This is an optimization exercise on Yosys and OpenROAD, whose aim is small area, a short achievable clock period and few clock cycles, not a production implementation.
Where RTL was checked, it was by simulation tests only, not by an equivalence proof against the original.
Not every run is shown, and edits may drop behaviour that the tests do not exercise.
Function not checked in runs 5 to 9: the RTL went through the layout flow alone.

`flow/run.sh`:
```
#!/bin/bash
# synth_recipe.tcl (not shown) runs the flow's synth.tcl, then flattens the netlist and writes it again
# the make line also repeats each setting of config.mk as NAME=value (left out here)
make -C /OpenROAD-flow-scripts/flow DESIGN_CONFIG=/design/flow/config.mk WORK_HOME=/design/flow/orfs CLKGATE_MAP_FILE= SYNTH_SCRIPT=/design/flow/synth_recipe.tcl finish
```
`flow/constraint.sdc`:
```
create_clock -name core_clock -period 5.0 [get_ports {clk}]
set_input_delay 1.0000 -clock core_clock [delete_from_list [all_inputs] [get_ports {clk}]]
set_output_delay 1.0000 -clock core_clock [all_outputs]
set_load 0.01 [all_outputs]
```
`flow/design.v`:
```
module simple_cpu (
    input clk,
    input rst_n,
    input instr_valid,
    input [15:0] instr,
    output instr_ready,
    input [7:0] mem_rdata,
    input mem_ready,
    output reg mem_req,
    output reg mem_we,
    output reg [7:0] mem_addr,
    output reg [7:0] mem_wdata,
    output reg done,
    output reg [3:0] flags   
);
  localparam IDLE = 3'd0;
  localparam DECODE = 3'd1;
  localparam EXEC = 3'd2;
  localparam MEM = 3'd3;
  localparam WB = 3'd4;
  reg [2:0] state, next_state;
  reg [15:0] instr_reg;
  reg [7:0] regfile[0:7];
  reg [7:0] alu_result;
  wire [3:0] opcode = instr_reg[15:12];
  wire [2:0] rd = instr_reg[11:9];
  wire [2:0] rs = instr_reg[7:5];
  wire [3:0] imm = instr_reg[3:0];
  integer i;
  assign instr_ready = (state == IDLE);
  always @(posedge clk or negedge rst_n) begin
    if (!rst_n) begin
      state <= IDLE;
    end else begin
      state <= next_state;
    end
  end
  always @(*) begin
    next_state = state;
    case (state)
      IDLE: begin
        if (instr_valid) next_state = DECODE;
      end
      DECODE: begin
        next_state = EXEC;
      end
      EXEC: begin
        if (opcode == 4'h9 || opcode == 4'hA) begin
          next_state = MEM;
        end else if (opcode >= 4'h1 && opcode <= 4'h8) begin
          next_state = WB;
        end else begin
          next_state = IDLE;
        end
      end
      MEM: begin
        if (mem_ready) next_state = IDLE;
      end
      WB: begin
        next_state = IDLE;
      end
      default: next_state = IDLE;
    endcase
  end
  always @(posedge clk or negedge rst_n) begin
    if (!rst_n) begin
      instr_reg <= 16'h0;
      done <= 1'b0;
      mem_req <= 1'b0;
      mem_we <= 1'b0;
      mem_addr <= 8'h0;
      mem_wdata <= 8'h0;
      flags <= 4'b0;
      alu_result <= 8'h0;
      for (i = 0; i < 8; i = i + 1) begin
        regfile[i] <= 8'h0;
      end
    end else begin
      case (state)
        IDLE: begin
          mem_req <= 1'b0;
          mem_we <= 1'b0;
          if (instr_valid) begin
            instr_reg   <= instr;
          end
        end
        DECODE: begin
        end
        EXEC: begin
          case (opcode)
            4'h0: begin   
            end
            4'h1: begin   
              alu_result <= regfile[rd] + regfile[rs];
            end
            4'h2: begin   
              alu_result <= regfile[rd] - regfile[rs];
            end
            4'h3: begin   
              alu_result <= regfile[rd] & regfile[rs];
            end
            4'h4: begin   
              alu_result <= regfile[rd] | regfile[rs];
            end
            4'h5: begin   
              alu_result <= regfile[rd] ^ regfile[rs];
            end
            4'h6: begin   
              alu_result <= regfile[rd] + imm;
            end
            4'h7: begin   
              alu_result <= regfile[rd] << imm;
            end
            4'h8: begin   
              alu_result <= regfile[rd] >> imm;
            end
            4'h9: begin   
              mem_addr <= regfile[rs] + imm;
              mem_req  <= 1'b1;
              mem_we   <= 1'b0;
            end
            4'hA: begin   
              mem_addr <= regfile[rs] + imm;
              mem_wdata <= regfile[rd];
              mem_req <= 1'b1;
              mem_we <= 1'b1;
            end
            4'hB, 4'hC: begin   
            end
            4'hF: begin   
              done <= 1'b1;
            end
            default: begin
            end
          endcase
        end
        MEM: begin
          if (mem_ready) begin
            mem_req <= 1'b0;
            mem_we  <= 1'b0;
            if (opcode == 4'h9) begin
              regfile[rd] <= mem_rdata;
            end
          end
        end
        WB: begin
          regfile[rd] <= alu_result;
          flags[3]    <= (alu_result == 8'h0);   
          flags[2]    <= alu_result[7];   
          flags[1]    <= 1'b0;   
          flags[0]    <= 1'b0;   
        end
      endcase
    end
  end
endmodule
```
`flow/config.mk`:
```
export PLATFORM = sky130hd
export DESIGN_NAME = simple_cpu
export DESIGN_NICKNAME = simple_cpu
export VERILOG_FILES = /design/flow/design.v
export SDC_FILE = /design/flow/constraint.sdc
export NUM_CORES = 4
export LEC_CHECK = 0
export CAP_MARGIN = 20
export CORE_MARGIN = 2
export CORE_UTILIZATION = 40
export SLEW_MARGIN = 20
```
### Metal 1, run 1

Bar = 50 um. Cells faint in the background.
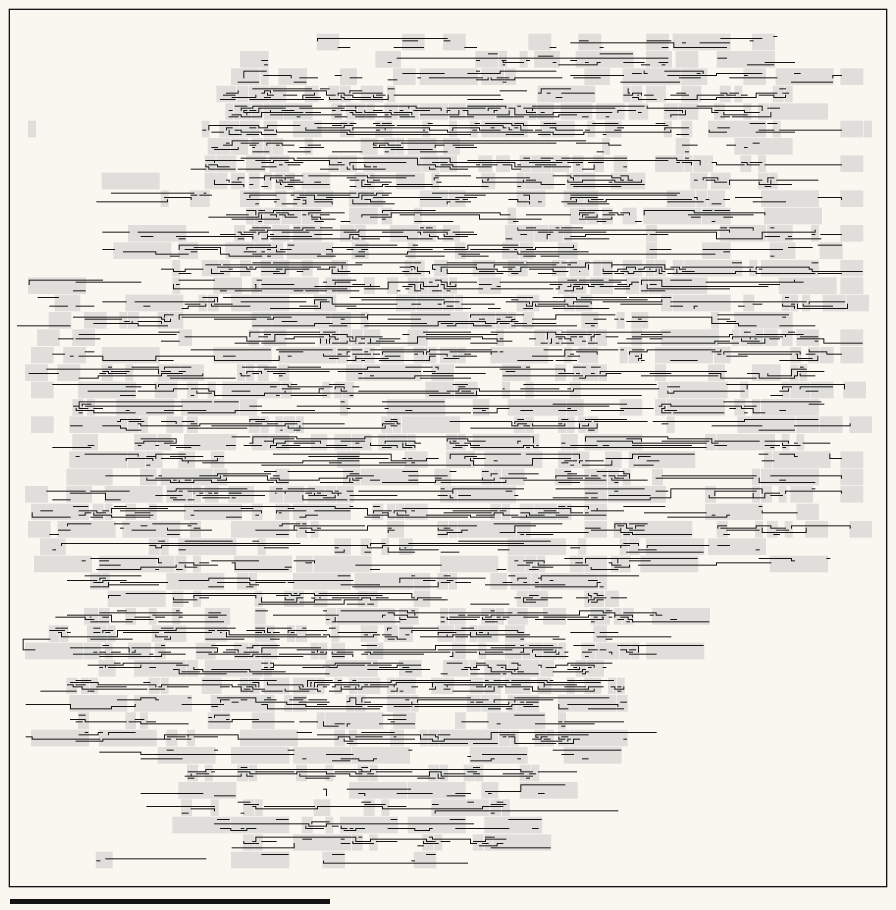
longest straight run = 55.2 um
main direction = horizontal
nets with wire on the layer = 818
total number of vias: 6157
Final Routed Wirelength: 21100 um

### Placed cells, one colour a class, run 1

Fill, decap, tap and diode cells in grey.
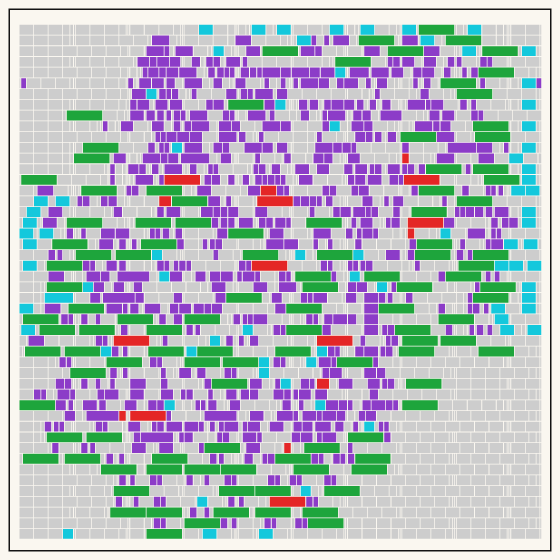
flops -> green  # cells 110, share of their area 35%
combinational and other logic -> purple  # cells 642, share of their area 52%
clock drivers and dummy loads -> red  # cells 16, share of their area 3.5%
other buffers and delay cells -> cyan  # cells 76, share of their area 8.9%
design area: 0.00809 mm2
floorplan core area: 0.0173 mm2
Core Util, Final: 46.8%
sequential portion of the cell area: 34.0%

==> flow_results.xml, run 1 <==
<?xml version="1.0" encoding="UTF-8"?>
<metrics>
  <group name="route">
    <metric name="detail-route-antenna-nets" unit="">0</metric>
    <metric name="drt-initial-drc-count" unit="">543</metric>
    <metric name="via_per_inst" unit="">5.76</metric>
    <metric name="firstDrtPassIters" unit="">6</metric>
  </group>
  <group name="clocking">
    <metric name="cts_hold_buf" unit="">0</metric>
    <metric name="cts_root_buffer" unit="">sky130_fd_sc_hd__clkbuf_16</metric>
    <metric name="postCtsResizedCells" unit="">0</metric>
    <metric name="clockBufferDepth" unit="">2</metric>
    <metric name="cts.clk_slew.worst_paths" unit="ns">0.08</metric>
    <metric name="insertion_delay" unit="ns">0.36</metric>
    <metric name="cts_buffers" unit="">9</metric>
    <metric name="cts-htree-levels" unit="">3</metric>
    <metric name="cts_num_sinks" unit="">110</metric>
  </group>
  <group name="die">
    <metric name="start_util" unit="%">40.8</metric>
    <metric name="die_height" unit="um">137</metric>
    <metric name="die_w" unit="um">137</metric>
  </group>
  <group name="critical_path">
    <metric name="setup.worst_path.end_class" unit="">flip-flop</metric>
    <metric name="cp_slowest_cell" unit="">sky130_fd_sc_hd__dfrtp_1</metric>
    <metric name="critical_path_fanouts_max" unit="">13</metric>
    <metric name="timing.critical_path.required" unit="ns">5.23</metric>
    <metric name="reg2regPathDepth" unit="">18</metric>
    <metric name="cpLargestDelayFamily" unit="">compound AO/OA/AOI/OAI gates</metric>
    <metric name="crit_cells" unit="">18</metric>
    <metric name="criticalPathCategory" unit="">flip-flop to flip-flop</metric>
  </group>
  <group name="logic_synthesis">
    <metric name="synth.yosys.warnings" unit="">2</metric>
    <metric name="synthArstFlopShare" unit="%">100</metric>
    <metric name="seq_total_area_yosys" unit="%">39.0</metric>
    <metric name="synth_flop_cell" unit="">sky130_fd_sc_hd__dfrtp_1</metric>
    <metric name="number_of_enable_type_register_cells_in_the_synthesized_netlist" unit="">0</metric>
  </group>
  <group name="place">
    <metric name="gp_congestion" unit="">0.965</metric>
    <metric name="detailed_place_hpwl" unit="um">15300</metric>
    <metric name="place_ws" unit="ns">0.639</metric>
  </group>
  <group name="layout">
    <metric name="fillCellCount" unit="">1735</metric>
    <metric name="drive_above_1_share" unit="%">9.12</metric>
    <metric name="multi_input_comb_area" unit="mm2">0.00396</metric>
    <metric name="finalNetCount" unit="">897</metric>
    <metric name="number_of_flip_flops_in_the_largest_register" unit="">64</metric>
    <metric name="antenna-diode-count" unit="">0</metric>
  </group>
  <group name="global_route">
    <metric name="grt-ovfl-total" unit="">0</metric>
    <metric name="antenna_found_initial" unit="">0</metric>
    <metric name="number_of_global_route_vias_before_repair" unit="">5752</metric>
  </group>
  <group name="sta">
    <metric name="worst_pin_slew" unit="ns">1.06</metric>
    <metric name="max_freq" unit="MHz">226</metric>
    <metric name="setup_repair_after_global_routing_missed_its_margin" unit="">false</metric>
    <metric name="period_needed" unit="ns">4.42</metric>
    <metric name="finClkSkew" unit="ns">0.00804</metric>
    <metric name="period_share" unit="%">88.4</metric>
    <metric name="setup_viol" unit="">0</metric>
    <metric name="fin_setup_tns" unit="ns">0</metric>
  </group>
  <group name="run_status">
    <metric name="status" unit="">timing/DRC/antenna clean</metric>
  </group>
  <group name="run">
    <metric name="max-cap-violations" unit="">0</metric>
  </group>
</metrics>
Testbench counts for the RTL of run 1, summed over its fixed seeds: cycles 18,612.
### Supply voltage drop heat map, run 1

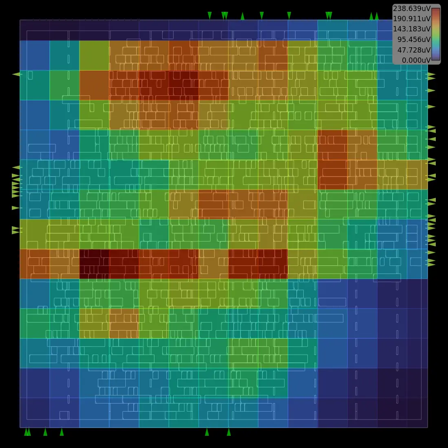

### Drive-strength map, run 1

Bar = 50 um.
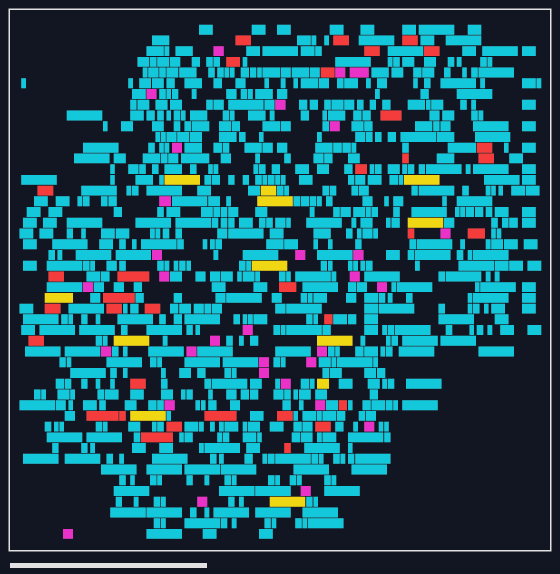
_6 and larger -> yellow  # cells 12, share 1.4%, most used clkbuf_16
_0 and _1 cells -> cyan  # cells 767, share 91%, most used dfrtp_1
_3 and _4 cells -> magenta  # cells 31, share 3.7%, most used buf_4
_2 cells -> red  # cells 34, share 4.0%, most used mux2_2
total of plain and repair buffers excluding clock buffers: 76
Worst Slack Setup Final: 0.582 ns
synthesis-to-finish area growth: 14.5%

==> run 1: kinds of logic after synthesis <==
family                     synth area share [%]
other                                    0.0531
buffers and inverters                      5.06
and+or+nand+nor                            17.8
adders and majority gates                  5.53
DFF                                        39.0
muxes                                      9.97
AOI/OAI and AO/OA                          21.0
xor gates and xnor gates                   1.61
==> run 1: cells in the mapped netlist, types with 12 or more instances <==
master,instances,share of area [%]
sky130_fd_sc_hd__a21oi_1,57,4.0
sky130_fd_sc_hd__clkbuf_1,38,2.0
sky130_fd_sc_hd__dfrtp_1,110,39
sky130_fd_sc_hd__ha_1,28,5.0
sky130_fd_sc_hd__inv_1,30,1.6
sky130_fd_sc_hd__mux2_2,17,2.7
sky130_fd_sc_hd__mux2i_1,40,5.7
sky130_fd_sc_hd__nand2_1,96,5.1
sky130_fd_sc_hd__nand2b_1,16,1.4
sky130_fd_sc_hd__nand3_1,14,0.99
sky130_fd_sc_hd__nor2_1,68,3.6
sky130_fd_sc_hd__nor2b_1,12,1.1
sky130_fd_sc_hd__nor3_1,15,1.1
sky130_fd_sc_hd__o21ai_0,83,5.9
==> run 1: metrics by stage <==
| step | utilization [%] | cell area (um2) | std cells |
|---|---|---|---|
| finish | 46.8 | 8090 | 1069 |
| global route | 46.8 | 8090 | 1069 |
| CTS | 46.8 | 8090 | 1069 |
| detailed placement | 45.2 | 7820 | 1053 |
| global placement | 45.2 | 7820 | 1053 |
| floorplan | - | 7070 | 804 |
==> run 1: cells in the final DEF (no fill, tap or decap), types with 7 or more instances in the layout <==
cell type,n
sky130_fd_sc_hd__mux2i_1,40
sky130_fd_sc_hd__o21ai_0,83
sky130_fd_sc_hd__clkdlybuf4s50_1,46
sky130_fd_sc_hd__mux2_2,17
sky130_fd_sc_hd__and2_1,8
sky130_fd_sc_hd__o211ai_1,7
sky130_fd_sc_hd__ha_1,28
sky130_fd_sc_hd__xnor2_1,11
sky130_fd_sc_hd__nor3_1,15
sky130_fd_sc_hd__a22oi_1,9
sky130_fd_sc_hd__nand2b_1,16
sky130_fd_sc_hd__clkbuf_16,9
sky130_fd_sc_hd__inv_1,30
sky130_fd_sc_hd__nor2_1,68
sky130_fd_sc_hd__dfrtp_1,110
sky130_fd_sc_hd__nor2b_1,12
sky130_fd_sc_hd__buf_4,29
sky130_fd_sc_hd__o22ai_1,10
sky130_fd_sc_hd__nand3_1,14
sky130_fd_sc_hd__a21oi_1,57
sky130_fd_sc_hd__nand3b_1,8
sky130_fd_sc_hd__a211oi_1,9
sky130_fd_sc_hd__nand2_1,96
sky130_fd_sc_hd__a21o_1,7
==> run 1: final timing paths <==
check,startpoint,to,slack [ns]
max,instr_reg[5],alu_result[7],0.58
min,done,done,0.47
max reg2reg,instr_reg[5],alu_result[7],0.58
min reg2reg,done,done,0.47
max in group asynchronous,rst_n,state[1],3.42
min in group asynchronous,rst_n,regfile[5][6],0.60
==> run 1: per-layer routing <==
| layer | wire length [um] | global-route usage, % |
|---|---|---|
| met5 | 0 | 0 |
| met4 | 479 | 7.33 |
| met3 | 1710 | 4.26 |
| met2 | 8960 | 33.7 |
| met1 | 9950 | 36.8 |
==> run 1: final cells by class <==
class / instances / share of cell area (%)
multi-input combinational: 610 / 49.0
tap: 225 / 3.48
inverter: 32 / 1.48
clock inverter: 7 / 0.603
clock buffer: 9 / 2.78
sequential: 110 / 34.0
timing repair buffer: 76 / 8.63
==> inputs of run 2 (changes only) <==
==> flow/design.v (replaced) <==
module simple_cpu (
    input clk,
    input rst_n,
    input instr_valid,
    input [15:0] instr,
    output instr_ready,
    input [7:0] mem_rdata,
    input mem_ready,
    output mem_req,
    output mem_we,
    output [7:0] mem_addr,
    output [7:0] mem_wdata,
    output reg done,
    output reg [3:0] flags   
);
  reg [7:0] regfile[0:7];
  reg x_alu;   
  reg x_ld;   
  reg x_st;   
  reg [2:0] x_rd;
  reg [3:0] x_op;
  reg [3:0] x_imm;
  reg [7:0] opa;   
  reg [7:0] opb;   
  integer i;
  wire m_pend = x_ld | x_st;
  assign instr_ready = ~m_pend | mem_ready;
  wire accept = instr_valid & instr_ready;
  assign mem_req = m_pend;
  assign mem_we = x_st;
  assign mem_addr = opb + {4'h0, x_imm};
  assign mem_wdata = opa;
  reg [7:0] alu_res;
  always @(*) begin
    case (x_op)
      4'h1: alu_res = opa + opb;
      4'h2: alu_res = opa - opb;
      4'h3: alu_res = opa & opb;
      4'h4: alu_res = opa | opb;
      4'h5: alu_res = opa ^ opb;
      4'h6: alu_res = opa + opb;
      4'h7: alu_res = opa << opb[3:0];
      4'h8: alu_res = opa >> opb[3:0];
      default: alu_res = 8'h00;
    endcase
  end
  wire wr_en = x_alu | (x_ld & mem_ready);
  wire [7:0] wr_val = x_ld ? mem_rdata : alu_res;
  wire [3:0] i_op = instr[15:12];
  wire [2:0] i_rd = instr[11:9];
  wire [2:0] i_rs = instr[7:5];
  wire [3:0] i_imm = instr[3:0];
  wire i_alu = (i_op >= 4'h1) && (i_op <= 4'h8);
  wire i_immop = (i_op == 4'h6) || (i_op == 4'h7) || (i_op == 4'h8);
  wire fwd_a = (x_alu | x_ld) && (x_rd == i_rd);
  wire fwd_b = (x_alu | x_ld) && (x_rd == i_rs);
  always @(posedge clk) begin
    if (instr_ready) begin
      x_rd  <= i_rd;
      x_op  <= i_op;
      x_imm <= i_imm;
      opa   <= fwd_a ? wr_val : regfile[i_rd];
      opb   <= i_immop ? {4'h0, i_imm} : (fwd_b ? wr_val : regfile[i_rs]);
    end
  end
  always @(posedge clk or negedge rst_n) begin
    if (!rst_n) begin
      x_alu <= 1'b0;
      x_ld <= 1'b0;
      x_st <= 1'b0;
      done <= 1'b0;
      flags <= 4'b0;
      for (i = 0; i < 8; i = i + 1) regfile[i] <= 8'h0;
    end else begin
      if (instr_ready) begin
        x_alu <= accept & i_alu;
        x_ld  <= accept & (i_op == 4'h9);
        x_st  <= accept & (i_op == 4'hA);
      end
      if (accept && i_op == 4'hF) done <= 1'b1;
      if (wr_en) regfile[x_rd] <= wr_val;
      if (x_alu) begin
        flags[3] <= (alu_res == 8'h0);
        flags[2] <= alu_res[7];
      end
    end
  end
endmodule
--- a/flow/config.mk
+++ b/flow/config.mk
@@ -6,6 +6,8 @@
 export NUM_CORES = 4
 export LEC_CHECK = 0
+export ABC_AREA = 1
 export CAP_MARGIN = 20
 export CORE_MARGIN = 2
 export CORE_UTILIZATION = 40
+export SETUP_SLACK_MARGIN = 2.6
 export SLEW_MARGIN = 20
### Placed cells, one colour a class, run 2

Fill, decap, tap and diode cells in grey.
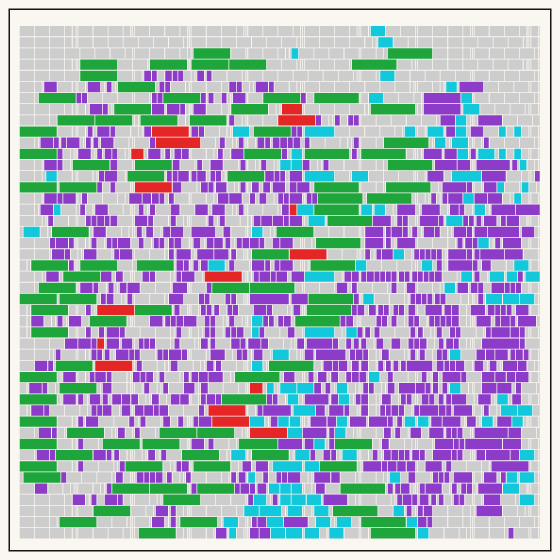
combinational and other logic -> purple  # cells 777, share of their area 54%
other buffers and delay cells -> cyan  # cells 124, share of their area 13%
clock drivers and dummy loads -> red  # cells 16, share of their area 3.7%
flops -> green  # cells 97, share of their area 30%
sequential portion of the cell area: 28.7%
floorplan core area: 0.0159 mm2
design area: 0.00892 mm2
Site Rows: 46
Core Util, Final: 56.2%

### Supply voltage drop heat map, run 2

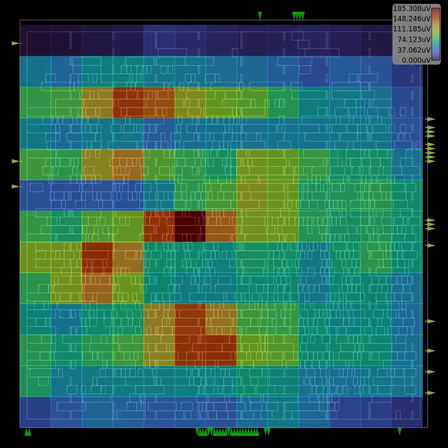

==> run 2 against run 1 <==
Count of clock-buffer cells in the layout up 2; register-to-register slack gained 1.5 ns; utilization up 9.4 points; critical endpoint is now mem_addr[5]; fmax increased by 52%; flip-flop and latch count is 13 lower; first-iteration DRC count is 2.8% lower; cell area up 10%; worst setup slack improved by 1.5 ns; worst hold slack better by 0.0076 ns; via count increased by 8.1%.
==> flow_results.xml, run 2 <==
<?xml version="1.0" encoding="UTF-8"?>
<metrics>
  <group name="die">
    <metric name="die_height" unit="um">132</metric>
    <metric name="die_w" unit="um">132</metric>
  </group>
  <group name="critical_path">
    <metric name="criticalPathCategory" unit="">flip-flop to output pin</metric>
    <metric name="setup.worst_path.end_class" unit="">output pin</metric>
    <metric name="crit_start" unit="">opb[1]</metric>
    <metric name="timing.critical_path.required" unit="ns">4.00</metric>
  </group>
  <group name="logic_synthesis">
    <metric name="seq_total_area_yosys" unit="%">39.3</metric>
    <metric name="post_synth_and_or_nand_nor_area_fraction" unit="%">25.9</metric>
    <metric name="synth_top_family_by_area" unit="">simple AND/OR/NAND/NOR gates</metric>
    <metric name="synth.yosys.warnings" unit="">2</metric>
    <metric name="synth_flop_cell" unit="">sky130_fd_sc_hd__dfrtp_1</metric>
  </group>
  <group name="clocking">
    <metric name="cts_hold_buf" unit="">0</metric>
    <metric name="cts_num_sinks" unit="">97</metric>
    <metric name="insertion_delay" unit="ns">0.35</metric>
    <metric name="cts_root_buffer" unit="">sky130_fd_sc_hd__clkbuf_16</metric>
  </group>
  <group name="layout">
    <metric name="layout.cells.most_common" unit="">sky130_fd_sc_hd__nand2_1</metric>
    <metric name="fillCellCount" unit="">1520</metric>
  </group>
  <group name="run_status">
    <metric name="status" unit="">timing/DRC/antenna clean</metric>
  </group>
  <group name="sta">
    <metric name="period_share" unit="%">58.1</metric>
    <metric name="fin_setup_tns" unit="ns">0</metric>
    <metric name="setup_repair_after_global_routing_missed_its_margin" unit="">true</metric>
    <metric name="worst_pin_slew" unit="ns">0.740</metric>
  </group>
  <group name="route">
    <metric name="detail-route-antenna-nets" unit="">0</metric>
  </group>
  <group name="global_route">
    <metric name="antenna_found_initial" unit="">0</metric>
    <metric name="number_of_global_route_vias_before_repair" unit="">6300</metric>
  </group>
  <group name="min_path">
    <metric name="min_from" unit="">done</metric>
  </group>
</metrics>
Testbench counts for the RTL of run 2, summed over its fixed seeds: cycles 4,872.
### Routed metal per tile, run 2

26 x 26 tiles, from dark blue (low) to red (high), scaled to the fullest tile. Values are wire area over tile area, all layers added.
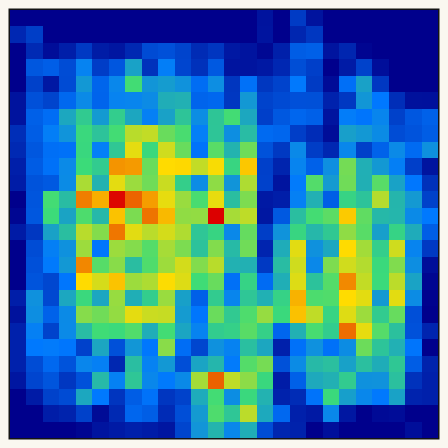
nearly empty tiles = 13%
emptiest ninth of the die = upper right
densest ninth of the die = centre
mean over tiles = 0.20
total number of vias: 6655
Routed wire per std cell: 17.9 um

### Drive-strength map, run 2

Bar = 50 um.
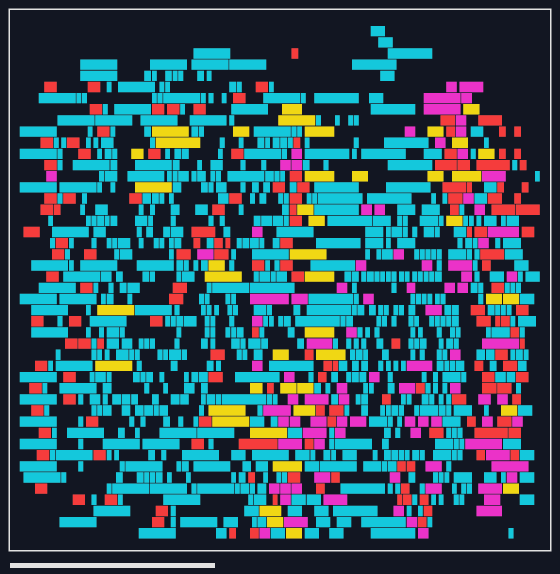
_2 cells -> red  # cells 152, share 15%, most used o21ai_2
_3 and _4 cells -> magenta  # cells 91, share 9.0%, most used buf_4
_0 and _1 cells -> cyan  # cells 728, share 72%, most used nand2_1
_6 and larger -> yellow  # cells 43, share 4.2%, most used buf_6
synthesis-to-finish area growth: 36.9%
Worst Slack Setup Final: 2.10 ns
total of plain and repair buffers excluding clock buffers: 124

-- run 2: cell types whose count changed after synthesis, sizes merged, moves of 19 or more --
cell and change:
a21oi -19, inv +89, edfxtp +27, clkbuf -36, dfrtp -40, nand3 +45, mux2i -40, nand2 +155
-- run 2: kinds of logic after synthesis --
group | count (synthesis)
AO/OA/AOI/OAI | 199
XOR/XNOR | 14
adder cells (fa/ha/maj) | 31
buffers and inverters | 141
flip-flops | 97
other | 1
AND/OR/NAND/NOR | 408
-- run 2: critical path: cells and delay by family (launching register included) --
family,cells,cell delay (ns)
AO/OA/AOI/OAI,1,0.06
XOR/XNOR,1,0.13
adder cells (fa/ha/maj),1,0.25
buffers and inverters,3,0.43
flip-flops,1,0.44
AND/OR/NAND/NOR,3,0.24
-- run 2: timing repair --
action | in CTS | in global routing
buffers inserted | 61 | 14
cloned | 2 | 0
gates resized for setup | 238 | 59
pin swaps | 56 | 48
setup endpoints to repair | 102 | 85
-- run 2: area by class of cell --
cell class	count	area (um2)	area share, %
clock buffer	11	264	2.96
clock inverter	5	57.6	0.645
inverter	121	483	5.41
multi-input combinational	654	4140	46.3
sequential	97	2560	28.7
tap	216	270	3.03
timing repair buffer	124	1130	12.7
timing repair inverter	2	13.8	0.154
-- run 2: stage by stage --
stage                     area [um2]  setup WS [ns]  hold WS, ns  cells
after floorplan                 6680           2.29        0.453    892
after global placement          7330           1.15        0.458   1137
after detailed placement        7330           1.12        0.467   1137
after CTS                       8670           2.05        0.483   1216
after global routing            8920           1.93        0.494   1230
final                           8920           2.10        0.477   1230
-- run 2: routing by layer --
layer / vias to the layer above / track usage (%) / part of all wire (%)
met2: 212 / 43.5 / 50
met3: 54 / 3.67 / 4.6
li1: 3213 / - / -
met1: 3176 / 31.6 / 41
met4: 0 / 11.5 / 4.0
met5: - / 0 / 0
-- run 2: final timing paths --
kind | end | slack, ns | depth (start not counted)
worst max-delay path | mem_addr[5] | 2.10 | 9
worst min-delay path | done | 0.48 | 1
worst max register to register | regfile[1][7] | 2.13 | 19
worst min register to register | done | 0.48 | 1
max in group asynchronous | x_ld | 3.60 | 2
min in group asynchronous | regfile[0][0] | 0.64 | 1
==> inputs of run 3 (changes only) <==
--- a/flow/config.mk
+++ b/flow/config.mk
@@ -6,5 +6,5 @@
 export NUM_CORES = 4
 export LEC_CHECK = 0
-export ABC_AREA = 1
+export ABC_CLOCK_PERIOD_IN_PS = 2400
 export CAP_MARGIN = 20
 export CORE_MARGIN = 2
### Supply voltage drop heat map, run 3

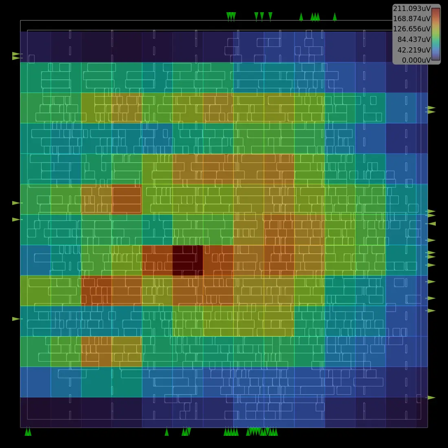

### Drive-strength map, run 3

Bar = 50 um.
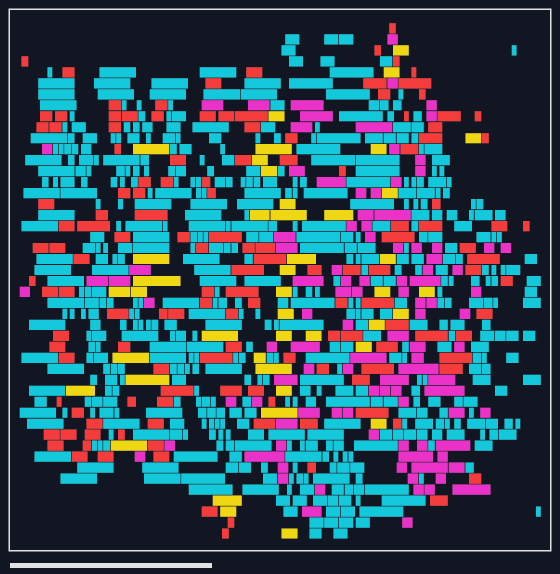
_3 and _4 cells -> magenta  # cells 104, share 13%, most used buf_4
_2 cells -> red  # cells 137, share 17%, most used mux2_2
_0 and _1 cells -> cyan  # cells 513, share 64%, most used nand2_1
_6 and larger -> yellow  # cells 43, share 5.4%, most used buf_6
Worst Slack Setup Final: 1.61 ns
design area: 0.00895 mm2
total of plain and repair buffers excluding clock buffers: 137

==> run 3 against run 2 <==
First-iteration DRC count shrank 1.3%; highest routed layer unchanged; critical endpoint is now opb[4]; area after synthesis grew 3.3%; fmax shrank 14%.
==> flow_results.xml, run 3 <==
<?xml version="1.0" encoding="UTF-8"?>
<metrics>
  <group name="die">
    <metric name="fp.coreArea" unit="mm2">0.0165</metric>
    <metric name="placement_rows" unit="">47</metric>
    <metric name="die_height" unit="um">134</metric>
    <metric name="die_w" unit="um">134</metric>
  </group>
  <group name="logic_synthesis">
    <metric name="synth_flop_cell" unit="">sky130_fd_sc_hd__dfrtp_1</metric>
    <metric name="seq_total_area_yosys" unit="%">38.0</metric>
    <metric name="synth.yosys.warnings" unit="">2</metric>
  </group>
  <group name="sta">
    <metric name="period_share" unit="%">67.9</metric>
    <metric name="fin_setup_tns" unit="ns">0</metric>
    <metric name="hold-worst-slack" unit="ns">0.499</metric>
    <metric name="worst_pin_slew" unit="ns">0.912</metric>
    <metric name="setup_repair_after_global_routing_missed_its_margin" unit="">true</metric>
  </group>
  <group name="route">
    <metric name="via_per_inst" unit="">5.92</metric>
    <metric name="detail-route-antenna-nets" unit="">0</metric>
  </group>
  <group name="place">
    <metric name="place.detailed.instances" unit="">917</metric>
    <metric name="place_ws" unit="ns">1.06</metric>
    <metric name="post_dp_cell_area" unit="mm2">0.00753</metric>
    <metric name="gp_congestion" unit="">0.895</metric>
  </group>
  <group name="clocking">
    <metric name="insertion_delay" unit="ns">0.35</metric>
    <metric name="cts_root_buffer" unit="">sky130_fd_sc_hd__clkbuf_16</metric>
    <metric name="cts_hold_buf" unit="">0</metric>
    <metric name="clockBufferDepth" unit="">2</metric>
    <metric name="cts_num_sinks" unit="">97</metric>
  </group>
  <group name="layout">
    <metric name="layout.cells.most_common" unit="">sky130_fd_sc_hd__nand2_1</metric>
    <metric name="area_growth" unit="%">32.9</metric>
    <metric name="fillCellCount" unit="">1441</metric>
    <metric name="seq_area" unit="mm2">0.00256</metric>
    <metric name="fin_cells" unit="">1017</metric>
  </group>
  <group name="critical_path">
    <metric name="criticalPathCategory" unit="">flip-flop to flip-flop</metric>
    <metric name="timing.critical_path.required" unit="ns">5.06</metric>
    <metric name="critical_path_buf_inv_count" unit="">0</metric>
    <metric name="setup.worst_path.end_class" unit="">flip-flop</metric>
  </group>
  <group name="global_route">
    <metric name="antenna_found_initial" unit="">0</metric>
    <metric name="grt-ovfl-total" unit="">0</metric>
  </group>
  <group name="run_status">
    <metric name="status" unit="">timing/DRC/antenna clean</metric>
  </group>
</metrics>
### Routed metal per tile, run 3

27 x 27 tiles, from dark blue (low) to red (high), scaled to the fullest tile. Values are wire area over tile area, all layers added.
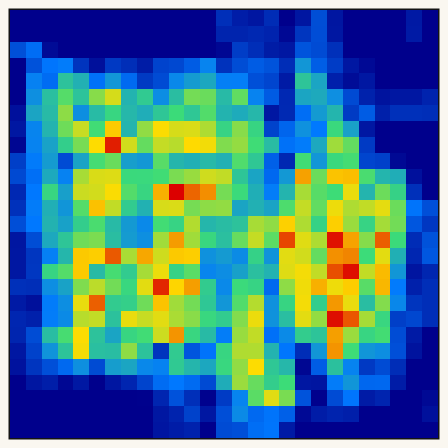
emptiest ninth of the die = upper right
nearly empty tiles = 19%
tiles over half the peak = 27%
Routed wire per std cell: 21.0 um
Final Routed Wirelength: 21300 um
total number of vias: 6016
GR Util All Layers: 24.1%

### Metal 1, run 3

Bar = 50 um. Cells faint in the background.
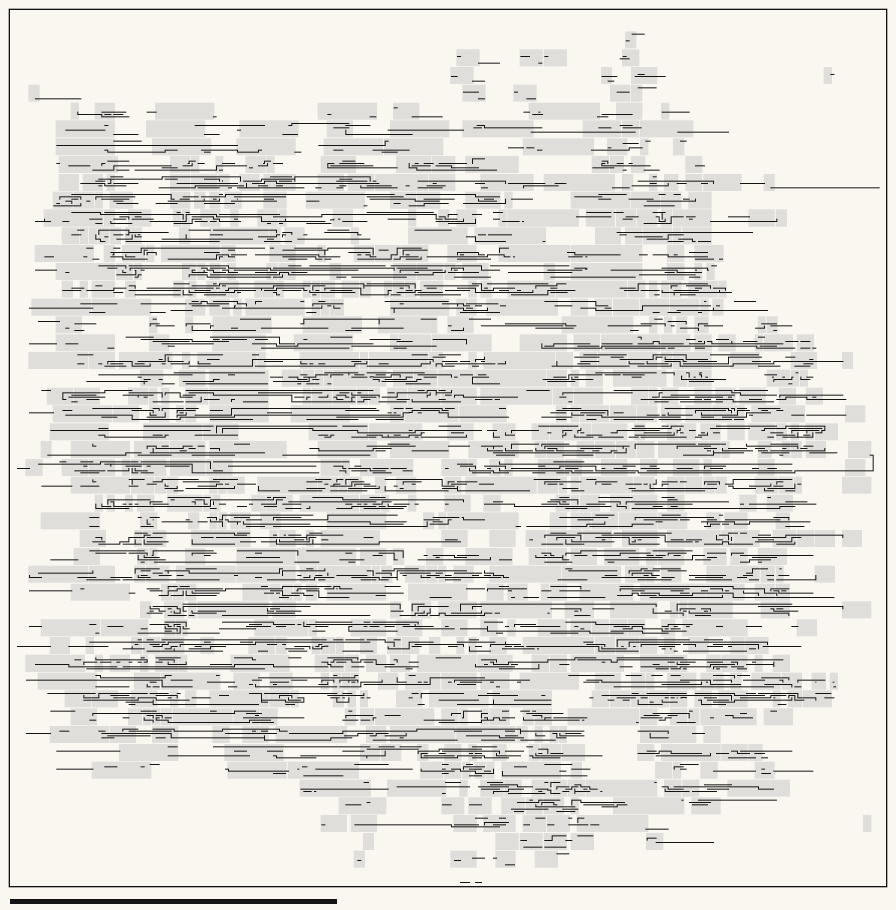
longest straight run = 44.6 um
main direction = horizontal
nets with wire on the layer = 783
share of all routed wire = 40%
GRT met1 Usage: 30.2%

run 3: cell families after synthesis:
kind of cell / share of synthesized area, %
xor gates and xnor gates: 3.25
buffers and inverters: 4.51
DFF: 38.0
muxes: 16.9
and+or+nand+nor: 14.5
adders and majority gates: 5.98
other: 0.0557
AOI/OAI and AO/OA: 16.8
run 3: metrics by stage:
step	util (%)
2_1_floorplan	-
3_3_place_gp	45.6
3_5_place_dp	45.6
4_1_cts	52.2
5_1_grt	54.2
6_report	54.2
run 3: timing repair:
item / CTS / global route
buffers inserted: 63 / 17
endpoints found under the setup margin: 100 / 91
gates cloned: 4 / 0
pin swaps: 27 / 30
gates resized for setup: 141 / 60
run 3: layout make-up:
type	count	area share, %
clock buffers	11	2.71
flip-flops and latches	97	28.6
clock inverters	5	0.601
well taps	220	3.08
inverters	30	1.47
repair buffers	137	13.9
multi-input cells	517	49.6
run 3: path summary, 6_finish.rpt:
path	start	end	slack [ns]	cells after the start
worst max-delay path	x_op[3]	opb[4]	1.61	11
worst min-delay path	regfile[1][0]	regfile[1][0]	0.50	2
worst max register to register	x_op[3]	opb[4]	1.61	11
worst min register to register	regfile[1][0]	regfile[1][0]	0.50	2
max in group asynchronous	rst_n	regfile[5][7]	3.44	2
min in group asynchronous	rst_n	regfile[7][4]	0.55	1
run 3: worst register-to-register path, delay by kind of cell, from the launching register on:
kind | cells | cell delay [ns]
adder cells (fa/ha/maj) | 1 | 0.36
flip-flops | 1 | 0.49
AND/OR/NAND/NOR | 4 | 0.78
XOR/XNOR | 1 | 0.14
AO/OA/AOI/OAI | 3 | 0.66
multiplexers | 2 | 0.68
run 3: metal layers:
layer  GRT usage (%)  part of all wire [%]
met5               0                     0
met4            10.6                   4.2
met3            3.39                   4.9
met2            41.6                    51
met1            30.2                    40
==> inputs of run 4 (changes only) <==
--- a/flow/config.mk
+++ b/flow/config.mk
@@ -6,8 +6,6 @@
 export NUM_CORES = 4
 export LEC_CHECK = 0
-export ABC_CLOCK_PERIOD_IN_PS = 2400
 export CAP_MARGIN = 20
 export CORE_MARGIN = 2
 export CORE_UTILIZATION = 40
-export SETUP_SLACK_MARGIN = 2.6
 export SLEW_MARGIN = 20
### Routed metal per tile, run 4

27 x 27 tiles, from dark blue (low) to red (high), scaled to the fullest tile. Values are wire area over tile area, all layers added.
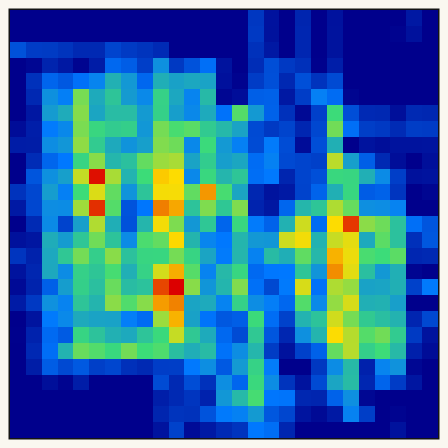
densest ninth of the die = centre
emptiest ninth of the die = upper right
mean over tiles = 0.18
nearly empty tiles = 22%
Final Routed Wirelength: 19400 um
total number of vias: 5543

### Drive-strength map, run 4

Bar = 50 um.
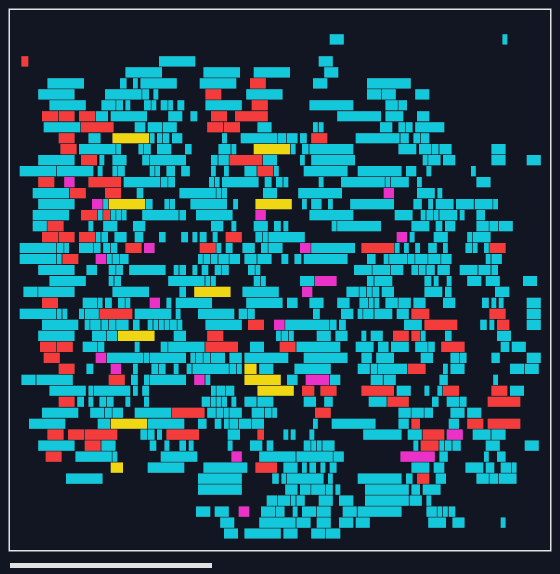
_6 and larger -> yellow  # cells 11, share 1.5%, most used clkbuf_16
_3 and _4 cells -> magenta  # cells 20, share 2.8%, most used buf_4
_2 cells -> red  # cells 77, share 11%, most used mux2_2
_0 and _1 cells -> cyan  # cells 610, share 85%, most used nand2_1
total of plain and repair buffers excluding clock buffers: 61
Worst Slack Setup Final: 0.890 ns

==> run 4 against run 3 <==
Flip-flop and latch count unchanged; area after synthesis unchanged; first-iteration DRC count down 17%; non-clock buffer count decreased by 76; critical path depth unchanged; still clean on timing, DRC and antenna; critical path type unchanged.
==> flow_results.xml, run 4 <==
<?xml version="1.0" encoding="UTF-8"?>
<metrics>
  <group name="route">
    <metric name="via_per_inst" unit="">5.91</metric>
    <metric name="detail-route-antenna-nets" unit="">0</metric>
    <metric name="wire_per_inst" unit="um">20.7</metric>
  </group>
  <group name="clocking">
    <metric name="clockBufferDepth" unit="">2</metric>
    <metric name="post_cts_buffers" unit="">0</metric>
    <metric name="cts_root_buffer" unit="">sky130_fd_sc_hd__clkbuf_16</metric>
    <metric name="postCtsResizedCells" unit="">0</metric>
  </group>
  <group name="die">
    <metric name="fp.coreArea" unit="mm2">0.0165</metric>
    <metric name="placement_rows" unit="">47</metric>
    <metric name="die_w" unit="um">134</metric>
  </group>
  <group name="place">
    <metric name="place_ws" unit="ns">0.932</metric>
    <metric name="gp_congestion" unit="">0.896</metric>
  </group>
  <group name="critical_path">
    <metric name="crit_cells" unit="">11</metric>
    <metric name="timing.critical_path.required" unit="ns">5.05</metric>
    <metric name="reg2reg_slack" unit="ns">0.89</metric>
    <metric name="worstReg2RegEnd" unit="">opb[4]</metric>
    <metric name="reg2regPathDepth" unit="">11</metric>
    <metric name="criticalPathCategory" unit="">flip-flop to flip-flop</metric>
    <metric name="cp-endpoint" unit="">opb[4]</metric>
    <metric name="crit_start" unit="">x_op[0]</metric>
  </group>
  <group name="global_route">
    <metric name="global_route.usage.total" unit="%">22.4</metric>
    <metric name="antenna_found_initial" unit="">0</metric>
  </group>
  <group name="layout">
    <metric name="area_growth" unit="%">13.9</metric>
  </group>
  <group name="logic_synthesis">
    <metric name="synth_flop_cell" unit="">sky130_fd_sc_hd__dfrtp_1</metric>
    <metric name="synth.yosys.warnings" unit="">2</metric>
    <metric name="seq_total_area_yosys" unit="%">38.0</metric>
  </group>
  <group name="run_status">
    <metric name="status" unit="">timing/DRC/antenna clean</metric>
  </group>
</metrics>
### Metal 1, run 4

Bar = 50 um. Cells faint in the background.
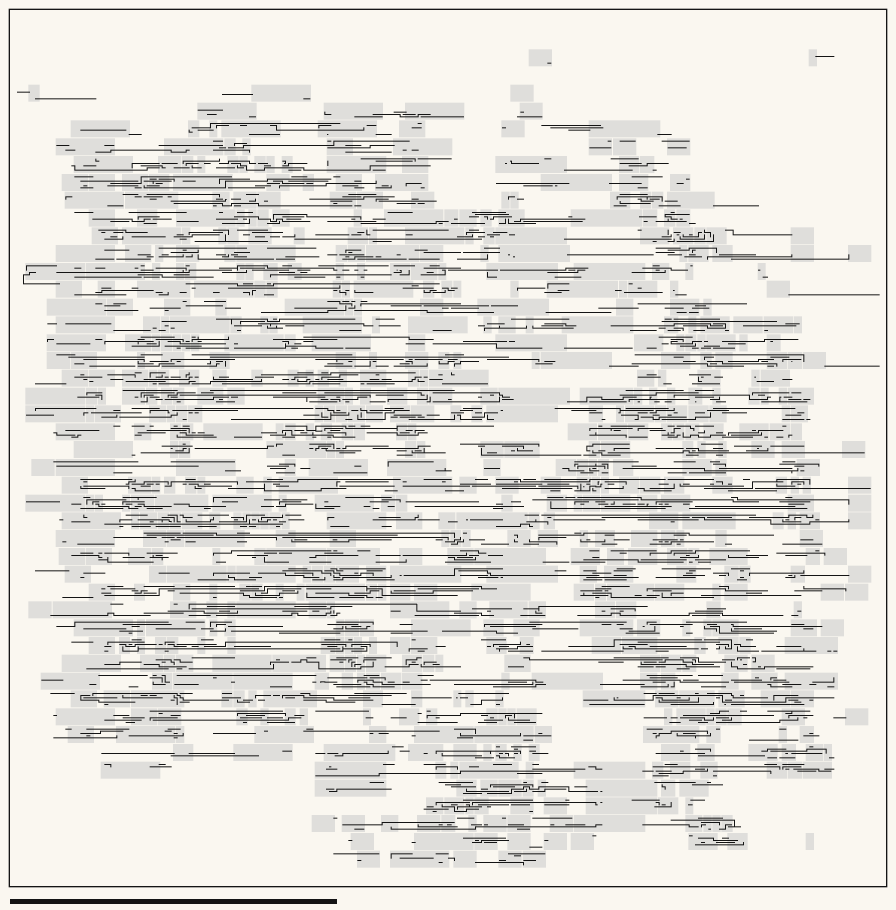
share of all routed wire = 41%
longest straight run = 45.5 um
main direction = horizontal
wire length on this layer = 7910 um
GRT met1 Usage: 27.9%

### Placed cells, one colour a class, run 4

Fill, decap, tap and diode cells in grey.
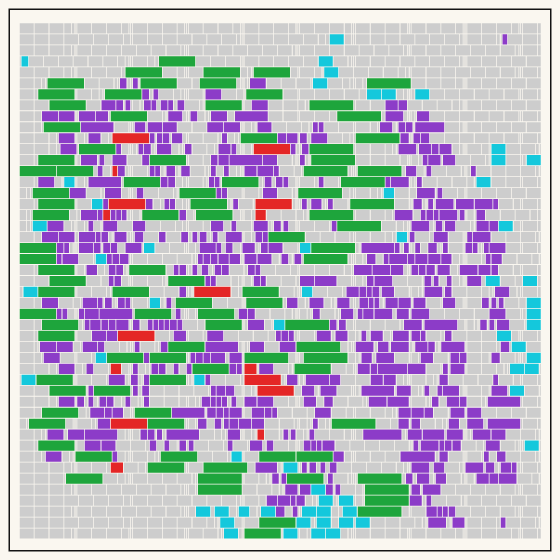
other buffers and delay cells -> cyan  # cells 61, share of their area 7.7%
clock drivers and dummy loads -> red  # cells 16, share of their area 3.7%
combinational and other logic -> purple  # cells 544, share of their area 54%
flops -> green  # cells 97, share of their area 35%
design area: 0.00767 mm2
Core Util, Final: 46.4%

==> run 4: logic make-up (layout without fill, tap and decap cells) <==
| kind of cell | after synthesis | count (layout) | synth area share (%) |
|---|---|---|---|
| and+or+nand+nor | 202 | 202 | 14.5 |
| AOI/OAI and AO/OA | 166 | 166 | 16.8 |
| DFF | 97 | 97 | 38.0 |
| muxes | 88 | 88 | 16.9 |
| buffers and inverters | 72 | 107 | 4.51 |
| adders and majority gates | 31 | 31 | 5.98 |
| xor gates and xnor gates | 25 | 25 | 3.25 |
| other | 1 | 2 | 0.0557 |
==> run 4: area by class of cell <==
class                   instances  area [um2]  area share (%)
multi-input cells             514        3880            50.6
flip-flops and latches         97        2560            33.4
repair buffers                 61         571            7.44
well taps                     220         275            3.59
clock buffers                  10         229            2.98
inverters                      30         113            1.47
clock inverters                 6        42.5           0.555
==> run 4: through the flow <==
| step | std cells | instance area [um2] | hold WS, ns |
|---|---|---|---|
| detailed placement | 922 | 7400 | 0.480 |
| global route | 938 | 7670 | 0.502 |
| finish | 938 | 7670 | 0.490 |
| CTS | 938 | 7670 | 0.496 |
| global placement | 922 | 7400 | 0.467 |
| floorplan | 683 | 6740 | 0.457 |
==> run 4: worst reg2reg max path, stage by stage, from the launching register on <==
cell and delay [ns]:
sky130_fd_sc_hd__edfxtp_1 0.68, sky130_fd_sc_hd__nor4bb_1 0.62, sky130_fd_sc_hd__or2_2 0.28, sky130_fd_sc_hd__mux2_2 0.37, sky130_fd_sc_hd__fa_1 0.40, sky130_fd_sc_hd__a211oi_1 0.32
sky130_fd_sc_hd__nor2_1 0.10, sky130_fd_sc_hd__xor2_1 0.16, sky130_fd_sc_hd__a211o_1 0.34, sky130_fd_sc_hd__mux2_4 0.34, sky130_fd_sc_hd__nor2_1 0.13, sky130_fd_sc_hd__a211oi_1 0.08
==> run 4: layer usage <==
layer / track usage, % / wire length, um / vias up
met5: 0 / 0 / -
met4: 9.34 / 670 / 0
li1: - / - / 2572
met3: 3.77 / 1090 / 47
met1: 27.9 / 7910 / 2716
met2: 38.4 / 9770 / 208
==> run 4: how the worst min path moves through the flow <==
stage / end / slack [ns] / startpoint
3_3_place_gp: done / 0.47 / done
4_1_cts: regfile[1][0] / 0.50 / regfile[1][0]
3_5_place_dp: regfile[1][0] / 0.48 / regfile[1][0]
2_1_floorplan: regfile[2][4] / 0.46 / regfile[2][4]
5_1_grt: done / 0.50 / done
6_report: done / 0.49 / done
==> inputs of run 5 (changes only) <==
==> flow/design.v (replaced) <==
module simple_cpu (
    input clk,
    input rst_n,
    input instr_valid,
    input [15:0] instr,
    output instr_ready,
    input [7:0] mem_rdata,
    input mem_ready,
    output mem_req,
    output mem_we,
    output [7:0] mem_addr,
    output [7:0] mem_wdata,
    output reg done,
    output reg [3:0] flags   
);
  reg [7:0] regfile[0:7];
  reg x_alu;   
  reg x_ld;   
  reg x_st;   
  reg [2:0] x_rd;
  reg [2:0] x_rs;
  reg [3:0] x_imm;
  reg c_add, c_sub, c_and, c_or, c_xor, c_shl, c_shr;
  reg [7:0] opa;   
  reg [7:0] opb;   
  integer i;
  wire m_pend = x_ld | x_st;
  wire stall = m_pend & ~mem_ready;
  assign instr_ready = ~stall;
  wire accept = instr_valid & instr_ready;
  assign mem_req = m_pend;
  assign mem_we = x_st;
  assign mem_addr = opb + {4'h0, x_imm};
  assign mem_wdata = opa;
  wire [7:0] sum = opa + (opb ^ {8{c_sub}}) + {7'h0, c_sub};
  wire [7:0] shl = opa << opb[2:0];
  wire [7:0] shr = opa >> opb[2:0];
  wire [7:0] alu_res = ({8{c_add}} & sum) | ({8{c_and}} & (opa & opb)) |
                       ({8{c_or}} & (opa | opb)) | ({8{c_xor}} & (opa ^ opb)) |
                       ({8{c_shl}} & shl) | ({8{c_shr}} & shr);
  wire wr_en = x_alu | (x_ld & mem_ready);
  wire [7:0] wr_val = x_ld ? mem_rdata : alu_res;
  wire [3:0] i_op = instr[15:12];
  wire [2:0] i_rd = instr[11:9];
  wire [2:0] i_rs = instr[7:5];
  wire [3:0] i_imm = instr[3:0];
  wire i_alu = (i_op >= 4'h1) && (i_op <= 4'h8);
  wire i_immop = (i_op == 4'h6) || (i_op == 4'h7) || (i_op == 4'h8);
  wire [2:0] ra = stall ? x_rd : i_rd;
  wire [2:0] rb = stall ? x_rs : i_rs;
  wire fwd_a = wr_en && (x_rd == i_rd);
  wire fwd_b = wr_en && (x_rd == i_rs);
  always @(posedge clk) begin
    c_add <= (i_op == 4'h1) || (i_op == 4'h2) || (i_op == 4'h6);
    c_sub <= (i_op == 4'h2);
    c_and <= (i_op == 4'h3);
    c_or  <= (i_op == 4'h4);
    c_xor <= (i_op == 4'h5);
    c_shl <= (i_op == 4'h7) && !i_imm[3];
    c_shr <= (i_op == 4'h8) && !i_imm[3];
    opa   <= fwd_a ? wr_val : regfile[ra];
    opb   <= (i_immop && !stall) ? {4'h0, i_imm} : (fwd_b ? wr_val : regfile[rb]);
    if (instr_ready) begin
      x_rd  <= i_rd;
      x_rs  <= i_rs;
      x_imm <= i_imm;
    end
  end
  always @(posedge clk or negedge rst_n) begin
    if (!rst_n) begin
      x_alu <= 1'b0;
      x_ld <= 1'b0;
      x_st <= 1'b0;
      done <= 1'b0;
      flags <= 4'b0;
      for (i = 0; i < 8; i = i + 1) regfile[i] <= 8'h0;
    end else begin
      x_alu <= accept & i_alu;
      if (instr_ready) begin
        x_ld <= instr_valid & (i_op == 4'h9);
        x_st <= instr_valid & (i_op == 4'hA);
      end
      if (accept && i_op == 4'hF) done <= 1'b1;
      if (wr_en) regfile[x_rd] <= wr_val;
      if (x_alu) begin
        flags[3] <= (alu_res == 8'h0);
        flags[2] <= alu_res[7];
      end
    end
  end
endmodule
--- a/flow/config.mk
+++ b/flow/config.mk
@@ -6,6 +6,8 @@
 export NUM_CORES = 4
 export LEC_CHECK = 0
+export ABC_AREA = 1
 export CAP_MARGIN = 20
 export CORE_MARGIN = 2
 export CORE_UTILIZATION = 40
+export SETUP_SLACK_MARGIN = 2.8
 export SLEW_MARGIN = 20
### Metal 1, run 5

Bar = 50 um. Cells faint in the background.
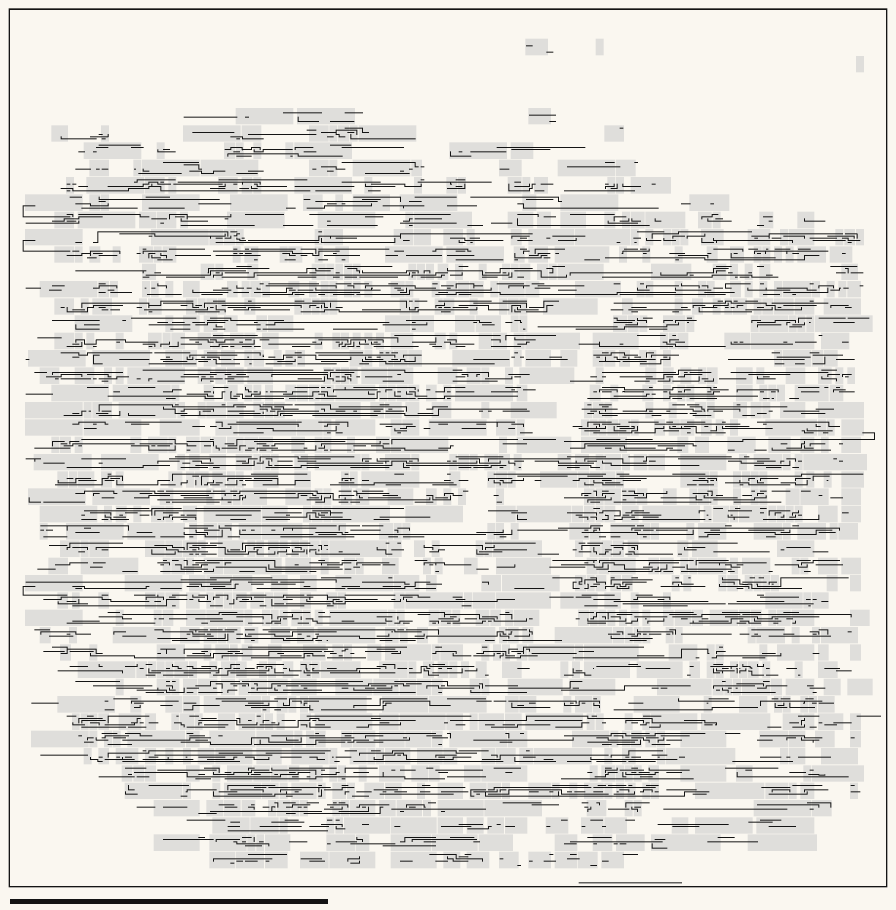
longest straight run = 34.0 um
share of all routed wire = 39%
main direction = horizontal
nets with wire on the layer = 1128
Final Routed Wirelength: 25600 um
total number of vias: 7833
GRT met1 Usage: 32.7%

### Drive-strength map, run 5

Bar = 50 um.
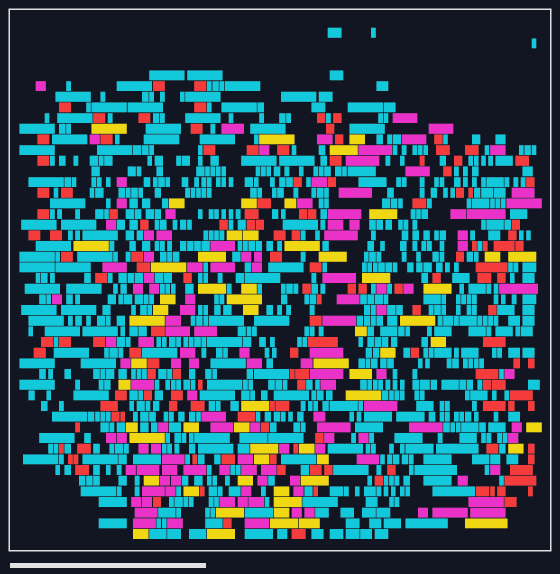
_6 and larger -> yellow  # cells 59, share 5.1%, most used buf_6
_0 and _1 cells -> cyan  # cells 839, share 72%, most used nand2_1
_3 and _4 cells -> magenta  # cells 124, share 11%, most used buf_4
_2 cells -> red  # cells 142, share 12%, most used o21ai_2
total of plain and repair buffers excluding clock buffers: 133
Worst Slack Setup Final: 2.12 ns
design area: 0.00976 mm2

==> run 5 against run 4 <==
Critical path type is now flip-flop to output pin; critical endpoint is now mem_addr[4]; utilization rose by 9.6 points.
==> flow_results.xml, run 5 <==
<?xml version="1.0" encoding="UTF-8"?>
<metrics>
  <group name="critical_path">
    <metric name="timing.critical_path.required" unit="ns">4.00</metric>
    <metric name="critical_path.cell_chain" unit="">ha_4 &gt; inv_2 &gt; fa_2 &gt; o21ai_2 &gt; buf_4 &gt; xor2_1 &gt; buf_2</metric>
    <metric name="criticalPathCategory" unit="">flip-flop to output pin</metric>
    <metric name="cp_slowest_cell" unit="">sky130_fd_sc_hd__dfxtp_4</metric>
  </group>
  <group name="layout">
    <metric name="finalNetCount" unit="">1217</metric>
    <metric name="seq_area" unit="mm2">0.00250</metric>
    <metric name="multi_input_comb_area" unit="mm2">0.00492</metric>
    <metric name="area_growth" unit="%">36.5</metric>
    <metric name="fin_cells" unit="">1389</metric>
    <metric name="layout.cells.most_common" unit="">sky130_fd_sc_hd__nand2_1</metric>
  </group>
  <group name="clocking">
    <metric name="cts_num_sinks" unit="">103</metric>
    <metric name="insertion_delay" unit="ns">0.36</metric>
    <metric name="clockBufferDepth" unit="">2</metric>
    <metric name="cts_root_buffer" unit="">sky130_fd_sc_hd__clkbuf_16</metric>
  </group>
  <group name="route">
    <metric name="post-route-drc-count" unit="">0</metric>
    <metric name="route.met3.wl" unit="um">1900</metric>
    <metric name="detail_route.wirelength.met1" unit="um">10000</metric>
    <metric name="detail-route-antenna-nets" unit="">0</metric>
    <metric name="highest_layer" unit="">met4</metric>
    <metric name="wl_met2" unit="um">12400</metric>
    <metric name="via_per_inst" unit="">5.64</metric>
    <metric name="firstDrtPassIters" unit="">6</metric>
  </group>
  <group name="logic_synthesis">
    <metric name="synth_flop_cell" unit="">sky130_fd_sc_hd__dfrtp_1</metric>
    <metric name="seq_total_area_yosys" unit="%">34.3</metric>
    <metric name="synthTopCellsByArea" unit="">sky130_fd_sc_hd__dfrtp_1 24%, sky130_fd_sc_hd__nand2_1 16%, sky130_fd_sc_hd__dfxtp_1 8.1%, sky130_fd_sc_hd__nand3_1 7.4%, sky130_fd_sc_hd__inv_1 5.8%</metric>
    <metric name="synth.most_common_cell" unit="">sky130_fd_sc_hd__nand2_1</metric>
    <metric name="synth.yosys.warnings" unit="">2</metric>
  </group>
  <group name="die">
    <metric name="die_height" unit="um">138</metric>
    <metric name="die_w" unit="um">138</metric>
    <metric name="fp.dieArea" unit="mm2">0.0190</metric>
    <metric name="i_o_pins" unit="">52</metric>
  </group>
  <group name="sta">
    <metric name="fin_setup_tns" unit="ns">0</metric>
    <metric name="setup_viol" unit="">0</metric>
    <metric name="worst_pin_slew" unit="ns">0.908</metric>
    <metric name="setup_repair_after_global_routing_missed_its_margin" unit="">true</metric>
    <metric name="period_share" unit="%">57.6</metric>
  </group>
  <group name="global_route">
    <metric name="antenna_found_initial" unit="">0</metric>
  </group>
  <group name="place">
    <metric name="place.detailed.instances" unit="">1279</metric>
    <metric name="detailed_place_hpwl" unit="um">15500</metric>
    <metric name="place_ws" unit="ns">1.26</metric>
    <metric name="gp_congestion" unit="">0.953</metric>
  </group>
  <group name="run_status">
    <metric name="status" unit="">timing/DRC/antenna clean</metric>
  </group>
</metrics>
### Placed cells, one colour a class, run 5

Fill, decap, tap and diode cells in grey.
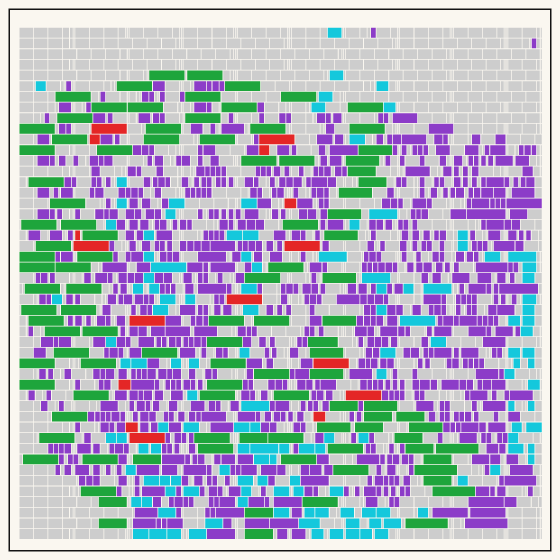
flops -> green  # cells 103, share of their area 26%
other buffers and delay cells -> cyan  # cells 133, share of their area 14%
combinational and other logic -> purple  # cells 912, share of their area 57%
clock drivers and dummy loads -> red  # cells 16, share of their area 2.9%
Site Rows: 48
floorplan core area: 0.0174 mm2
Core Util, Final: 56.1%

### Routed metal per tile, run 5

28 x 28 tiles, from dark blue (low) to red (high), scaled to the fullest tile. Values are wire area over tile area, all layers added.
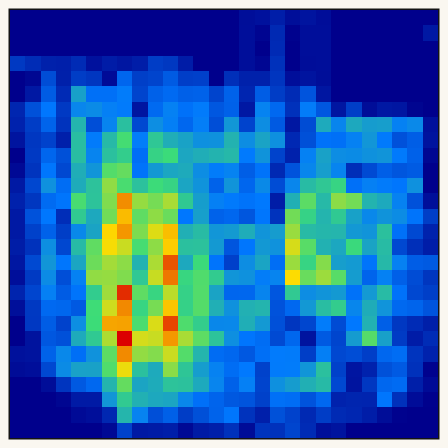
fullest tile = 0.97
emptiest ninth of the die = upper right
nearly empty tiles = 18%
tiles over half the peak = 11%
mean over tiles = 0.23
Routed wire per std cell: 18.4 um
GR Util All Layers: 25.8%

==> run 5: changes by cell type in the layout (fill, tap and decap cells not counted), moves of 28 or more <==
cell	change
sky130_fd_sc_hd__nand4_1	+62
sky130_fd_sc_hd__inv_1	+64
sky130_fd_sc_hd__clkdlybuf4s50_1	-30
sky130_fd_sc_hd__nor2_1	+38
sky130_fd_sc_hd__nand2_1	+174
sky130_fd_sc_hd__mux2_2	-47
sky130_fd_sc_hd__buf_4	+41
sky130_fd_sc_hd__o21ai_0	-28
sky130_fd_sc_hd__o21ai_2	+32
sky130_fd_sc_hd__nand3_1	+64
==> run 5: worst paths after layout <==
path	start	to	slack [ns]	cells past startpoint
worst min register to register	flags[3]	flags[3]	0.48	2
worst max-delay path	opb[0]	mem_addr[4]	2.12	7
max in group asynchronous	rst_n	regfile[5][7]	3.64	1
worst min-delay path	flags[3]	flags[3]	0.48	2
worst max register to register	opb[0]	regfile[7][1]	2.55	16
min in group asynchronous	rst_n	regfile[2][2]	0.77	1
==> run 5: timing repair <==
action / in CTS / in global routing
buffers inserted: 44 / 33
endpoints found under the setup margin: 111 / 88
hold endpoints to repair: 0 / 0
pin swaps: 30 / 82
gates resized for setup: 164 / 196
gates cloned: 9 / 8
==> run 5: cells by family after synthesis <==
family,Yosys count,synth area share (%)
flip-flops,103,34.3
AO/OA/AOI/OAI,133,10.6
adder cells (fa/ha/maj),30,5.46
AND/OR/NAND/NOR,602,37.8
other,1,0.0524
buffers and inverters,164,10.1
XOR/XNOR,14,1.71
==> run 5: tightest hold or removal path, stage by stage, from the launching register on <==
cell and delay [ns]:
sky130_fd_sc_hd__dfrtp_1 0.34, sky130_fd_sc_hd__nand2_1 0.05, sky130_fd_sc_hd__nand2_1 0.06
==> run 5: layout make-up <==
type,count,area share (%)
clock inverters,7,0.551
flip-flops and latches,103,25.6
repair buffers,133,13.2
well taps,225,2.88
multi-input cells,795,50.4
repair inverters,1,0.0897
inverters,116,4.97
clock buffers,9,2.31
==> run 5: stage by stage <==
step	hold slack (ns)	area (um2)
floorplan	0.453	7240
global placement	0.455	7740
detailed placement	0.473	7740
CTS	0.490	8810
global route	0.522	9760
finish	0.483	9760
==> run 5: layer usage <==
metal / vias to the layer above / GRT usage [%]
met3: 98 / 3.27
li1: 3689 / -
met1: 3622 / 32.7
met5: - / 0
met2: 424 / 44.3
met4: 0 / 10.7
==> inputs of run 6 (changes only) <==
--- a/flow/config.mk
+++ b/flow/config.mk
@@ -7,4 +7,5 @@
 export LEC_CHECK = 0
 export ABC_AREA = 1
+export ABC_CLOCK_PERIOD_IN_PS = 2000
 export CAP_MARGIN = 20
 export CORE_MARGIN = 2
### Supply voltage drop heat map, run 6

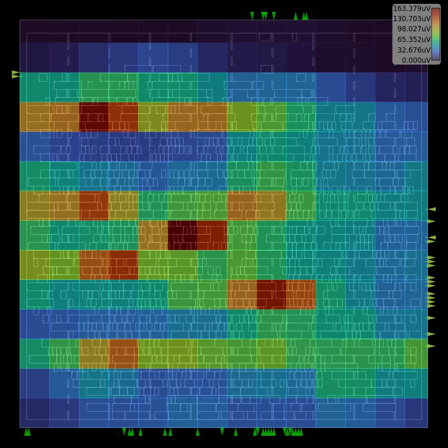

==> run 6 against run 5 <==
Still clean; synthesized cell count stayed put; utilization unchanged; via count did not move; cell count did not move; largest cell class unchanged.
==> flow_results.xml, run 6 <==
<?xml version="1.0" encoding="UTF-8"?>
<metrics>
  <group name="run_status">
    <metric name="status" unit="">timing/DRC/antenna clean</metric>
  </group>
  <group name="logic_synthesis">
    <metric name="seq_total_area_yosys" unit="%">34.3</metric>
    <metric name="synthesis.area" unit="mm2">0.00715</metric>
    <metric name="synthTopCellsByArea" unit="">sky130_fd_sc_hd__dfrtp_1 24%, sky130_fd_sc_hd__nand2_1 16%, sky130_fd_sc_hd__dfxtp_1 8.1%, sky130_fd_sc_hd__nand3_1 7.4%, sky130_fd_sc_hd__inv_1 5.8%</metric>
    <metric name="yosys.area_share.xor_xnor" unit="%">1.71</metric>
    <metric name="netlist_instances" unit="">1047</metric>
    <metric name="synth_cell_types" unit="">47</metric>
    <metric name="synth_adder_area_share" unit="%">5.46</metric>
    <metric name="synth-compound-area-share" unit="%">10.6</metric>
    <metric name="post_synth_and_or_nand_nor_area_fraction" unit="%">37.8</metric>
    <metric name="synth.yosys.warnings" unit="">2</metric>
    <metric name="synth_flop_cell" unit="">sky130_fd_sc_hd__dfrtp_1</metric>
    <metric name="synth.most_common_cell" unit="">sky130_fd_sc_hd__nand2_1</metric>
    <metric name="synth_top_family_by_area" unit="">simple AND/OR/NAND/NOR gates</metric>
    <metric name="synthMuxAreaShare" unit="%">0</metric>
    <metric name="number_of_enable_type_register_cells_in_the_synthesized_netlist" unit="">4</metric>
  </group>
  <group name="layout">
    <metric name="area_growth" unit="%">36.5</metric>
    <metric name="finalNetCount" unit="">1217</metric>
    <metric name="finalCoreUtilization" unit="%">56.1</metric>
    <metric name="antenna-diode-count" unit="">0</metric>
    <metric name="layout.cells.most_common" unit="">sky130_fd_sc_hd__nand2_1</metric>
  </group>
  <group name="route">
    <metric name="wire_per_inst" unit="um">18.4</metric>
    <metric name="post-route-drc-count" unit="">0</metric>
    <metric name="routed-via-count" unit="">7833</metric>
    <metric name="detail-route-antenna-nets" unit="">0</metric>
    <metric name="firstDrtPassIters" unit="">6</metric>
    <metric name="via_per_inst" unit="">5.64</metric>
    <metric name="drt-total-wl" unit="um">25600</metric>
  </group>
  <group name="global_route">
    <metric name="antenna_found_initial" unit="">0</metric>
    <metric name="global_route.usage.total" unit="%">25.8</metric>
  </group>
  <group name="clocking">
    <metric name="cts_root_buffer" unit="">sky130_fd_sc_hd__clkbuf_16</metric>
    <metric name="insertion_delay" unit="ns">0.36</metric>
    <metric name="cts_num_sinks" unit="">103</metric>
    <metric name="clockBufferDepth" unit="">2</metric>
  </group>
  <group name="die">
    <metric name="fp.coreArea" unit="mm2">0.0174</metric>
    <metric name="fp.dieArea" unit="mm2">0.0190</metric>
    <metric name="placement_rows" unit="">48</metric>
    <metric name="i_o_pins" unit="">52</metric>
    <metric name="die_height" unit="um">138</metric>
    <metric name="die_w" unit="um">138</metric>
  </group>
  <group name="critical_path">
    <metric name="criticalPathCategory" unit="">flip-flop to output pin</metric>
    <metric name="timing.critical_path.required" unit="ns">4.00</metric>
  </group>
  <group name="sta">
    <metric name="fin_setup_tns" unit="ns">0</metric>
    <metric name="worst_pin_slew" unit="ns">0.908</metric>
    <metric name="setup_viol" unit="">0</metric>
    <metric name="period_share" unit="%">57.6</metric>
    <metric name="postLayoutSetupSlackWorst" unit="ns">2.12</metric>
    <metric name="setup_repair_after_global_routing_missed_its_margin" unit="">true</metric>
    <metric name="hold-worst-slack" unit="ns">0.483</metric>
  </group>
  <group name="place">
    <metric name="detailed_place_hpwl" unit="um">15500</metric>
    <metric name="place_ws" unit="ns">1.26</metric>
    <metric name="gp_congestion" unit="">0.953</metric>
  </group>
</metrics>
## run 6: per-layer routing
layer / wire length [um] / GRT usage (%) / up-vias / share of wire [%]
met4: 1240 / 10.7 / 0 / 4.9
met3: 1900 / 3.27 / 98 / 7.4
met5: 0 / 0 / - / 0
li1: - / - / 3689 / -
met1: 10000 / 32.7 / 3622 / 39
met2: 12400 / 44.3 / 424 / 49
## run 6: final timing paths
path	startpoint	to	slack, ns	cells after the start
worst max register to register	opb[0]	regfile[7][1]	2.55	16
worst max-delay path	opb[0]	mem_addr[4]	2.12	7
worst min-delay path	flags[3]	flags[3]	0.48	2
min in group asynchronous	rst_n	regfile[2][2]	0.77	1
worst min register to register	flags[3]	flags[3]	0.48	2
max in group asynchronous	rst_n	regfile[5][7]	3.64	1
## run 6: cell type report
cell class                 count  area [um2]  area share [%]
clock buffer                   9         225            2.31
clock inverter                 7        53.8           0.551
inverter                     116         485            4.97
multi-input combinational    795        4920            50.4
sequential                   103        2500            25.6
tap                          225         282            2.88
timing repair buffer         133        1290            13.2
timing repair inverter         1        8.76          0.0897
## run 6: cell families after synthesis
| group | after synthesis |
|---|---|
| other | 1 |
| buffers and inverters | 164 |
| and+or+nand+nor | 602 |
| DFF | 103 |
| adders and majority gates | 30 |
| AOI/OAI and AO/OA | 133 |
| xor gates and xnor gates | 14 |
## run 6: stage by stage
stage          cell area [um2]  instances
4_1_cts                   8810       1348
2_1_floorplan             7240       1048
3_3_place_gp              7740       1279
5_1_grt                   9760       1389
3_5_place_dp              7740       1279
6_report                  9760       1389
## run 6: repair_timing
item                                    in CTS  in global routing
buffers inserted                            44                 33
cloned                                       9                  8
endpoints found under the setup margin     111                 88
pin swaps                                   30                 82
resized for setup                          164                196
## run 6: critical path, stage by stage (launching register included)
cell	delay [ns]
sky130_fd_sc_hd__dfxtp_4	0.39
sky130_fd_sc_hd__ha_4	0.15
sky130_fd_sc_hd__inv_2	0.04
sky130_fd_sc_hd__fa_2	0.39
sky130_fd_sc_hd__o21ai_2	0.16
sky130_fd_sc_hd__buf_4	0.13
sky130_fd_sc_hd__xor2_1	0.13
sky130_fd_sc_hd__buf_2	0.14
==> inputs of run 7 (changes only) <==
--- a/flow/design.v
+++ b/flow/design.v
@@ -7,7 +7,7 @@
     input [7:0] mem_rdata,
     input mem_ready,
-    output mem_req,
-    output mem_we,
-    output [7:0] mem_addr,
+    output reg mem_req,
+    output reg mem_we,
+    output reg [7:0] mem_addr,
     output [7:0] mem_wdata,
     output reg done,
@@ -16,6 +16,5 @@
   reg [7:0] regfile[0:7];
   reg x_alu;   
-  reg x_ld;   
-  reg x_st;   
+  reg x_fix;   
   reg [2:0] x_rd;
   reg [2:0] x_rs;
@@ -25,12 +24,10 @@
   reg [7:0] opb;   
   integer i;
-  wire m_pend = x_ld | x_st;
-  wire stall = m_pend & ~mem_ready;
+  wire x_ld = mem_req & ~mem_we;
+  wire stall = x_fix | (mem_req & ~mem_ready);
   assign instr_ready = ~stall;
   wire accept = instr_valid & instr_ready;
-  assign mem_req = m_pend;
-  assign mem_we = x_st;
-  assign mem_addr = opb + {4'h0, x_imm};
   assign mem_wdata = opa;
+  wire ld_done = x_ld & mem_ready;
   wire [7:0] sum = opa + (opb ^ {8{c_sub}}) + {7'h0, c_sub};
   wire [7:0] shl = opa << opb[2:0];
@@ -39,6 +36,6 @@
                        ({8{c_or}} & (opa | opb)) | ({8{c_xor}} & (opa ^ opb)) |
                        ({8{c_shl}} & shl) | ({8{c_shr}} & shr);
-  wire wr_en = x_alu | (x_ld & mem_ready);
-  wire [7:0] wr_val = x_ld ? mem_rdata : alu_res;
+  wire [7:0] wr_val = ({8{x_alu}} & alu_res) | ({8{x_ld}} & mem_rdata);
+  wire wr_en = x_alu | ld_done;
   wire [3:0] i_op = instr[15:12];
   wire [2:0] i_rd = instr[11:9];
@@ -46,7 +43,10 @@
   wire [3:0] i_imm = instr[3:0];
   wire i_alu = (i_op >= 4'h1) && (i_op <= 4'h8);
+  wire i_mem = (i_op == 4'h9) || (i_op == 4'hA);
   wire i_immop = (i_op == 4'h6) || (i_op == 4'h7) || (i_op == 4'h8);
   wire [2:0] ra = stall ? x_rd : i_rd;
   wire [2:0] rb = stall ? x_rs : i_rs;
+  wire [3:0] ri = stall ? x_imm : i_imm;
+  wire [7:0] rf_b = regfile[rb];
   wire fwd_a = wr_en && (x_rd == i_rd);
   wire fwd_b = wr_en && (x_rd == i_rs);
@@ -60,9 +60,11 @@
     c_shr <= (i_op == 4'h8) && !i_imm[3];
     opa   <= fwd_a ? wr_val : regfile[ra];
-    opb   <= (i_immop && !stall) ? {4'h0, i_imm} : (fwd_b ? wr_val : regfile[rb]);
+    opb   <= (i_immop && !stall) ? {4'h0, i_imm} : (fwd_b ? wr_val : rf_b);
+    mem_addr <= rf_b + {4'h0, ri};
     if (instr_ready) begin
       x_rd  <= i_rd;
       x_rs  <= i_rs;
       x_imm <= i_imm;
+      mem_we <= (i_op == 4'hA);
     end
   end
@@ -70,6 +72,6 @@
     if (!rst_n) begin
       x_alu <= 1'b0;
-      x_ld <= 1'b0;
-      x_st <= 1'b0;
+      x_fix <= 1'b0;
+      mem_req <= 1'b0;
       done <= 1'b0;
       flags <= 4'b0;
@@ -77,7 +79,10 @@
     end else begin
       x_alu <= accept & i_alu;
-      if (instr_ready) begin
-        x_ld <= instr_valid & (i_op == 4'h9);
-        x_st <= instr_valid & (i_op == 4'hA);
+      if (x_fix) begin
+        x_fix <= 1'b0;
+        mem_req <= 1'b1;
+      end else if (instr_ready) begin
+        x_fix <= accept & i_mem & fwd_b;
+        mem_req <= accept & i_mem & ~fwd_b;
       end
       if (accept && i_op == 4'hF) done <= 1'b1;
--- a/flow/config.mk
+++ b/flow/config.mk
@@ -7,8 +7,7 @@
 export LEC_CHECK = 0
 export ABC_AREA = 1
-export ABC_CLOCK_PERIOD_IN_PS = 2000
 export CAP_MARGIN = 20
 export CORE_MARGIN = 2
 export CORE_UTILIZATION = 40
-export SETUP_SLACK_MARGIN = 2.8
+export SETUP_SLACK_MARGIN = 2.5
 export SLEW_MARGIN = 20
### Metal 1, run 7

Bar = 50 um. Cells faint in the background.
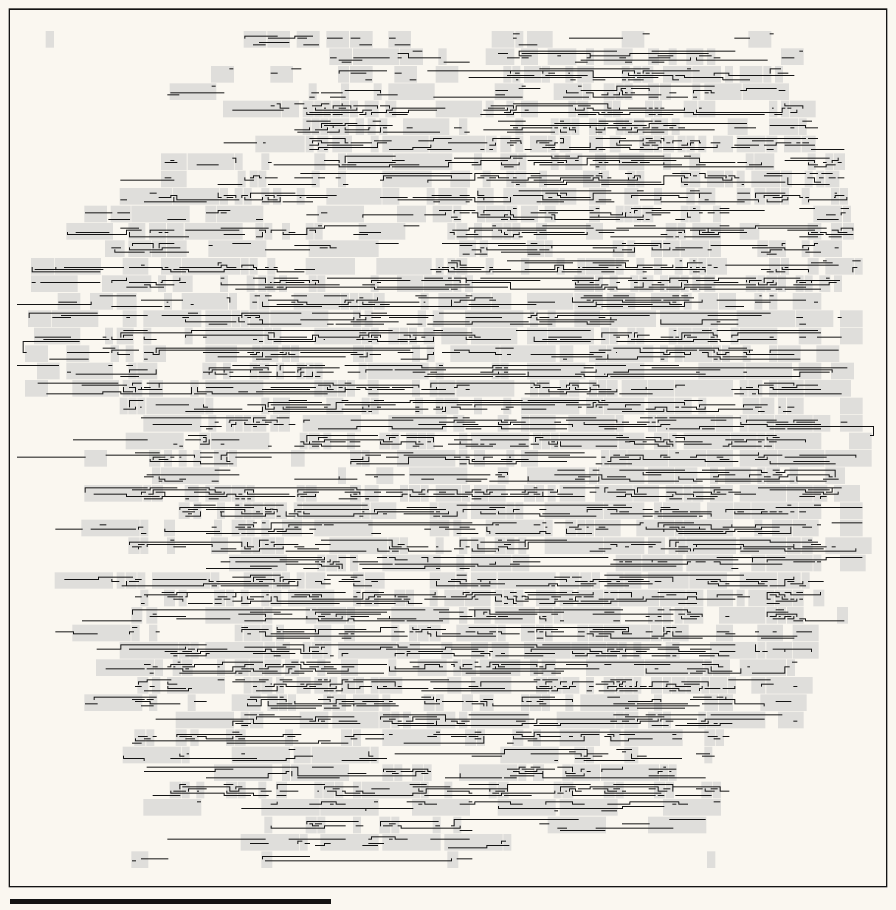
nets with wire on the layer = 1044
longest straight run = 43.2 um
total number of vias: 6979
Final Routed Wirelength: 23300 um

### Routed metal per tile, run 7

27 x 27 tiles, from dark blue (low) to red (high), scaled to the fullest tile. Values are wire area over tile area, all layers added.
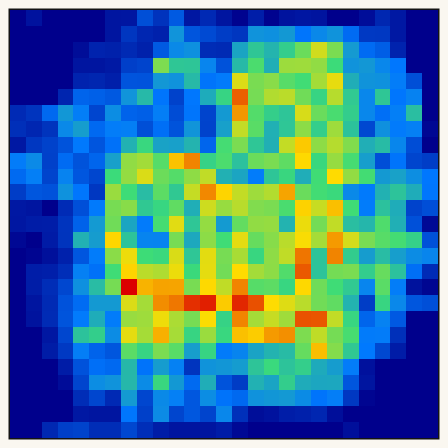
nearly empty tiles = 15%
emptiest ninth of the die = upper left
mean over tiles = 0.20
densest ninth of the die = centre
GR Util All Layers: 25.1%
Routed wire per std cell: 17.9 um

==> run 7 against run 6 <==
Largest cell class unchanged; critical endpoint is now mem_addr[6]; area after synthesis fell by 1.8%; first-iteration DRC count decreased by 13%; routed wire length shrank 8.8%; clock skew up 0.00077 ns; still clean; register-to-register slack worse by 0.22 ns; highest routed layer unchanged.
==> flow_results.xml, run 7 <==
<?xml version="1.0" encoding="UTF-8"?>
<metrics>
  <group name="route">
    <metric name="post-route-drc-count" unit="">0</metric>
  </group>
  <group name="logic_synthesis">
    <metric name="number_of_enable_type_register_cells_in_the_synthesized_netlist" unit="">1</metric>
    <metric name="synth.most_common_cell" unit="">sky130_fd_sc_hd__nand2_1</metric>
    <metric name="synth_flop_cell" unit="">sky130_fd_sc_hd__dfrtp_1</metric>
  </group>
  <group name="critical_path">
    <metric name="cp_slowest_cell" unit="">sky130_fd_sc_hd__fa_2</metric>
    <metric name="criticalPathCategory" unit="">input pin to flip-flop</metric>
    <metric name="reg2reg_from" unit="">mem_req</metric>
    <metric name="reg2regPathDepth" unit="">17</metric>
    <metric name="worstReg2RegEnd" unit="">mem_addr[6]</metric>
    <metric name="critical_path_buf_inv_count" unit="">3</metric>
    <metric name="cpLargestDelayFamily" unit="">simple AND/OR/NAND/NOR gates</metric>
    <metric name="critPathMaxStageDelay" unit="ns">0.37</metric>
  </group>
  <group name="global_route">
    <metric name="antenna_found_initial" unit="">0</metric>
    <metric name="busiest_layer" unit="">met1</metric>
  </group>
  <group name="sta">
    <metric name="fin_setup_tns" unit="ns">0</metric>
    <metric name="period_share" unit="%">57.8</metric>
    <metric name="setup_viol" unit="">0</metric>
    <metric name="worst_pin_slew" unit="ns">0.958</metric>
  </group>
  <group name="place">
    <metric name="detailed_place_hpwl" unit="um">15500</metric>
    <metric name="place_ws" unit="ns">0.609</metric>
  </group>
  <group name="run_status">
    <metric name="status" unit="">timing/DRC/antenna clean</metric>
  </group>
  <group name="die">
    <metric name="i_o_pins" unit="">52</metric>
    <metric name="fp.dieArea" unit="mm2">0.0186</metric>
  </group>
</metrics>
### Placed cells, one colour a class, run 7

Fill, decap, tap and diode cells in grey.
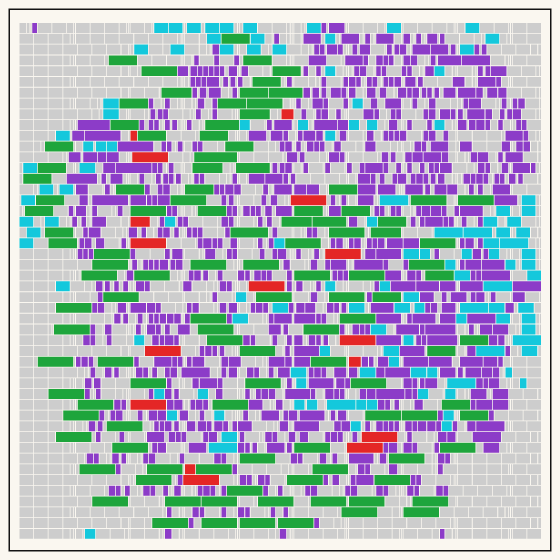
other buffers and delay cells -> cyan  # cells 120, share of their area 13%
flops -> green  # cells 112, share of their area 29%
clock drivers and dummy loads -> red  # cells 16, share of their area 3.5%
combinational and other logic -> purple  # cells 833, share of their area 54%
floorplan core area: 0.0172 mm2
Core Util, Final: 54.2%

### Drive-strength map, run 7

Bar = 50 um.
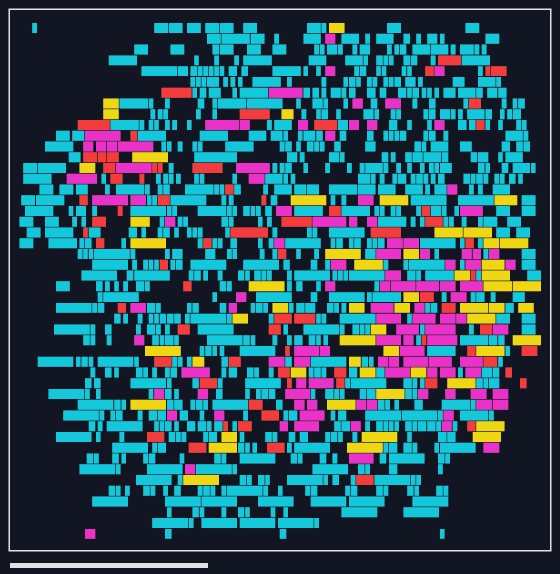
_6 and larger -> yellow  # cells 55, share 5.1%, most used buf_6
_2 cells -> red  # cells 72, share 6.7%, most used nand2_2
_0 and _1 cells -> cyan  # cells 844, share 78%, most used nand2_1
_3 and _4 cells -> magenta  # cells 110, share 10%, most used buf_4
synthesis-to-finish area growth: 33.1%
Worst Slack Setup Final: 2.11 ns

-- run 7: changes by cell type in the layout (fill, tap and decap cells not counted), sizes merged, moves of 9 or more --
cell           change
buf               -18
clkdlybuf4s50     +25
dfxtp             +12
dlygate4sd2       -14
inv               +18
nand2             -35
nand3             -70
nand4             -47
o211ai            +10
o22ai             +29
or2                -9
-- run 7: cell type report --
type | instances | share of cell area, %
repair buffers | 120 | 13.0
inverters | 135 | 6.01
clock buffers | 12 | 3.09
clock inverters | 4 | 0.321
well taps | 225 | 3.01
flip-flops and latches | 112 | 28.1
multi-input cells | 698 | 46.5
-- run 7: repair_timing --
action | CTS | global route
pin swaps | 46 | 39
buffers inserted | 44 | 26
endpoints found under the setup margin | 92 | 68
gates resized for setup | 113 | 55
hold endpoints to repair | 0 | 0
gates cloned | 2 | 2
-- run 7: layer usage --
metal	up-vias	wire (um)	share of wire [%]
met3	43	1560	6.7
li1	3385	-	-
met2	252	10400	44
met4	0	531	2.3
met1	3299	10900	47
met5	-	0	0
-- run 7: per-stage QoR --
| stage | area (um2) | utilization (%) | hold WS [ns] |
|---|---|---|---|
| floorplan | 7160 | - | 0.432 |
| global placement | 7760 | 45.0 | 0.444 |
| detailed placement | 7770 | 45.1 | 0.450 |
| CTS | 8850 | 51.3 | 0.467 |
| global route | 9340 | 54.2 | 0.495 |
| finish | 9340 | 54.2 | 0.459 |
-- run 7: logic make-up (layout without fill, tap and decap cells) --
kind of cell | Yosys count | after routing | share of synthesized area [%]
simple gates | 448 | 452 | 29.0
compound gates | 201 | 201 | 16.9
buf+inv | 163 | 271 | 9.75
flops | 112 | 112 | 37.1
fa+ha+maj | 30 | 30 | 5.56
xor+xnor | 13 | 13 | 1.62
other cells | 1 | 2 | 0.0534
-- run 7: worst register-to-register path, stage by stage (launching register included) --
cell and delay, ns:
sky130_fd_sc_hd__dfrtp_2 0.49, sky130_fd_sc_hd__nand2_8 0.15, sky130_fd_sc_hd__nand2_8 0.09, sky130_fd_sc_hd__nand2_4 0.09, sky130_fd_sc_hd__nand2_8 0.08, sky130_fd_sc_hd__buf_6 0.13, sky130_fd_sc_hd__nand3_4 0.14, sky130_fd_sc_hd__o22ai_2 0.08
sky130_fd_sc_hd__nor2_1 0.11, sky130_fd_sc_hd__nand2_1 0.10, sky130_fd_sc_hd__nand2_2 0.11, sky130_fd_sc_hd__inv_2 0.05, sky130_fd_sc_hd__ha_4 0.16, sky130_fd_sc_hd__fa_2 0.37, sky130_fd_sc_hd__a31oi_4 0.22, sky130_fd_sc_hd__nor2_2 0.05
sky130_fd_sc_hd__nand3b_1 0.08, sky130_fd_sc_hd__nand2_1 0.05
-- run 7: worst max path at each step --
| stage | cells after the start | from | end |
|---|---|---|---|
| finish | 17 | mem_ready | mem_addr[6] |
| global route | 20 | mem_ready | mem_addr[6] |
| CTS | 19 | mem_ready | mem_addr[6] |
| detailed placement | 21 | mem_ready | mem_addr[6] |
| global placement | 24 | mem_ready | mem_addr[7] |
| floorplan | 24 | mem_ready | mem_addr[7] |
==> inputs of run 8 (changes only) <==
--- a/flow/config.mk
+++ b/flow/config.mk
@@ -6,5 +6,4 @@
 export NUM_CORES = 4
 export LEC_CHECK = 0
-export ABC_AREA = 1
 export CAP_MARGIN = 20
 export CORE_MARGIN = 2
### Drive-strength map, run 8

Bar = 50 um.
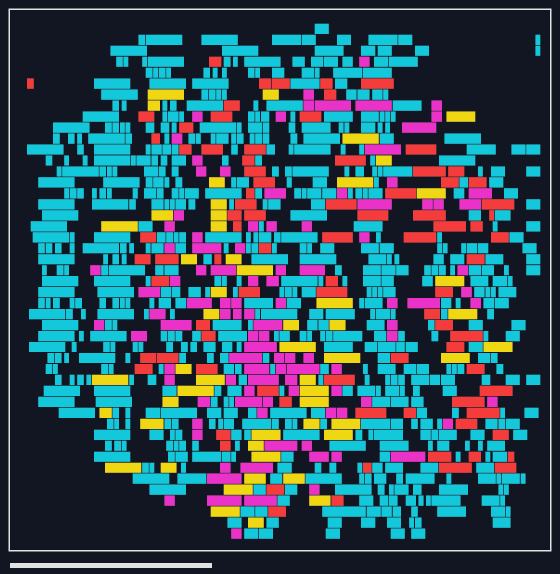
_3 and _4 cells -> magenta  # cells 104, share 12%, most used buf_4
_0 and _1 cells -> cyan  # cells 630, share 72%, most used nand2_1
_6 and larger -> yellow  # cells 52, share 6.0%, most used buf_6
_2 cells -> red  # cells 85, share 9.8%
synthesis-to-finish area growth: 35.6%
design area: 0.00915 mm2
total of plain and repair buffers excluding clock buffers: 148
Worst Slack Setup Final: 1.53 ns

### Placed cells, one colour a class, run 8

Fill, decap, tap and diode cells in grey.
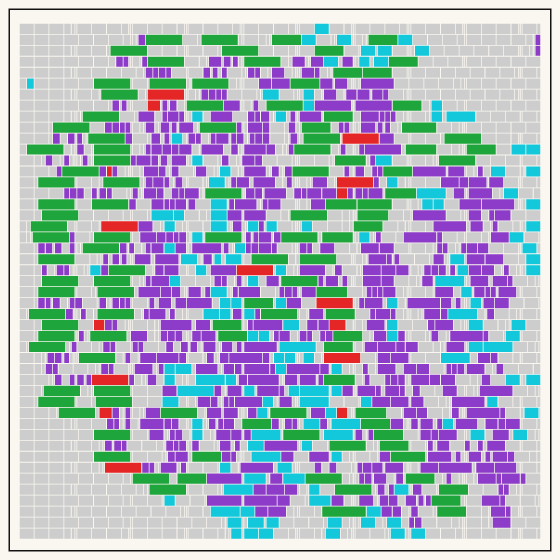
clock drivers and dummy loads -> red  # cells 16, share of their area 3.2%
flops -> green  # cells 112, share of their area 30%
other buffers and delay cells -> cyan  # cells 148, share of their area 17%
combinational and other logic -> purple  # cells 595, share of their area 50%
sequential portion of the cell area: 28.7%
floorplan core area: 0.0165 mm2
Site Rows: 47
Core Util, Final: 55.3%

==> run 8 against run 7 <==
Global-route usage shrank 0.77 points; cell count decreased by 16%; worst hold slack better by 0.045 ns; routed wire length decreased by 1.5%; register-to-register slack lost 0.58 ns; utilization increased by 1.1 points; synthesized cell count down 22%; cell area is 2.1% lower.
==> flow_results.xml, run 8 <==
<?xml version="1.0" encoding="UTF-8"?>
<metrics>
  <group name="run_status">
    <metric name="status" unit="">timing/DRC/antenna clean</metric>
  </group>
  <group name="route">
    <metric name="firstDrtPassIters" unit="">5</metric>
    <metric name="post-route-drc-count" unit="">0</metric>
    <metric name="detail-route-antenna-nets" unit="">0</metric>
  </group>
  <group name="clocking">
    <metric name="cts.clk_slew.worst_paths" unit="ns">0.08</metric>
    <metric name="cts_tree" unit="">yes</metric>
    <metric name="cts_hold_buf" unit="">0</metric>
    <metric name="cts-htree-levels" unit="">3</metric>
  </group>
  <group name="critical_path">
    <metric name="critical_path_buf_inv_count" unit="">3</metric>
    <metric name="reg2reg_from" unit="">mem_req</metric>
    <metric name="crit_start" unit="">mem_ready</metric>
    <metric name="cp_slowest_cell" unit="">sky130_fd_sc_hd__o32a_1</metric>
    <metric name="cp-endpoint" unit="">mem_addr[7]</metric>
    <metric name="worstReg2RegEnd" unit="">mem_addr[7]</metric>
    <metric name="critPathMaxStageDelay" unit="ns">0.39</metric>
    <metric name="criticalPathCategory" unit="">input pin to flip-flop</metric>
    <metric name="crit_cells" unit="">15</metric>
    <metric name="cpLargestDelayFamily" unit="">compound AO/OA/AOI/OAI gates</metric>
    <metric name="reg2regPathDepth" unit="">14</metric>
  </group>
  <group name="logic_synthesis">
    <metric name="synth-compound-area-share" unit="%">21.5</metric>
    <metric name="number_of_enable_type_register_cells_in_the_synthesized_netlist" unit="">1</metric>
    <metric name="post_synth_and_or_nand_nor_area_fraction" unit="%">15.4</metric>
    <metric name="synthesis.area" unit="mm2">0.00675</metric>
    <metric name="yosys.area_share.xor_xnor" unit="%">3.51</metric>
    <metric name="synth.most_common_cell" unit="">sky130_fd_sc_hd__nand2_1</metric>
    <metric name="synth_cell_types" unit="">79</metric>
    <metric name="synthArstFlopShare" unit="%">62.5</metric>
    <metric name="synthMuxAreaShare" unit="%">9.61</metric>
    <metric name="synth_adder_area_share" unit="%">5.79</metric>
    <metric name="synth_top_family_by_area" unit="">compound AO/OA/AOI/OAI gates</metric>
    <metric name="synth_flop_cell" unit="">sky130_fd_sc_hd__dfrtp_1</metric>
  </group>
  <group name="sta">
    <metric name="fin_setup_tns" unit="ns">0</metric>
    <metric name="hold-worst-slack" unit="ns">0.503</metric>
    <metric name="period_needed" unit="ns">3.47</metric>
    <metric name="setup_viol" unit="">0</metric>
    <metric name="period_share" unit="%">69.3</metric>
    <metric name="relSlewSlack" unit="%">37.4</metric>
    <metric name="worst_pin_slew" unit="ns">0.939</metric>
  </group>
  <group name="die">
    <metric name="i_o_pins" unit="">52</metric>
    <metric name="fp.dieArea" unit="mm2">0.0179</metric>
    <metric name="die_w" unit="um">134</metric>
  </group>
  <group name="layout">
    <metric name="seq_area" unit="mm2">0.00263</metric>
    <metric name="register_containing_the_most_flip_flops_in_the_final_layout" unit="">regfile</metric>
  </group>
  <group name="global_route">
    <metric name="antenna_found_initial" unit="">0</metric>
    <metric name="grt_max_degree" unit="">42</metric>
    <metric name="number_of_global_route_vias_before_repair" unit="">6000</metric>
  </group>
  <group name="place">
    <metric name="post_dp_cell_area" unit="mm2">0.00747</metric>
    <metric name="detailed_place_hpwl" unit="um">15100</metric>
    <metric name="port-buffer-count" unit="">47</metric>
  </group>
  <group name="min_path">
    <metric name="worst_hold_path.num_cells" unit="">1</metric>
  </group>
</metrics>
### Supply voltage drop heat map, run 8

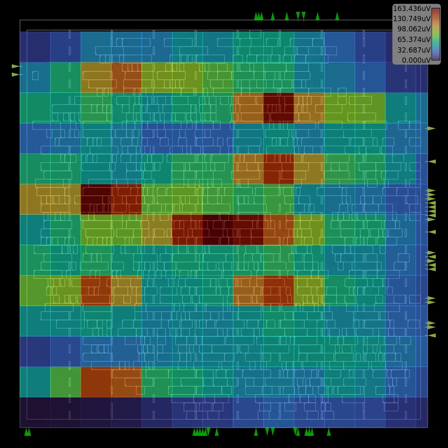

### Routed metal per tile, run 8

27 x 27 tiles, from dark blue (low) to red (high), scaled to the fullest tile. Values are wire area over tile area, all layers added.
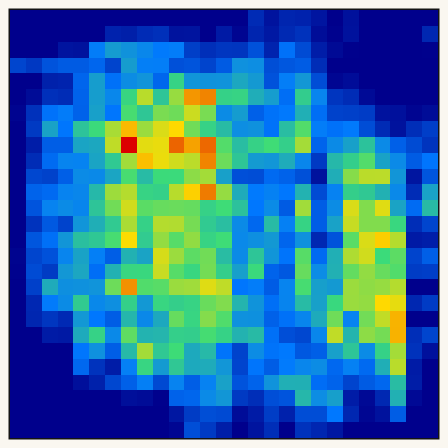
mean over tiles = 0.21
fullest tile = 0.77
emptiest ninth of the die = upper right
tiles over half the peak = 17%
nearly empty tiles = 19%
densest ninth of the die = centre
total number of vias: 6455
GR Util All Layers: 24.3%
Routed wire per std cell: 21.1 um
Final Routed Wirelength: 23000 um

[run 8: cell count changes in the layout (fill, tap and decap cells not counted), sizes merged, moves of 25 or more]
cell / change
buf: +25
inv: -99
mux2i: +30
nand2: -161
nor2: -47
o21ai: -26
[run 8: worst register-to-register path: stages, from the launching register on]
cell	delay, ns
sky130_fd_sc_hd__dfrtp_1	0.40
sky130_fd_sc_hd__nor2b_4	0.14
sky130_fd_sc_hd__or2_4	0.27
sky130_fd_sc_hd__buf_6	0.14
sky130_fd_sc_hd__buf_12	0.13
sky130_fd_sc_hd__a31o_4	0.26
sky130_fd_sc_hd__a221oi_2	0.23
sky130_fd_sc_hd__nor2_1	0.06
sky130_fd_sc_hd__o32a_1	0.39
sky130_fd_sc_hd__ha_1	0.32
sky130_fd_sc_hd__a21o_1	0.18
sky130_fd_sc_hd__a21o_1	0.20
sky130_fd_sc_hd__a21oi_2	0.17
sky130_fd_sc_hd__nor4b_2	0.08
sky130_fd_sc_hd__xor2_1	0.17
[run 8: cells by family after synthesis]
family                   after synthesis
adder cells (fa/ha/maj)               30
AO/OA/AOI/OAI                        223
buffers and inverters                 82
flip-flops                           112
XOR/XNOR                              27
AND/OR/NAND/NOR                      227
other                                  1
multiplexers                          49
[run 8: worst min-delay path by stage]
stage	startpoint	end	slack (ns)
after floorplan	x_imm[2]	x_imm[2]	0.42
after global placement	x_imm[0]	x_imm[0]	0.44
after detailed placement	x_imm[3]	x_imm[3]	0.44
after CTS	x_imm[3]	x_imm[3]	0.46
after global routing	done	done	0.52
final	done	done	0.50
[run 8: metal layers]
metal	vias to the layer above	global-route usage, %	part of all wire (%)
met5	-	0	0
met4	0	11.1	4.1
met3	64	2.57	5.3
met2	290	41.8	49
met1	3172	30.8	42
li1	2929	-	-
[run 8: stage by stage]
step | setup WS, ns | util, %
2_1_floorplan | 1.39 | -
3_3_place_gp | 0.360 | 45.2
3_5_place_dp | 0.270 | 45.2
4_1_cts | 1.56 | 50.6
5_1_grt | 1.42 | 55.3
6_report | 1.53 | 55.3
[run 8: area by class of cell]
cell class | count | share of cell area [%]
Inverter | 37 | 1.96
Clock buffer | 10 | 2.50
Timing Repair Buffer | 148 | 16.7
Clock inverter | 6 | 0.561
Tap cell | 220 | 3.01
Multi-Input combinational cell | 558 | 46.6
Sequential cell | 112 | 28.7
[run 8: repair_timing]
action	4_1_cts	5_1_grt
pin swaps	24	36
endpoints found under the setup margin	104	87
cloned	0	5
setup buffers	32	46
gates resized for setup	66	91
==> inputs of run 9 (changes only) <==
==> flow/design.v (replaced) <==
module simple_cpu (
    input clk,
    input rst_n,
    input instr_valid,
    input [15:0] instr,
    output instr_ready,
    input [7:0] mem_rdata,
    input mem_ready,
    output reg mem_req,
    output reg mem_we,
    output reg [7:0] mem_addr,
    output [7:0] mem_wdata,
    output reg done,
    output reg [3:0] flags   
);
  reg [7:0] regfile[0:7];
  reg sk_v;
  reg [13:0] sk;   
  reg x_alu;   
  reg x_fix;   
  reg [2:0] x_rd;
  reg [2:0] x_rs;
  reg [3:0] x_imm;
  reg c_add, c_sub, c_and, c_or, c_xor, c_shl, c_shr;
  reg [7:0] opa;   
  reg [7:0] opb;   
  integer i;
  assign instr_ready = ~sk_v;
  wire accept = instr_valid & ~sk_v;
  wire x_ld = mem_req & ~mem_we;
  wire mwait = mem_req & ~mem_ready;
  wire stall = x_fix | mwait;
  assign mem_wdata = opa;
  wire ld_done = x_ld & mem_ready;
  wire [7:0] sum = opa + (opb ^ {8{c_sub}}) + {7'h0, c_sub};
  wire [7:0] shl = opa << opb[2:0];
  wire [7:0] shr = opa >> opb[2:0];
  wire [7:0] alu_res = ({8{c_add}} & sum) | ({8{c_and}} & (opa & opb)) |
                       ({8{c_or}} & (opa | opb)) | ({8{c_xor}} & (opa ^ opb)) |
                       ({8{c_shl}} & shl) | ({8{c_shr}} & shr);
  wire [7:0] wr_val = ({8{x_alu}} & alu_res) | ({8{x_ld}} & mem_rdata);
  wire wr_en = x_alu | ld_done;
  wire s_valid = sk_v | instr_valid;
  wire [13:0] s = sk_v ? sk : {instr[15:9], instr[7:5], instr[3:0]};
  wire [3:0] s_op = s[13:10];
  wire [2:0] s_rd = s[9:7];
  wire [2:0] s_rs = s[6:4];
  wire [3:0] s_imm = s[3:0];
  wire s_alu = (s_op >= 4'h1) && (s_op <= 4'h8);
  wire s_mem = (s_op == 4'h9) || (s_op == 4'hA);
  wire s_immop = (s_op == 4'h6) || (s_op == 4'h7) || (s_op == 4'h8);
  wire take = s_valid & ~stall;
  wire [2:0] ra = stall ? x_rd : s_rd;
  wire [2:0] rb = x_fix ? x_rs : s_rs;
  wire [3:0] ri = x_fix ? x_imm : s_imm;
  wire [7:0] rf_b = regfile[rb];
  wire fwd_a = wr_en && (x_rd == s_rd);
  wire fwd_b = wr_en && (x_rd == s_rs);
  always @(posedge clk) begin
    c_add <= (s_op == 4'h1) || (s_op == 4'h2) || (s_op == 4'h6);
    c_sub <= (s_op == 4'h2);
    c_and <= (s_op == 4'h3);
    c_or  <= (s_op == 4'h4);
    c_xor <= (s_op == 4'h5);
    c_shl <= (s_op == 4'h7) && !s_imm[3];
    c_shr <= (s_op == 4'h8) && !s_imm[3];
    opa   <= fwd_a ? wr_val : regfile[ra];
    opb   <= s_immop ? {4'h0, s_imm} : (fwd_b ? wr_val : rf_b);
    if (!mwait) mem_addr <= rf_b + {4'h0, ri};
    if (!stall) begin
      x_rd  <= s_rd;
      x_rs  <= s_rs;
      x_imm <= s_imm;
      mem_we <= (s_op == 4'hA);
    end
    if (!sk_v) sk <= {instr[15:9], instr[7:5], instr[3:0]};
  end
  always @(posedge clk or negedge rst_n) begin
    if (!rst_n) begin
      sk_v <= 1'b0;
      x_alu <= 1'b0;
      x_fix <= 1'b0;
      mem_req <= 1'b0;
      done <= 1'b0;
      flags <= 4'b0;
      for (i = 0; i < 8; i = i + 1) regfile[i] <= 8'h0;
    end else begin
      sk_v <= (sk_v | instr_valid) & stall;
      x_alu <= take & s_alu;
      if (x_fix) begin
        x_fix <= 1'b0;
        mem_req <= 1'b1;
      end else if (!mwait) begin
        x_fix <= take & s_mem & fwd_b;
        mem_req <= take & s_mem & ~fwd_b;
      end
      if (accept && instr[15:12] == 4'hF) done <= 1'b1;
      if (wr_en) regfile[x_rd] <= wr_val;
      if (x_alu) begin
        flags[3] <= (alu_res == 8'h0);
        flags[2] <= alu_res[7];
      end
    end
  end
endmodule
--- a/flow/config.mk
+++ b/flow/config.mk
@@ -6,4 +6,5 @@
 export NUM_CORES = 4
 export LEC_CHECK = 0
+export ABC_AREA = 1
 export CAP_MARGIN = 20
 export CORE_MARGIN = 2
### Drive-strength map, run 9

Bar = 50 um.
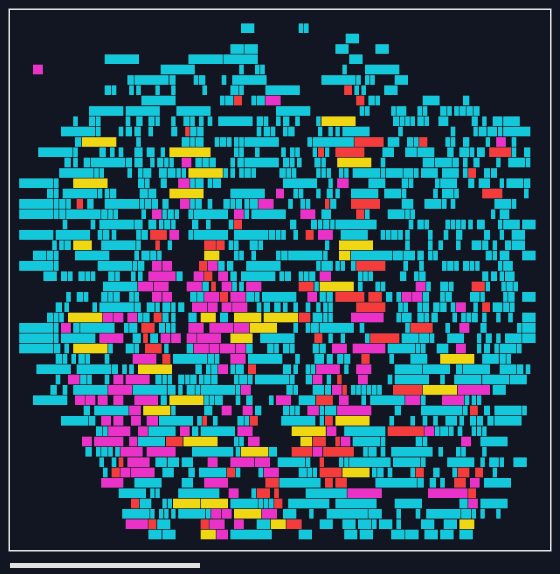
_0 and _1 cells -> cyan  # cells 905, share 79%, most used nand2_1
_2 cells -> red  # cells 77, share 6.7%, most used nand2_2
_3 and _4 cells -> magenta  # cells 128, share 11%, most used buf_4
_6 and larger -> yellow  # cells 36, share 3.1%, most used clkbuf_16
design area: 0.00991 mm2
Worst Slack Setup Final: 1.98 ns

### Placed cells, one colour a class, run 9

Fill, decap, tap and diode cells in grey.
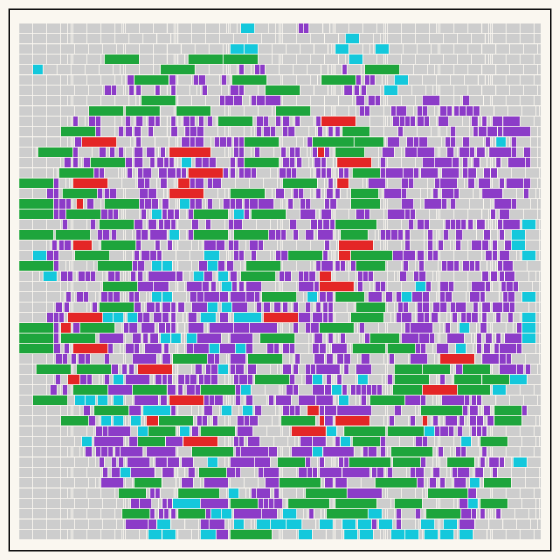
combinational and other logic -> purple  # cells 875, share of their area 51%
clock drivers and dummy loads -> red  # cells 32, share of their area 6.0%
flops -> green  # cells 127, share of their area 32%
other buffers and delay cells -> cyan  # cells 112, share of their area 10%
Site Rows: 50
Core Util, Final: 53.0%
sequential portion of the cell area: 31.1%
floorplan core area: 0.0187 mm2

==> run 9 against run 8 <==
Still clean; sequential share of layout area is 2.4 points higher; die area is 13% higher; flip-flop and latch count is 15 higher; count of clock-buffer cells in the layout is 11 higher; critical path type unchanged; critical endpoint is now mem_addr[6].
==> flow_results.xml, run 9 <==
<?xml version="1.0" encoding="UTF-8"?>
<metrics>
  <group name="critical_path">
    <metric name="critPathMaxStageDelay" unit="ns">0.35</metric>
    <metric name="cpLargestDelayFamily" unit="">simple AND/OR/NAND/NOR gates</metric>
    <metric name="crit_cells" unit="">18</metric>
    <metric name="critical_path_buf_inv_count" unit="">4</metric>
    <metric name="cp_slowest_cell" unit="">sky130_fd_sc_hd__fa_2</metric>
    <metric name="criticalPathCategory" unit="">input pin to flip-flop</metric>
    <metric name="reg2regPathDepth" unit="">17</metric>
  </group>
  <group name="sta">
    <metric name="relSlewSlack" unit="%">37.4</metric>
    <metric name="period_needed" unit="ns">3.02</metric>
    <metric name="fin_setup_tns" unit="ns">0</metric>
    <metric name="period_share" unit="%">60.4</metric>
    <metric name="setup_viol" unit="">0</metric>
  </group>
  <group name="global_route">
    <metric name="antenna_found_initial" unit="">0</metric>
    <metric name="grt_max_degree" unit="">72</metric>
  </group>
  <group name="route">
    <metric name="firstDrtPassIters" unit="">6</metric>
    <metric name="post-route-drc-count" unit="">0</metric>
  </group>
  <group name="clocking">
    <metric name="cts_tree" unit="">yes</metric>
    <metric name="cts.clk_slew.worst_paths" unit="ns">0.06</metric>
    <metric name="cts_hold_buf" unit="">0</metric>
    <metric name="cts-htree-levels" unit="">4</metric>
  </group>
  <group name="place">
    <metric name="place_ws" unit="ns">0.830</metric>
    <metric name="detailed_place_hpwl" unit="um">16800</metric>
    <metric name="port-buffer-count" unit="">47</metric>
  </group>
  <group name="run_status">
    <metric name="status" unit="">timing/DRC/antenna clean</metric>
  </group>
  <group name="logic_synthesis">
    <metric name="number_of_enable_type_register_cells_in_the_synthesized_netlist" unit="">16</metric>
    <metric name="synth_cell_types" unit="">52</metric>
    <metric name="synthArstFlopShare" unit="%">55.9</metric>
  </group>
  <group name="min_path">
    <metric name="worst_hold_path.num_cells" unit="">2</metric>
  </group>
  <group name="die">
    <metric name="fp.dieArea" unit="mm2">0.0202</metric>
    <metric name="i_o_pins" unit="">52</metric>
  </group>
  <group name="layout">
    <metric name="area_growth" unit="%">29.8</metric>
  </group>
</metrics>
### Supply voltage drop heat map, run 9

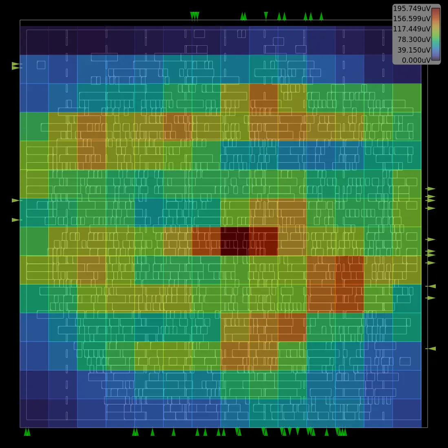

### Metal 1, run 9

Bar = 50 um. Cells faint in the background.
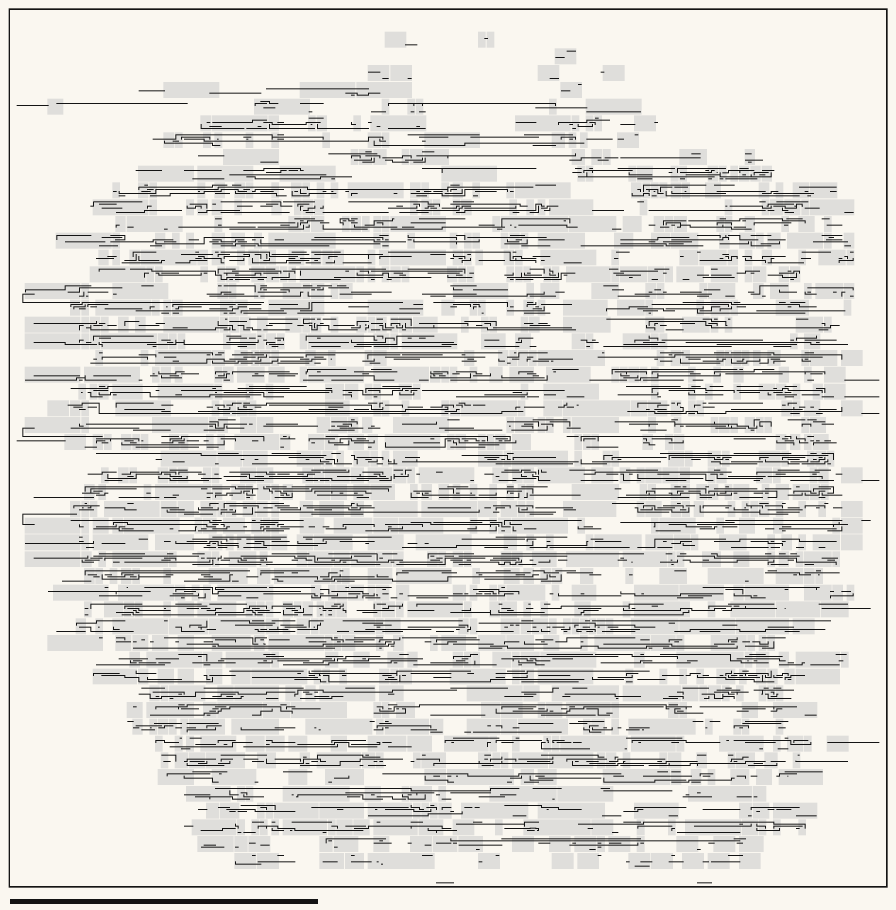
main direction = horizontal
longest straight run = 46.9 um
nets with wire on the layer = 1102
total number of vias: 7279
GRT met1 Usage: 32.7%
Final Routed Wirelength: 23700 um

## run 9: tightest hold or removal path: cells and delay by family, from the launching register on
family / cells / cell delay [ns]
DFF: 1 / 0.34
and+or+nand+nor: 2 / 0.11
## run 9: per-layer routing
| layer | global-route usage, % | vias up | part of all wire (%) |
|---|---|---|---|
| met1 | 32.7 | 3435 | 45 |
| met3 | 3.50 | 49 | 4.6 |
| li1 | - | 3570 | - |
| met2 | 40.6 | 225 | 48 |
| met5 | 0 | - | 0 |
| met4 | 10.2 | 0 | 2.8 |
## run 9: layout make-up
cell class / count / area share, %
inverters: 141 / 5.77
clock inverters: 11 / 1.10
flip-flops and latches: 127 / 31.1
repair buffers: 112 / 10.1
multi-input cells: 734 / 44.2
clock buffers: 21 / 4.76
well taps: 234 / 2.95
## run 9: final timing paths
path                                from             to  slack, ns
worst max register to register      sk_v    mem_addr[6]       1.99
min in group asynchronous          rst_n  regfile[6][7]       0.72
worst min register to register  flags[2]       flags[2]       0.49
max in group asynchronous          rst_n           sk_v       3.58
worst min-delay path            flags[2]       flags[2]       0.49
worst max-delay path            instr[7]    mem_addr[6]       1.98
## run 9: kinds of logic after synthesis
kind of cell / after synthesis / share of synthesized area [%]
other: 1 / 0.0491
XOR/XNOR: 18 / 2.06
adder cells (fa/ha/maj): 30 / 5.11
AO/OA/AOI/OAI: 206 / 15.2
buffers and inverters: 172 / 9.50
AND/OR/NAND/NOR: 477 / 28.0
flip-flops: 127 / 40.0
## run 9: metrics by stage
step | hold WS (ns) | utilization (%) | cells | cell area (um2)
after global routing | 0.519 | 53.0 | 1380 | 9910
final | 0.488 | 53.0 | 1380 | 9910
after global placement | 0.473 | 44.6 | 1288 | 8350
after detailed placement | 0.469 | 44.6 | 1288 | 8350
after CTS | 0.492 | 51.5 | 1368 | 9640
after floorplan | 0.457 | - | 1032 | 7730
## run 9: timing repair
item,CTS,global route
endpoints found under the setup margin,102,51
pin swaps,30,26
gates resized for setup,102,45
cloned,1,0
setup buffers,47,12

==> port drivers added, routing unchanged <==
How much do the figures lean on ideal ports? The routed layouts below were timed once more, with nothing changed but the port constraints. Step 1 sets driving cells, clkbuf_16 on the clock port and buf_2 on the other inputs (assumed; they add their load-dependent delay and slew). Step 2 moves the port delays by t, midway between the first and last clock arrival at a register: inputs arrive t later, outputs are due t later. That takes back most of the time a late clock gives input paths. a / b / c = no drivers / after step 1 / after step 2; a / b = the first two.
run | shift t [ns] | setup slack, ns | clock arrival spread, ns
run 1 | 0.397 | 0.582 / 0.582 / 0.582 | 0.008 / 0.008
run 2 | 0.386 | 2.096 / 2.056 / 2.128 | 0.009 / 0.008
run 3 | 0.388 | 1.607 / 1.607 / 1.607 | 0.007 / 0.008
run 4 | 0.378 | 0.890 / 0.890 / 0.890 | 0.010 / 0.010
run 5 | 0.400 | 2.122 / 2.078 / 2.148 | 0.010 / 0.011
run 6 | 0.400 | 2.122 / 2.078 / 2.148 | 0.010 / 0.011
run 7 | 0.402 | 2.108 / 2.088 / 1.685 | 0.011 / 0.011
run 8 | 0.394 | 1.533 / 1.519 / 1.125 | 0.015 / 0.015
run 9 | 0.472 | 1.982 / 1.989 / 1.526 | 0.010 / 0.010
After both steps every run listed still meets setup and hold. The setup slack of run 9, which loses most, moves by +0.007 ns with the drivers and by -0.456 ns with both steps.
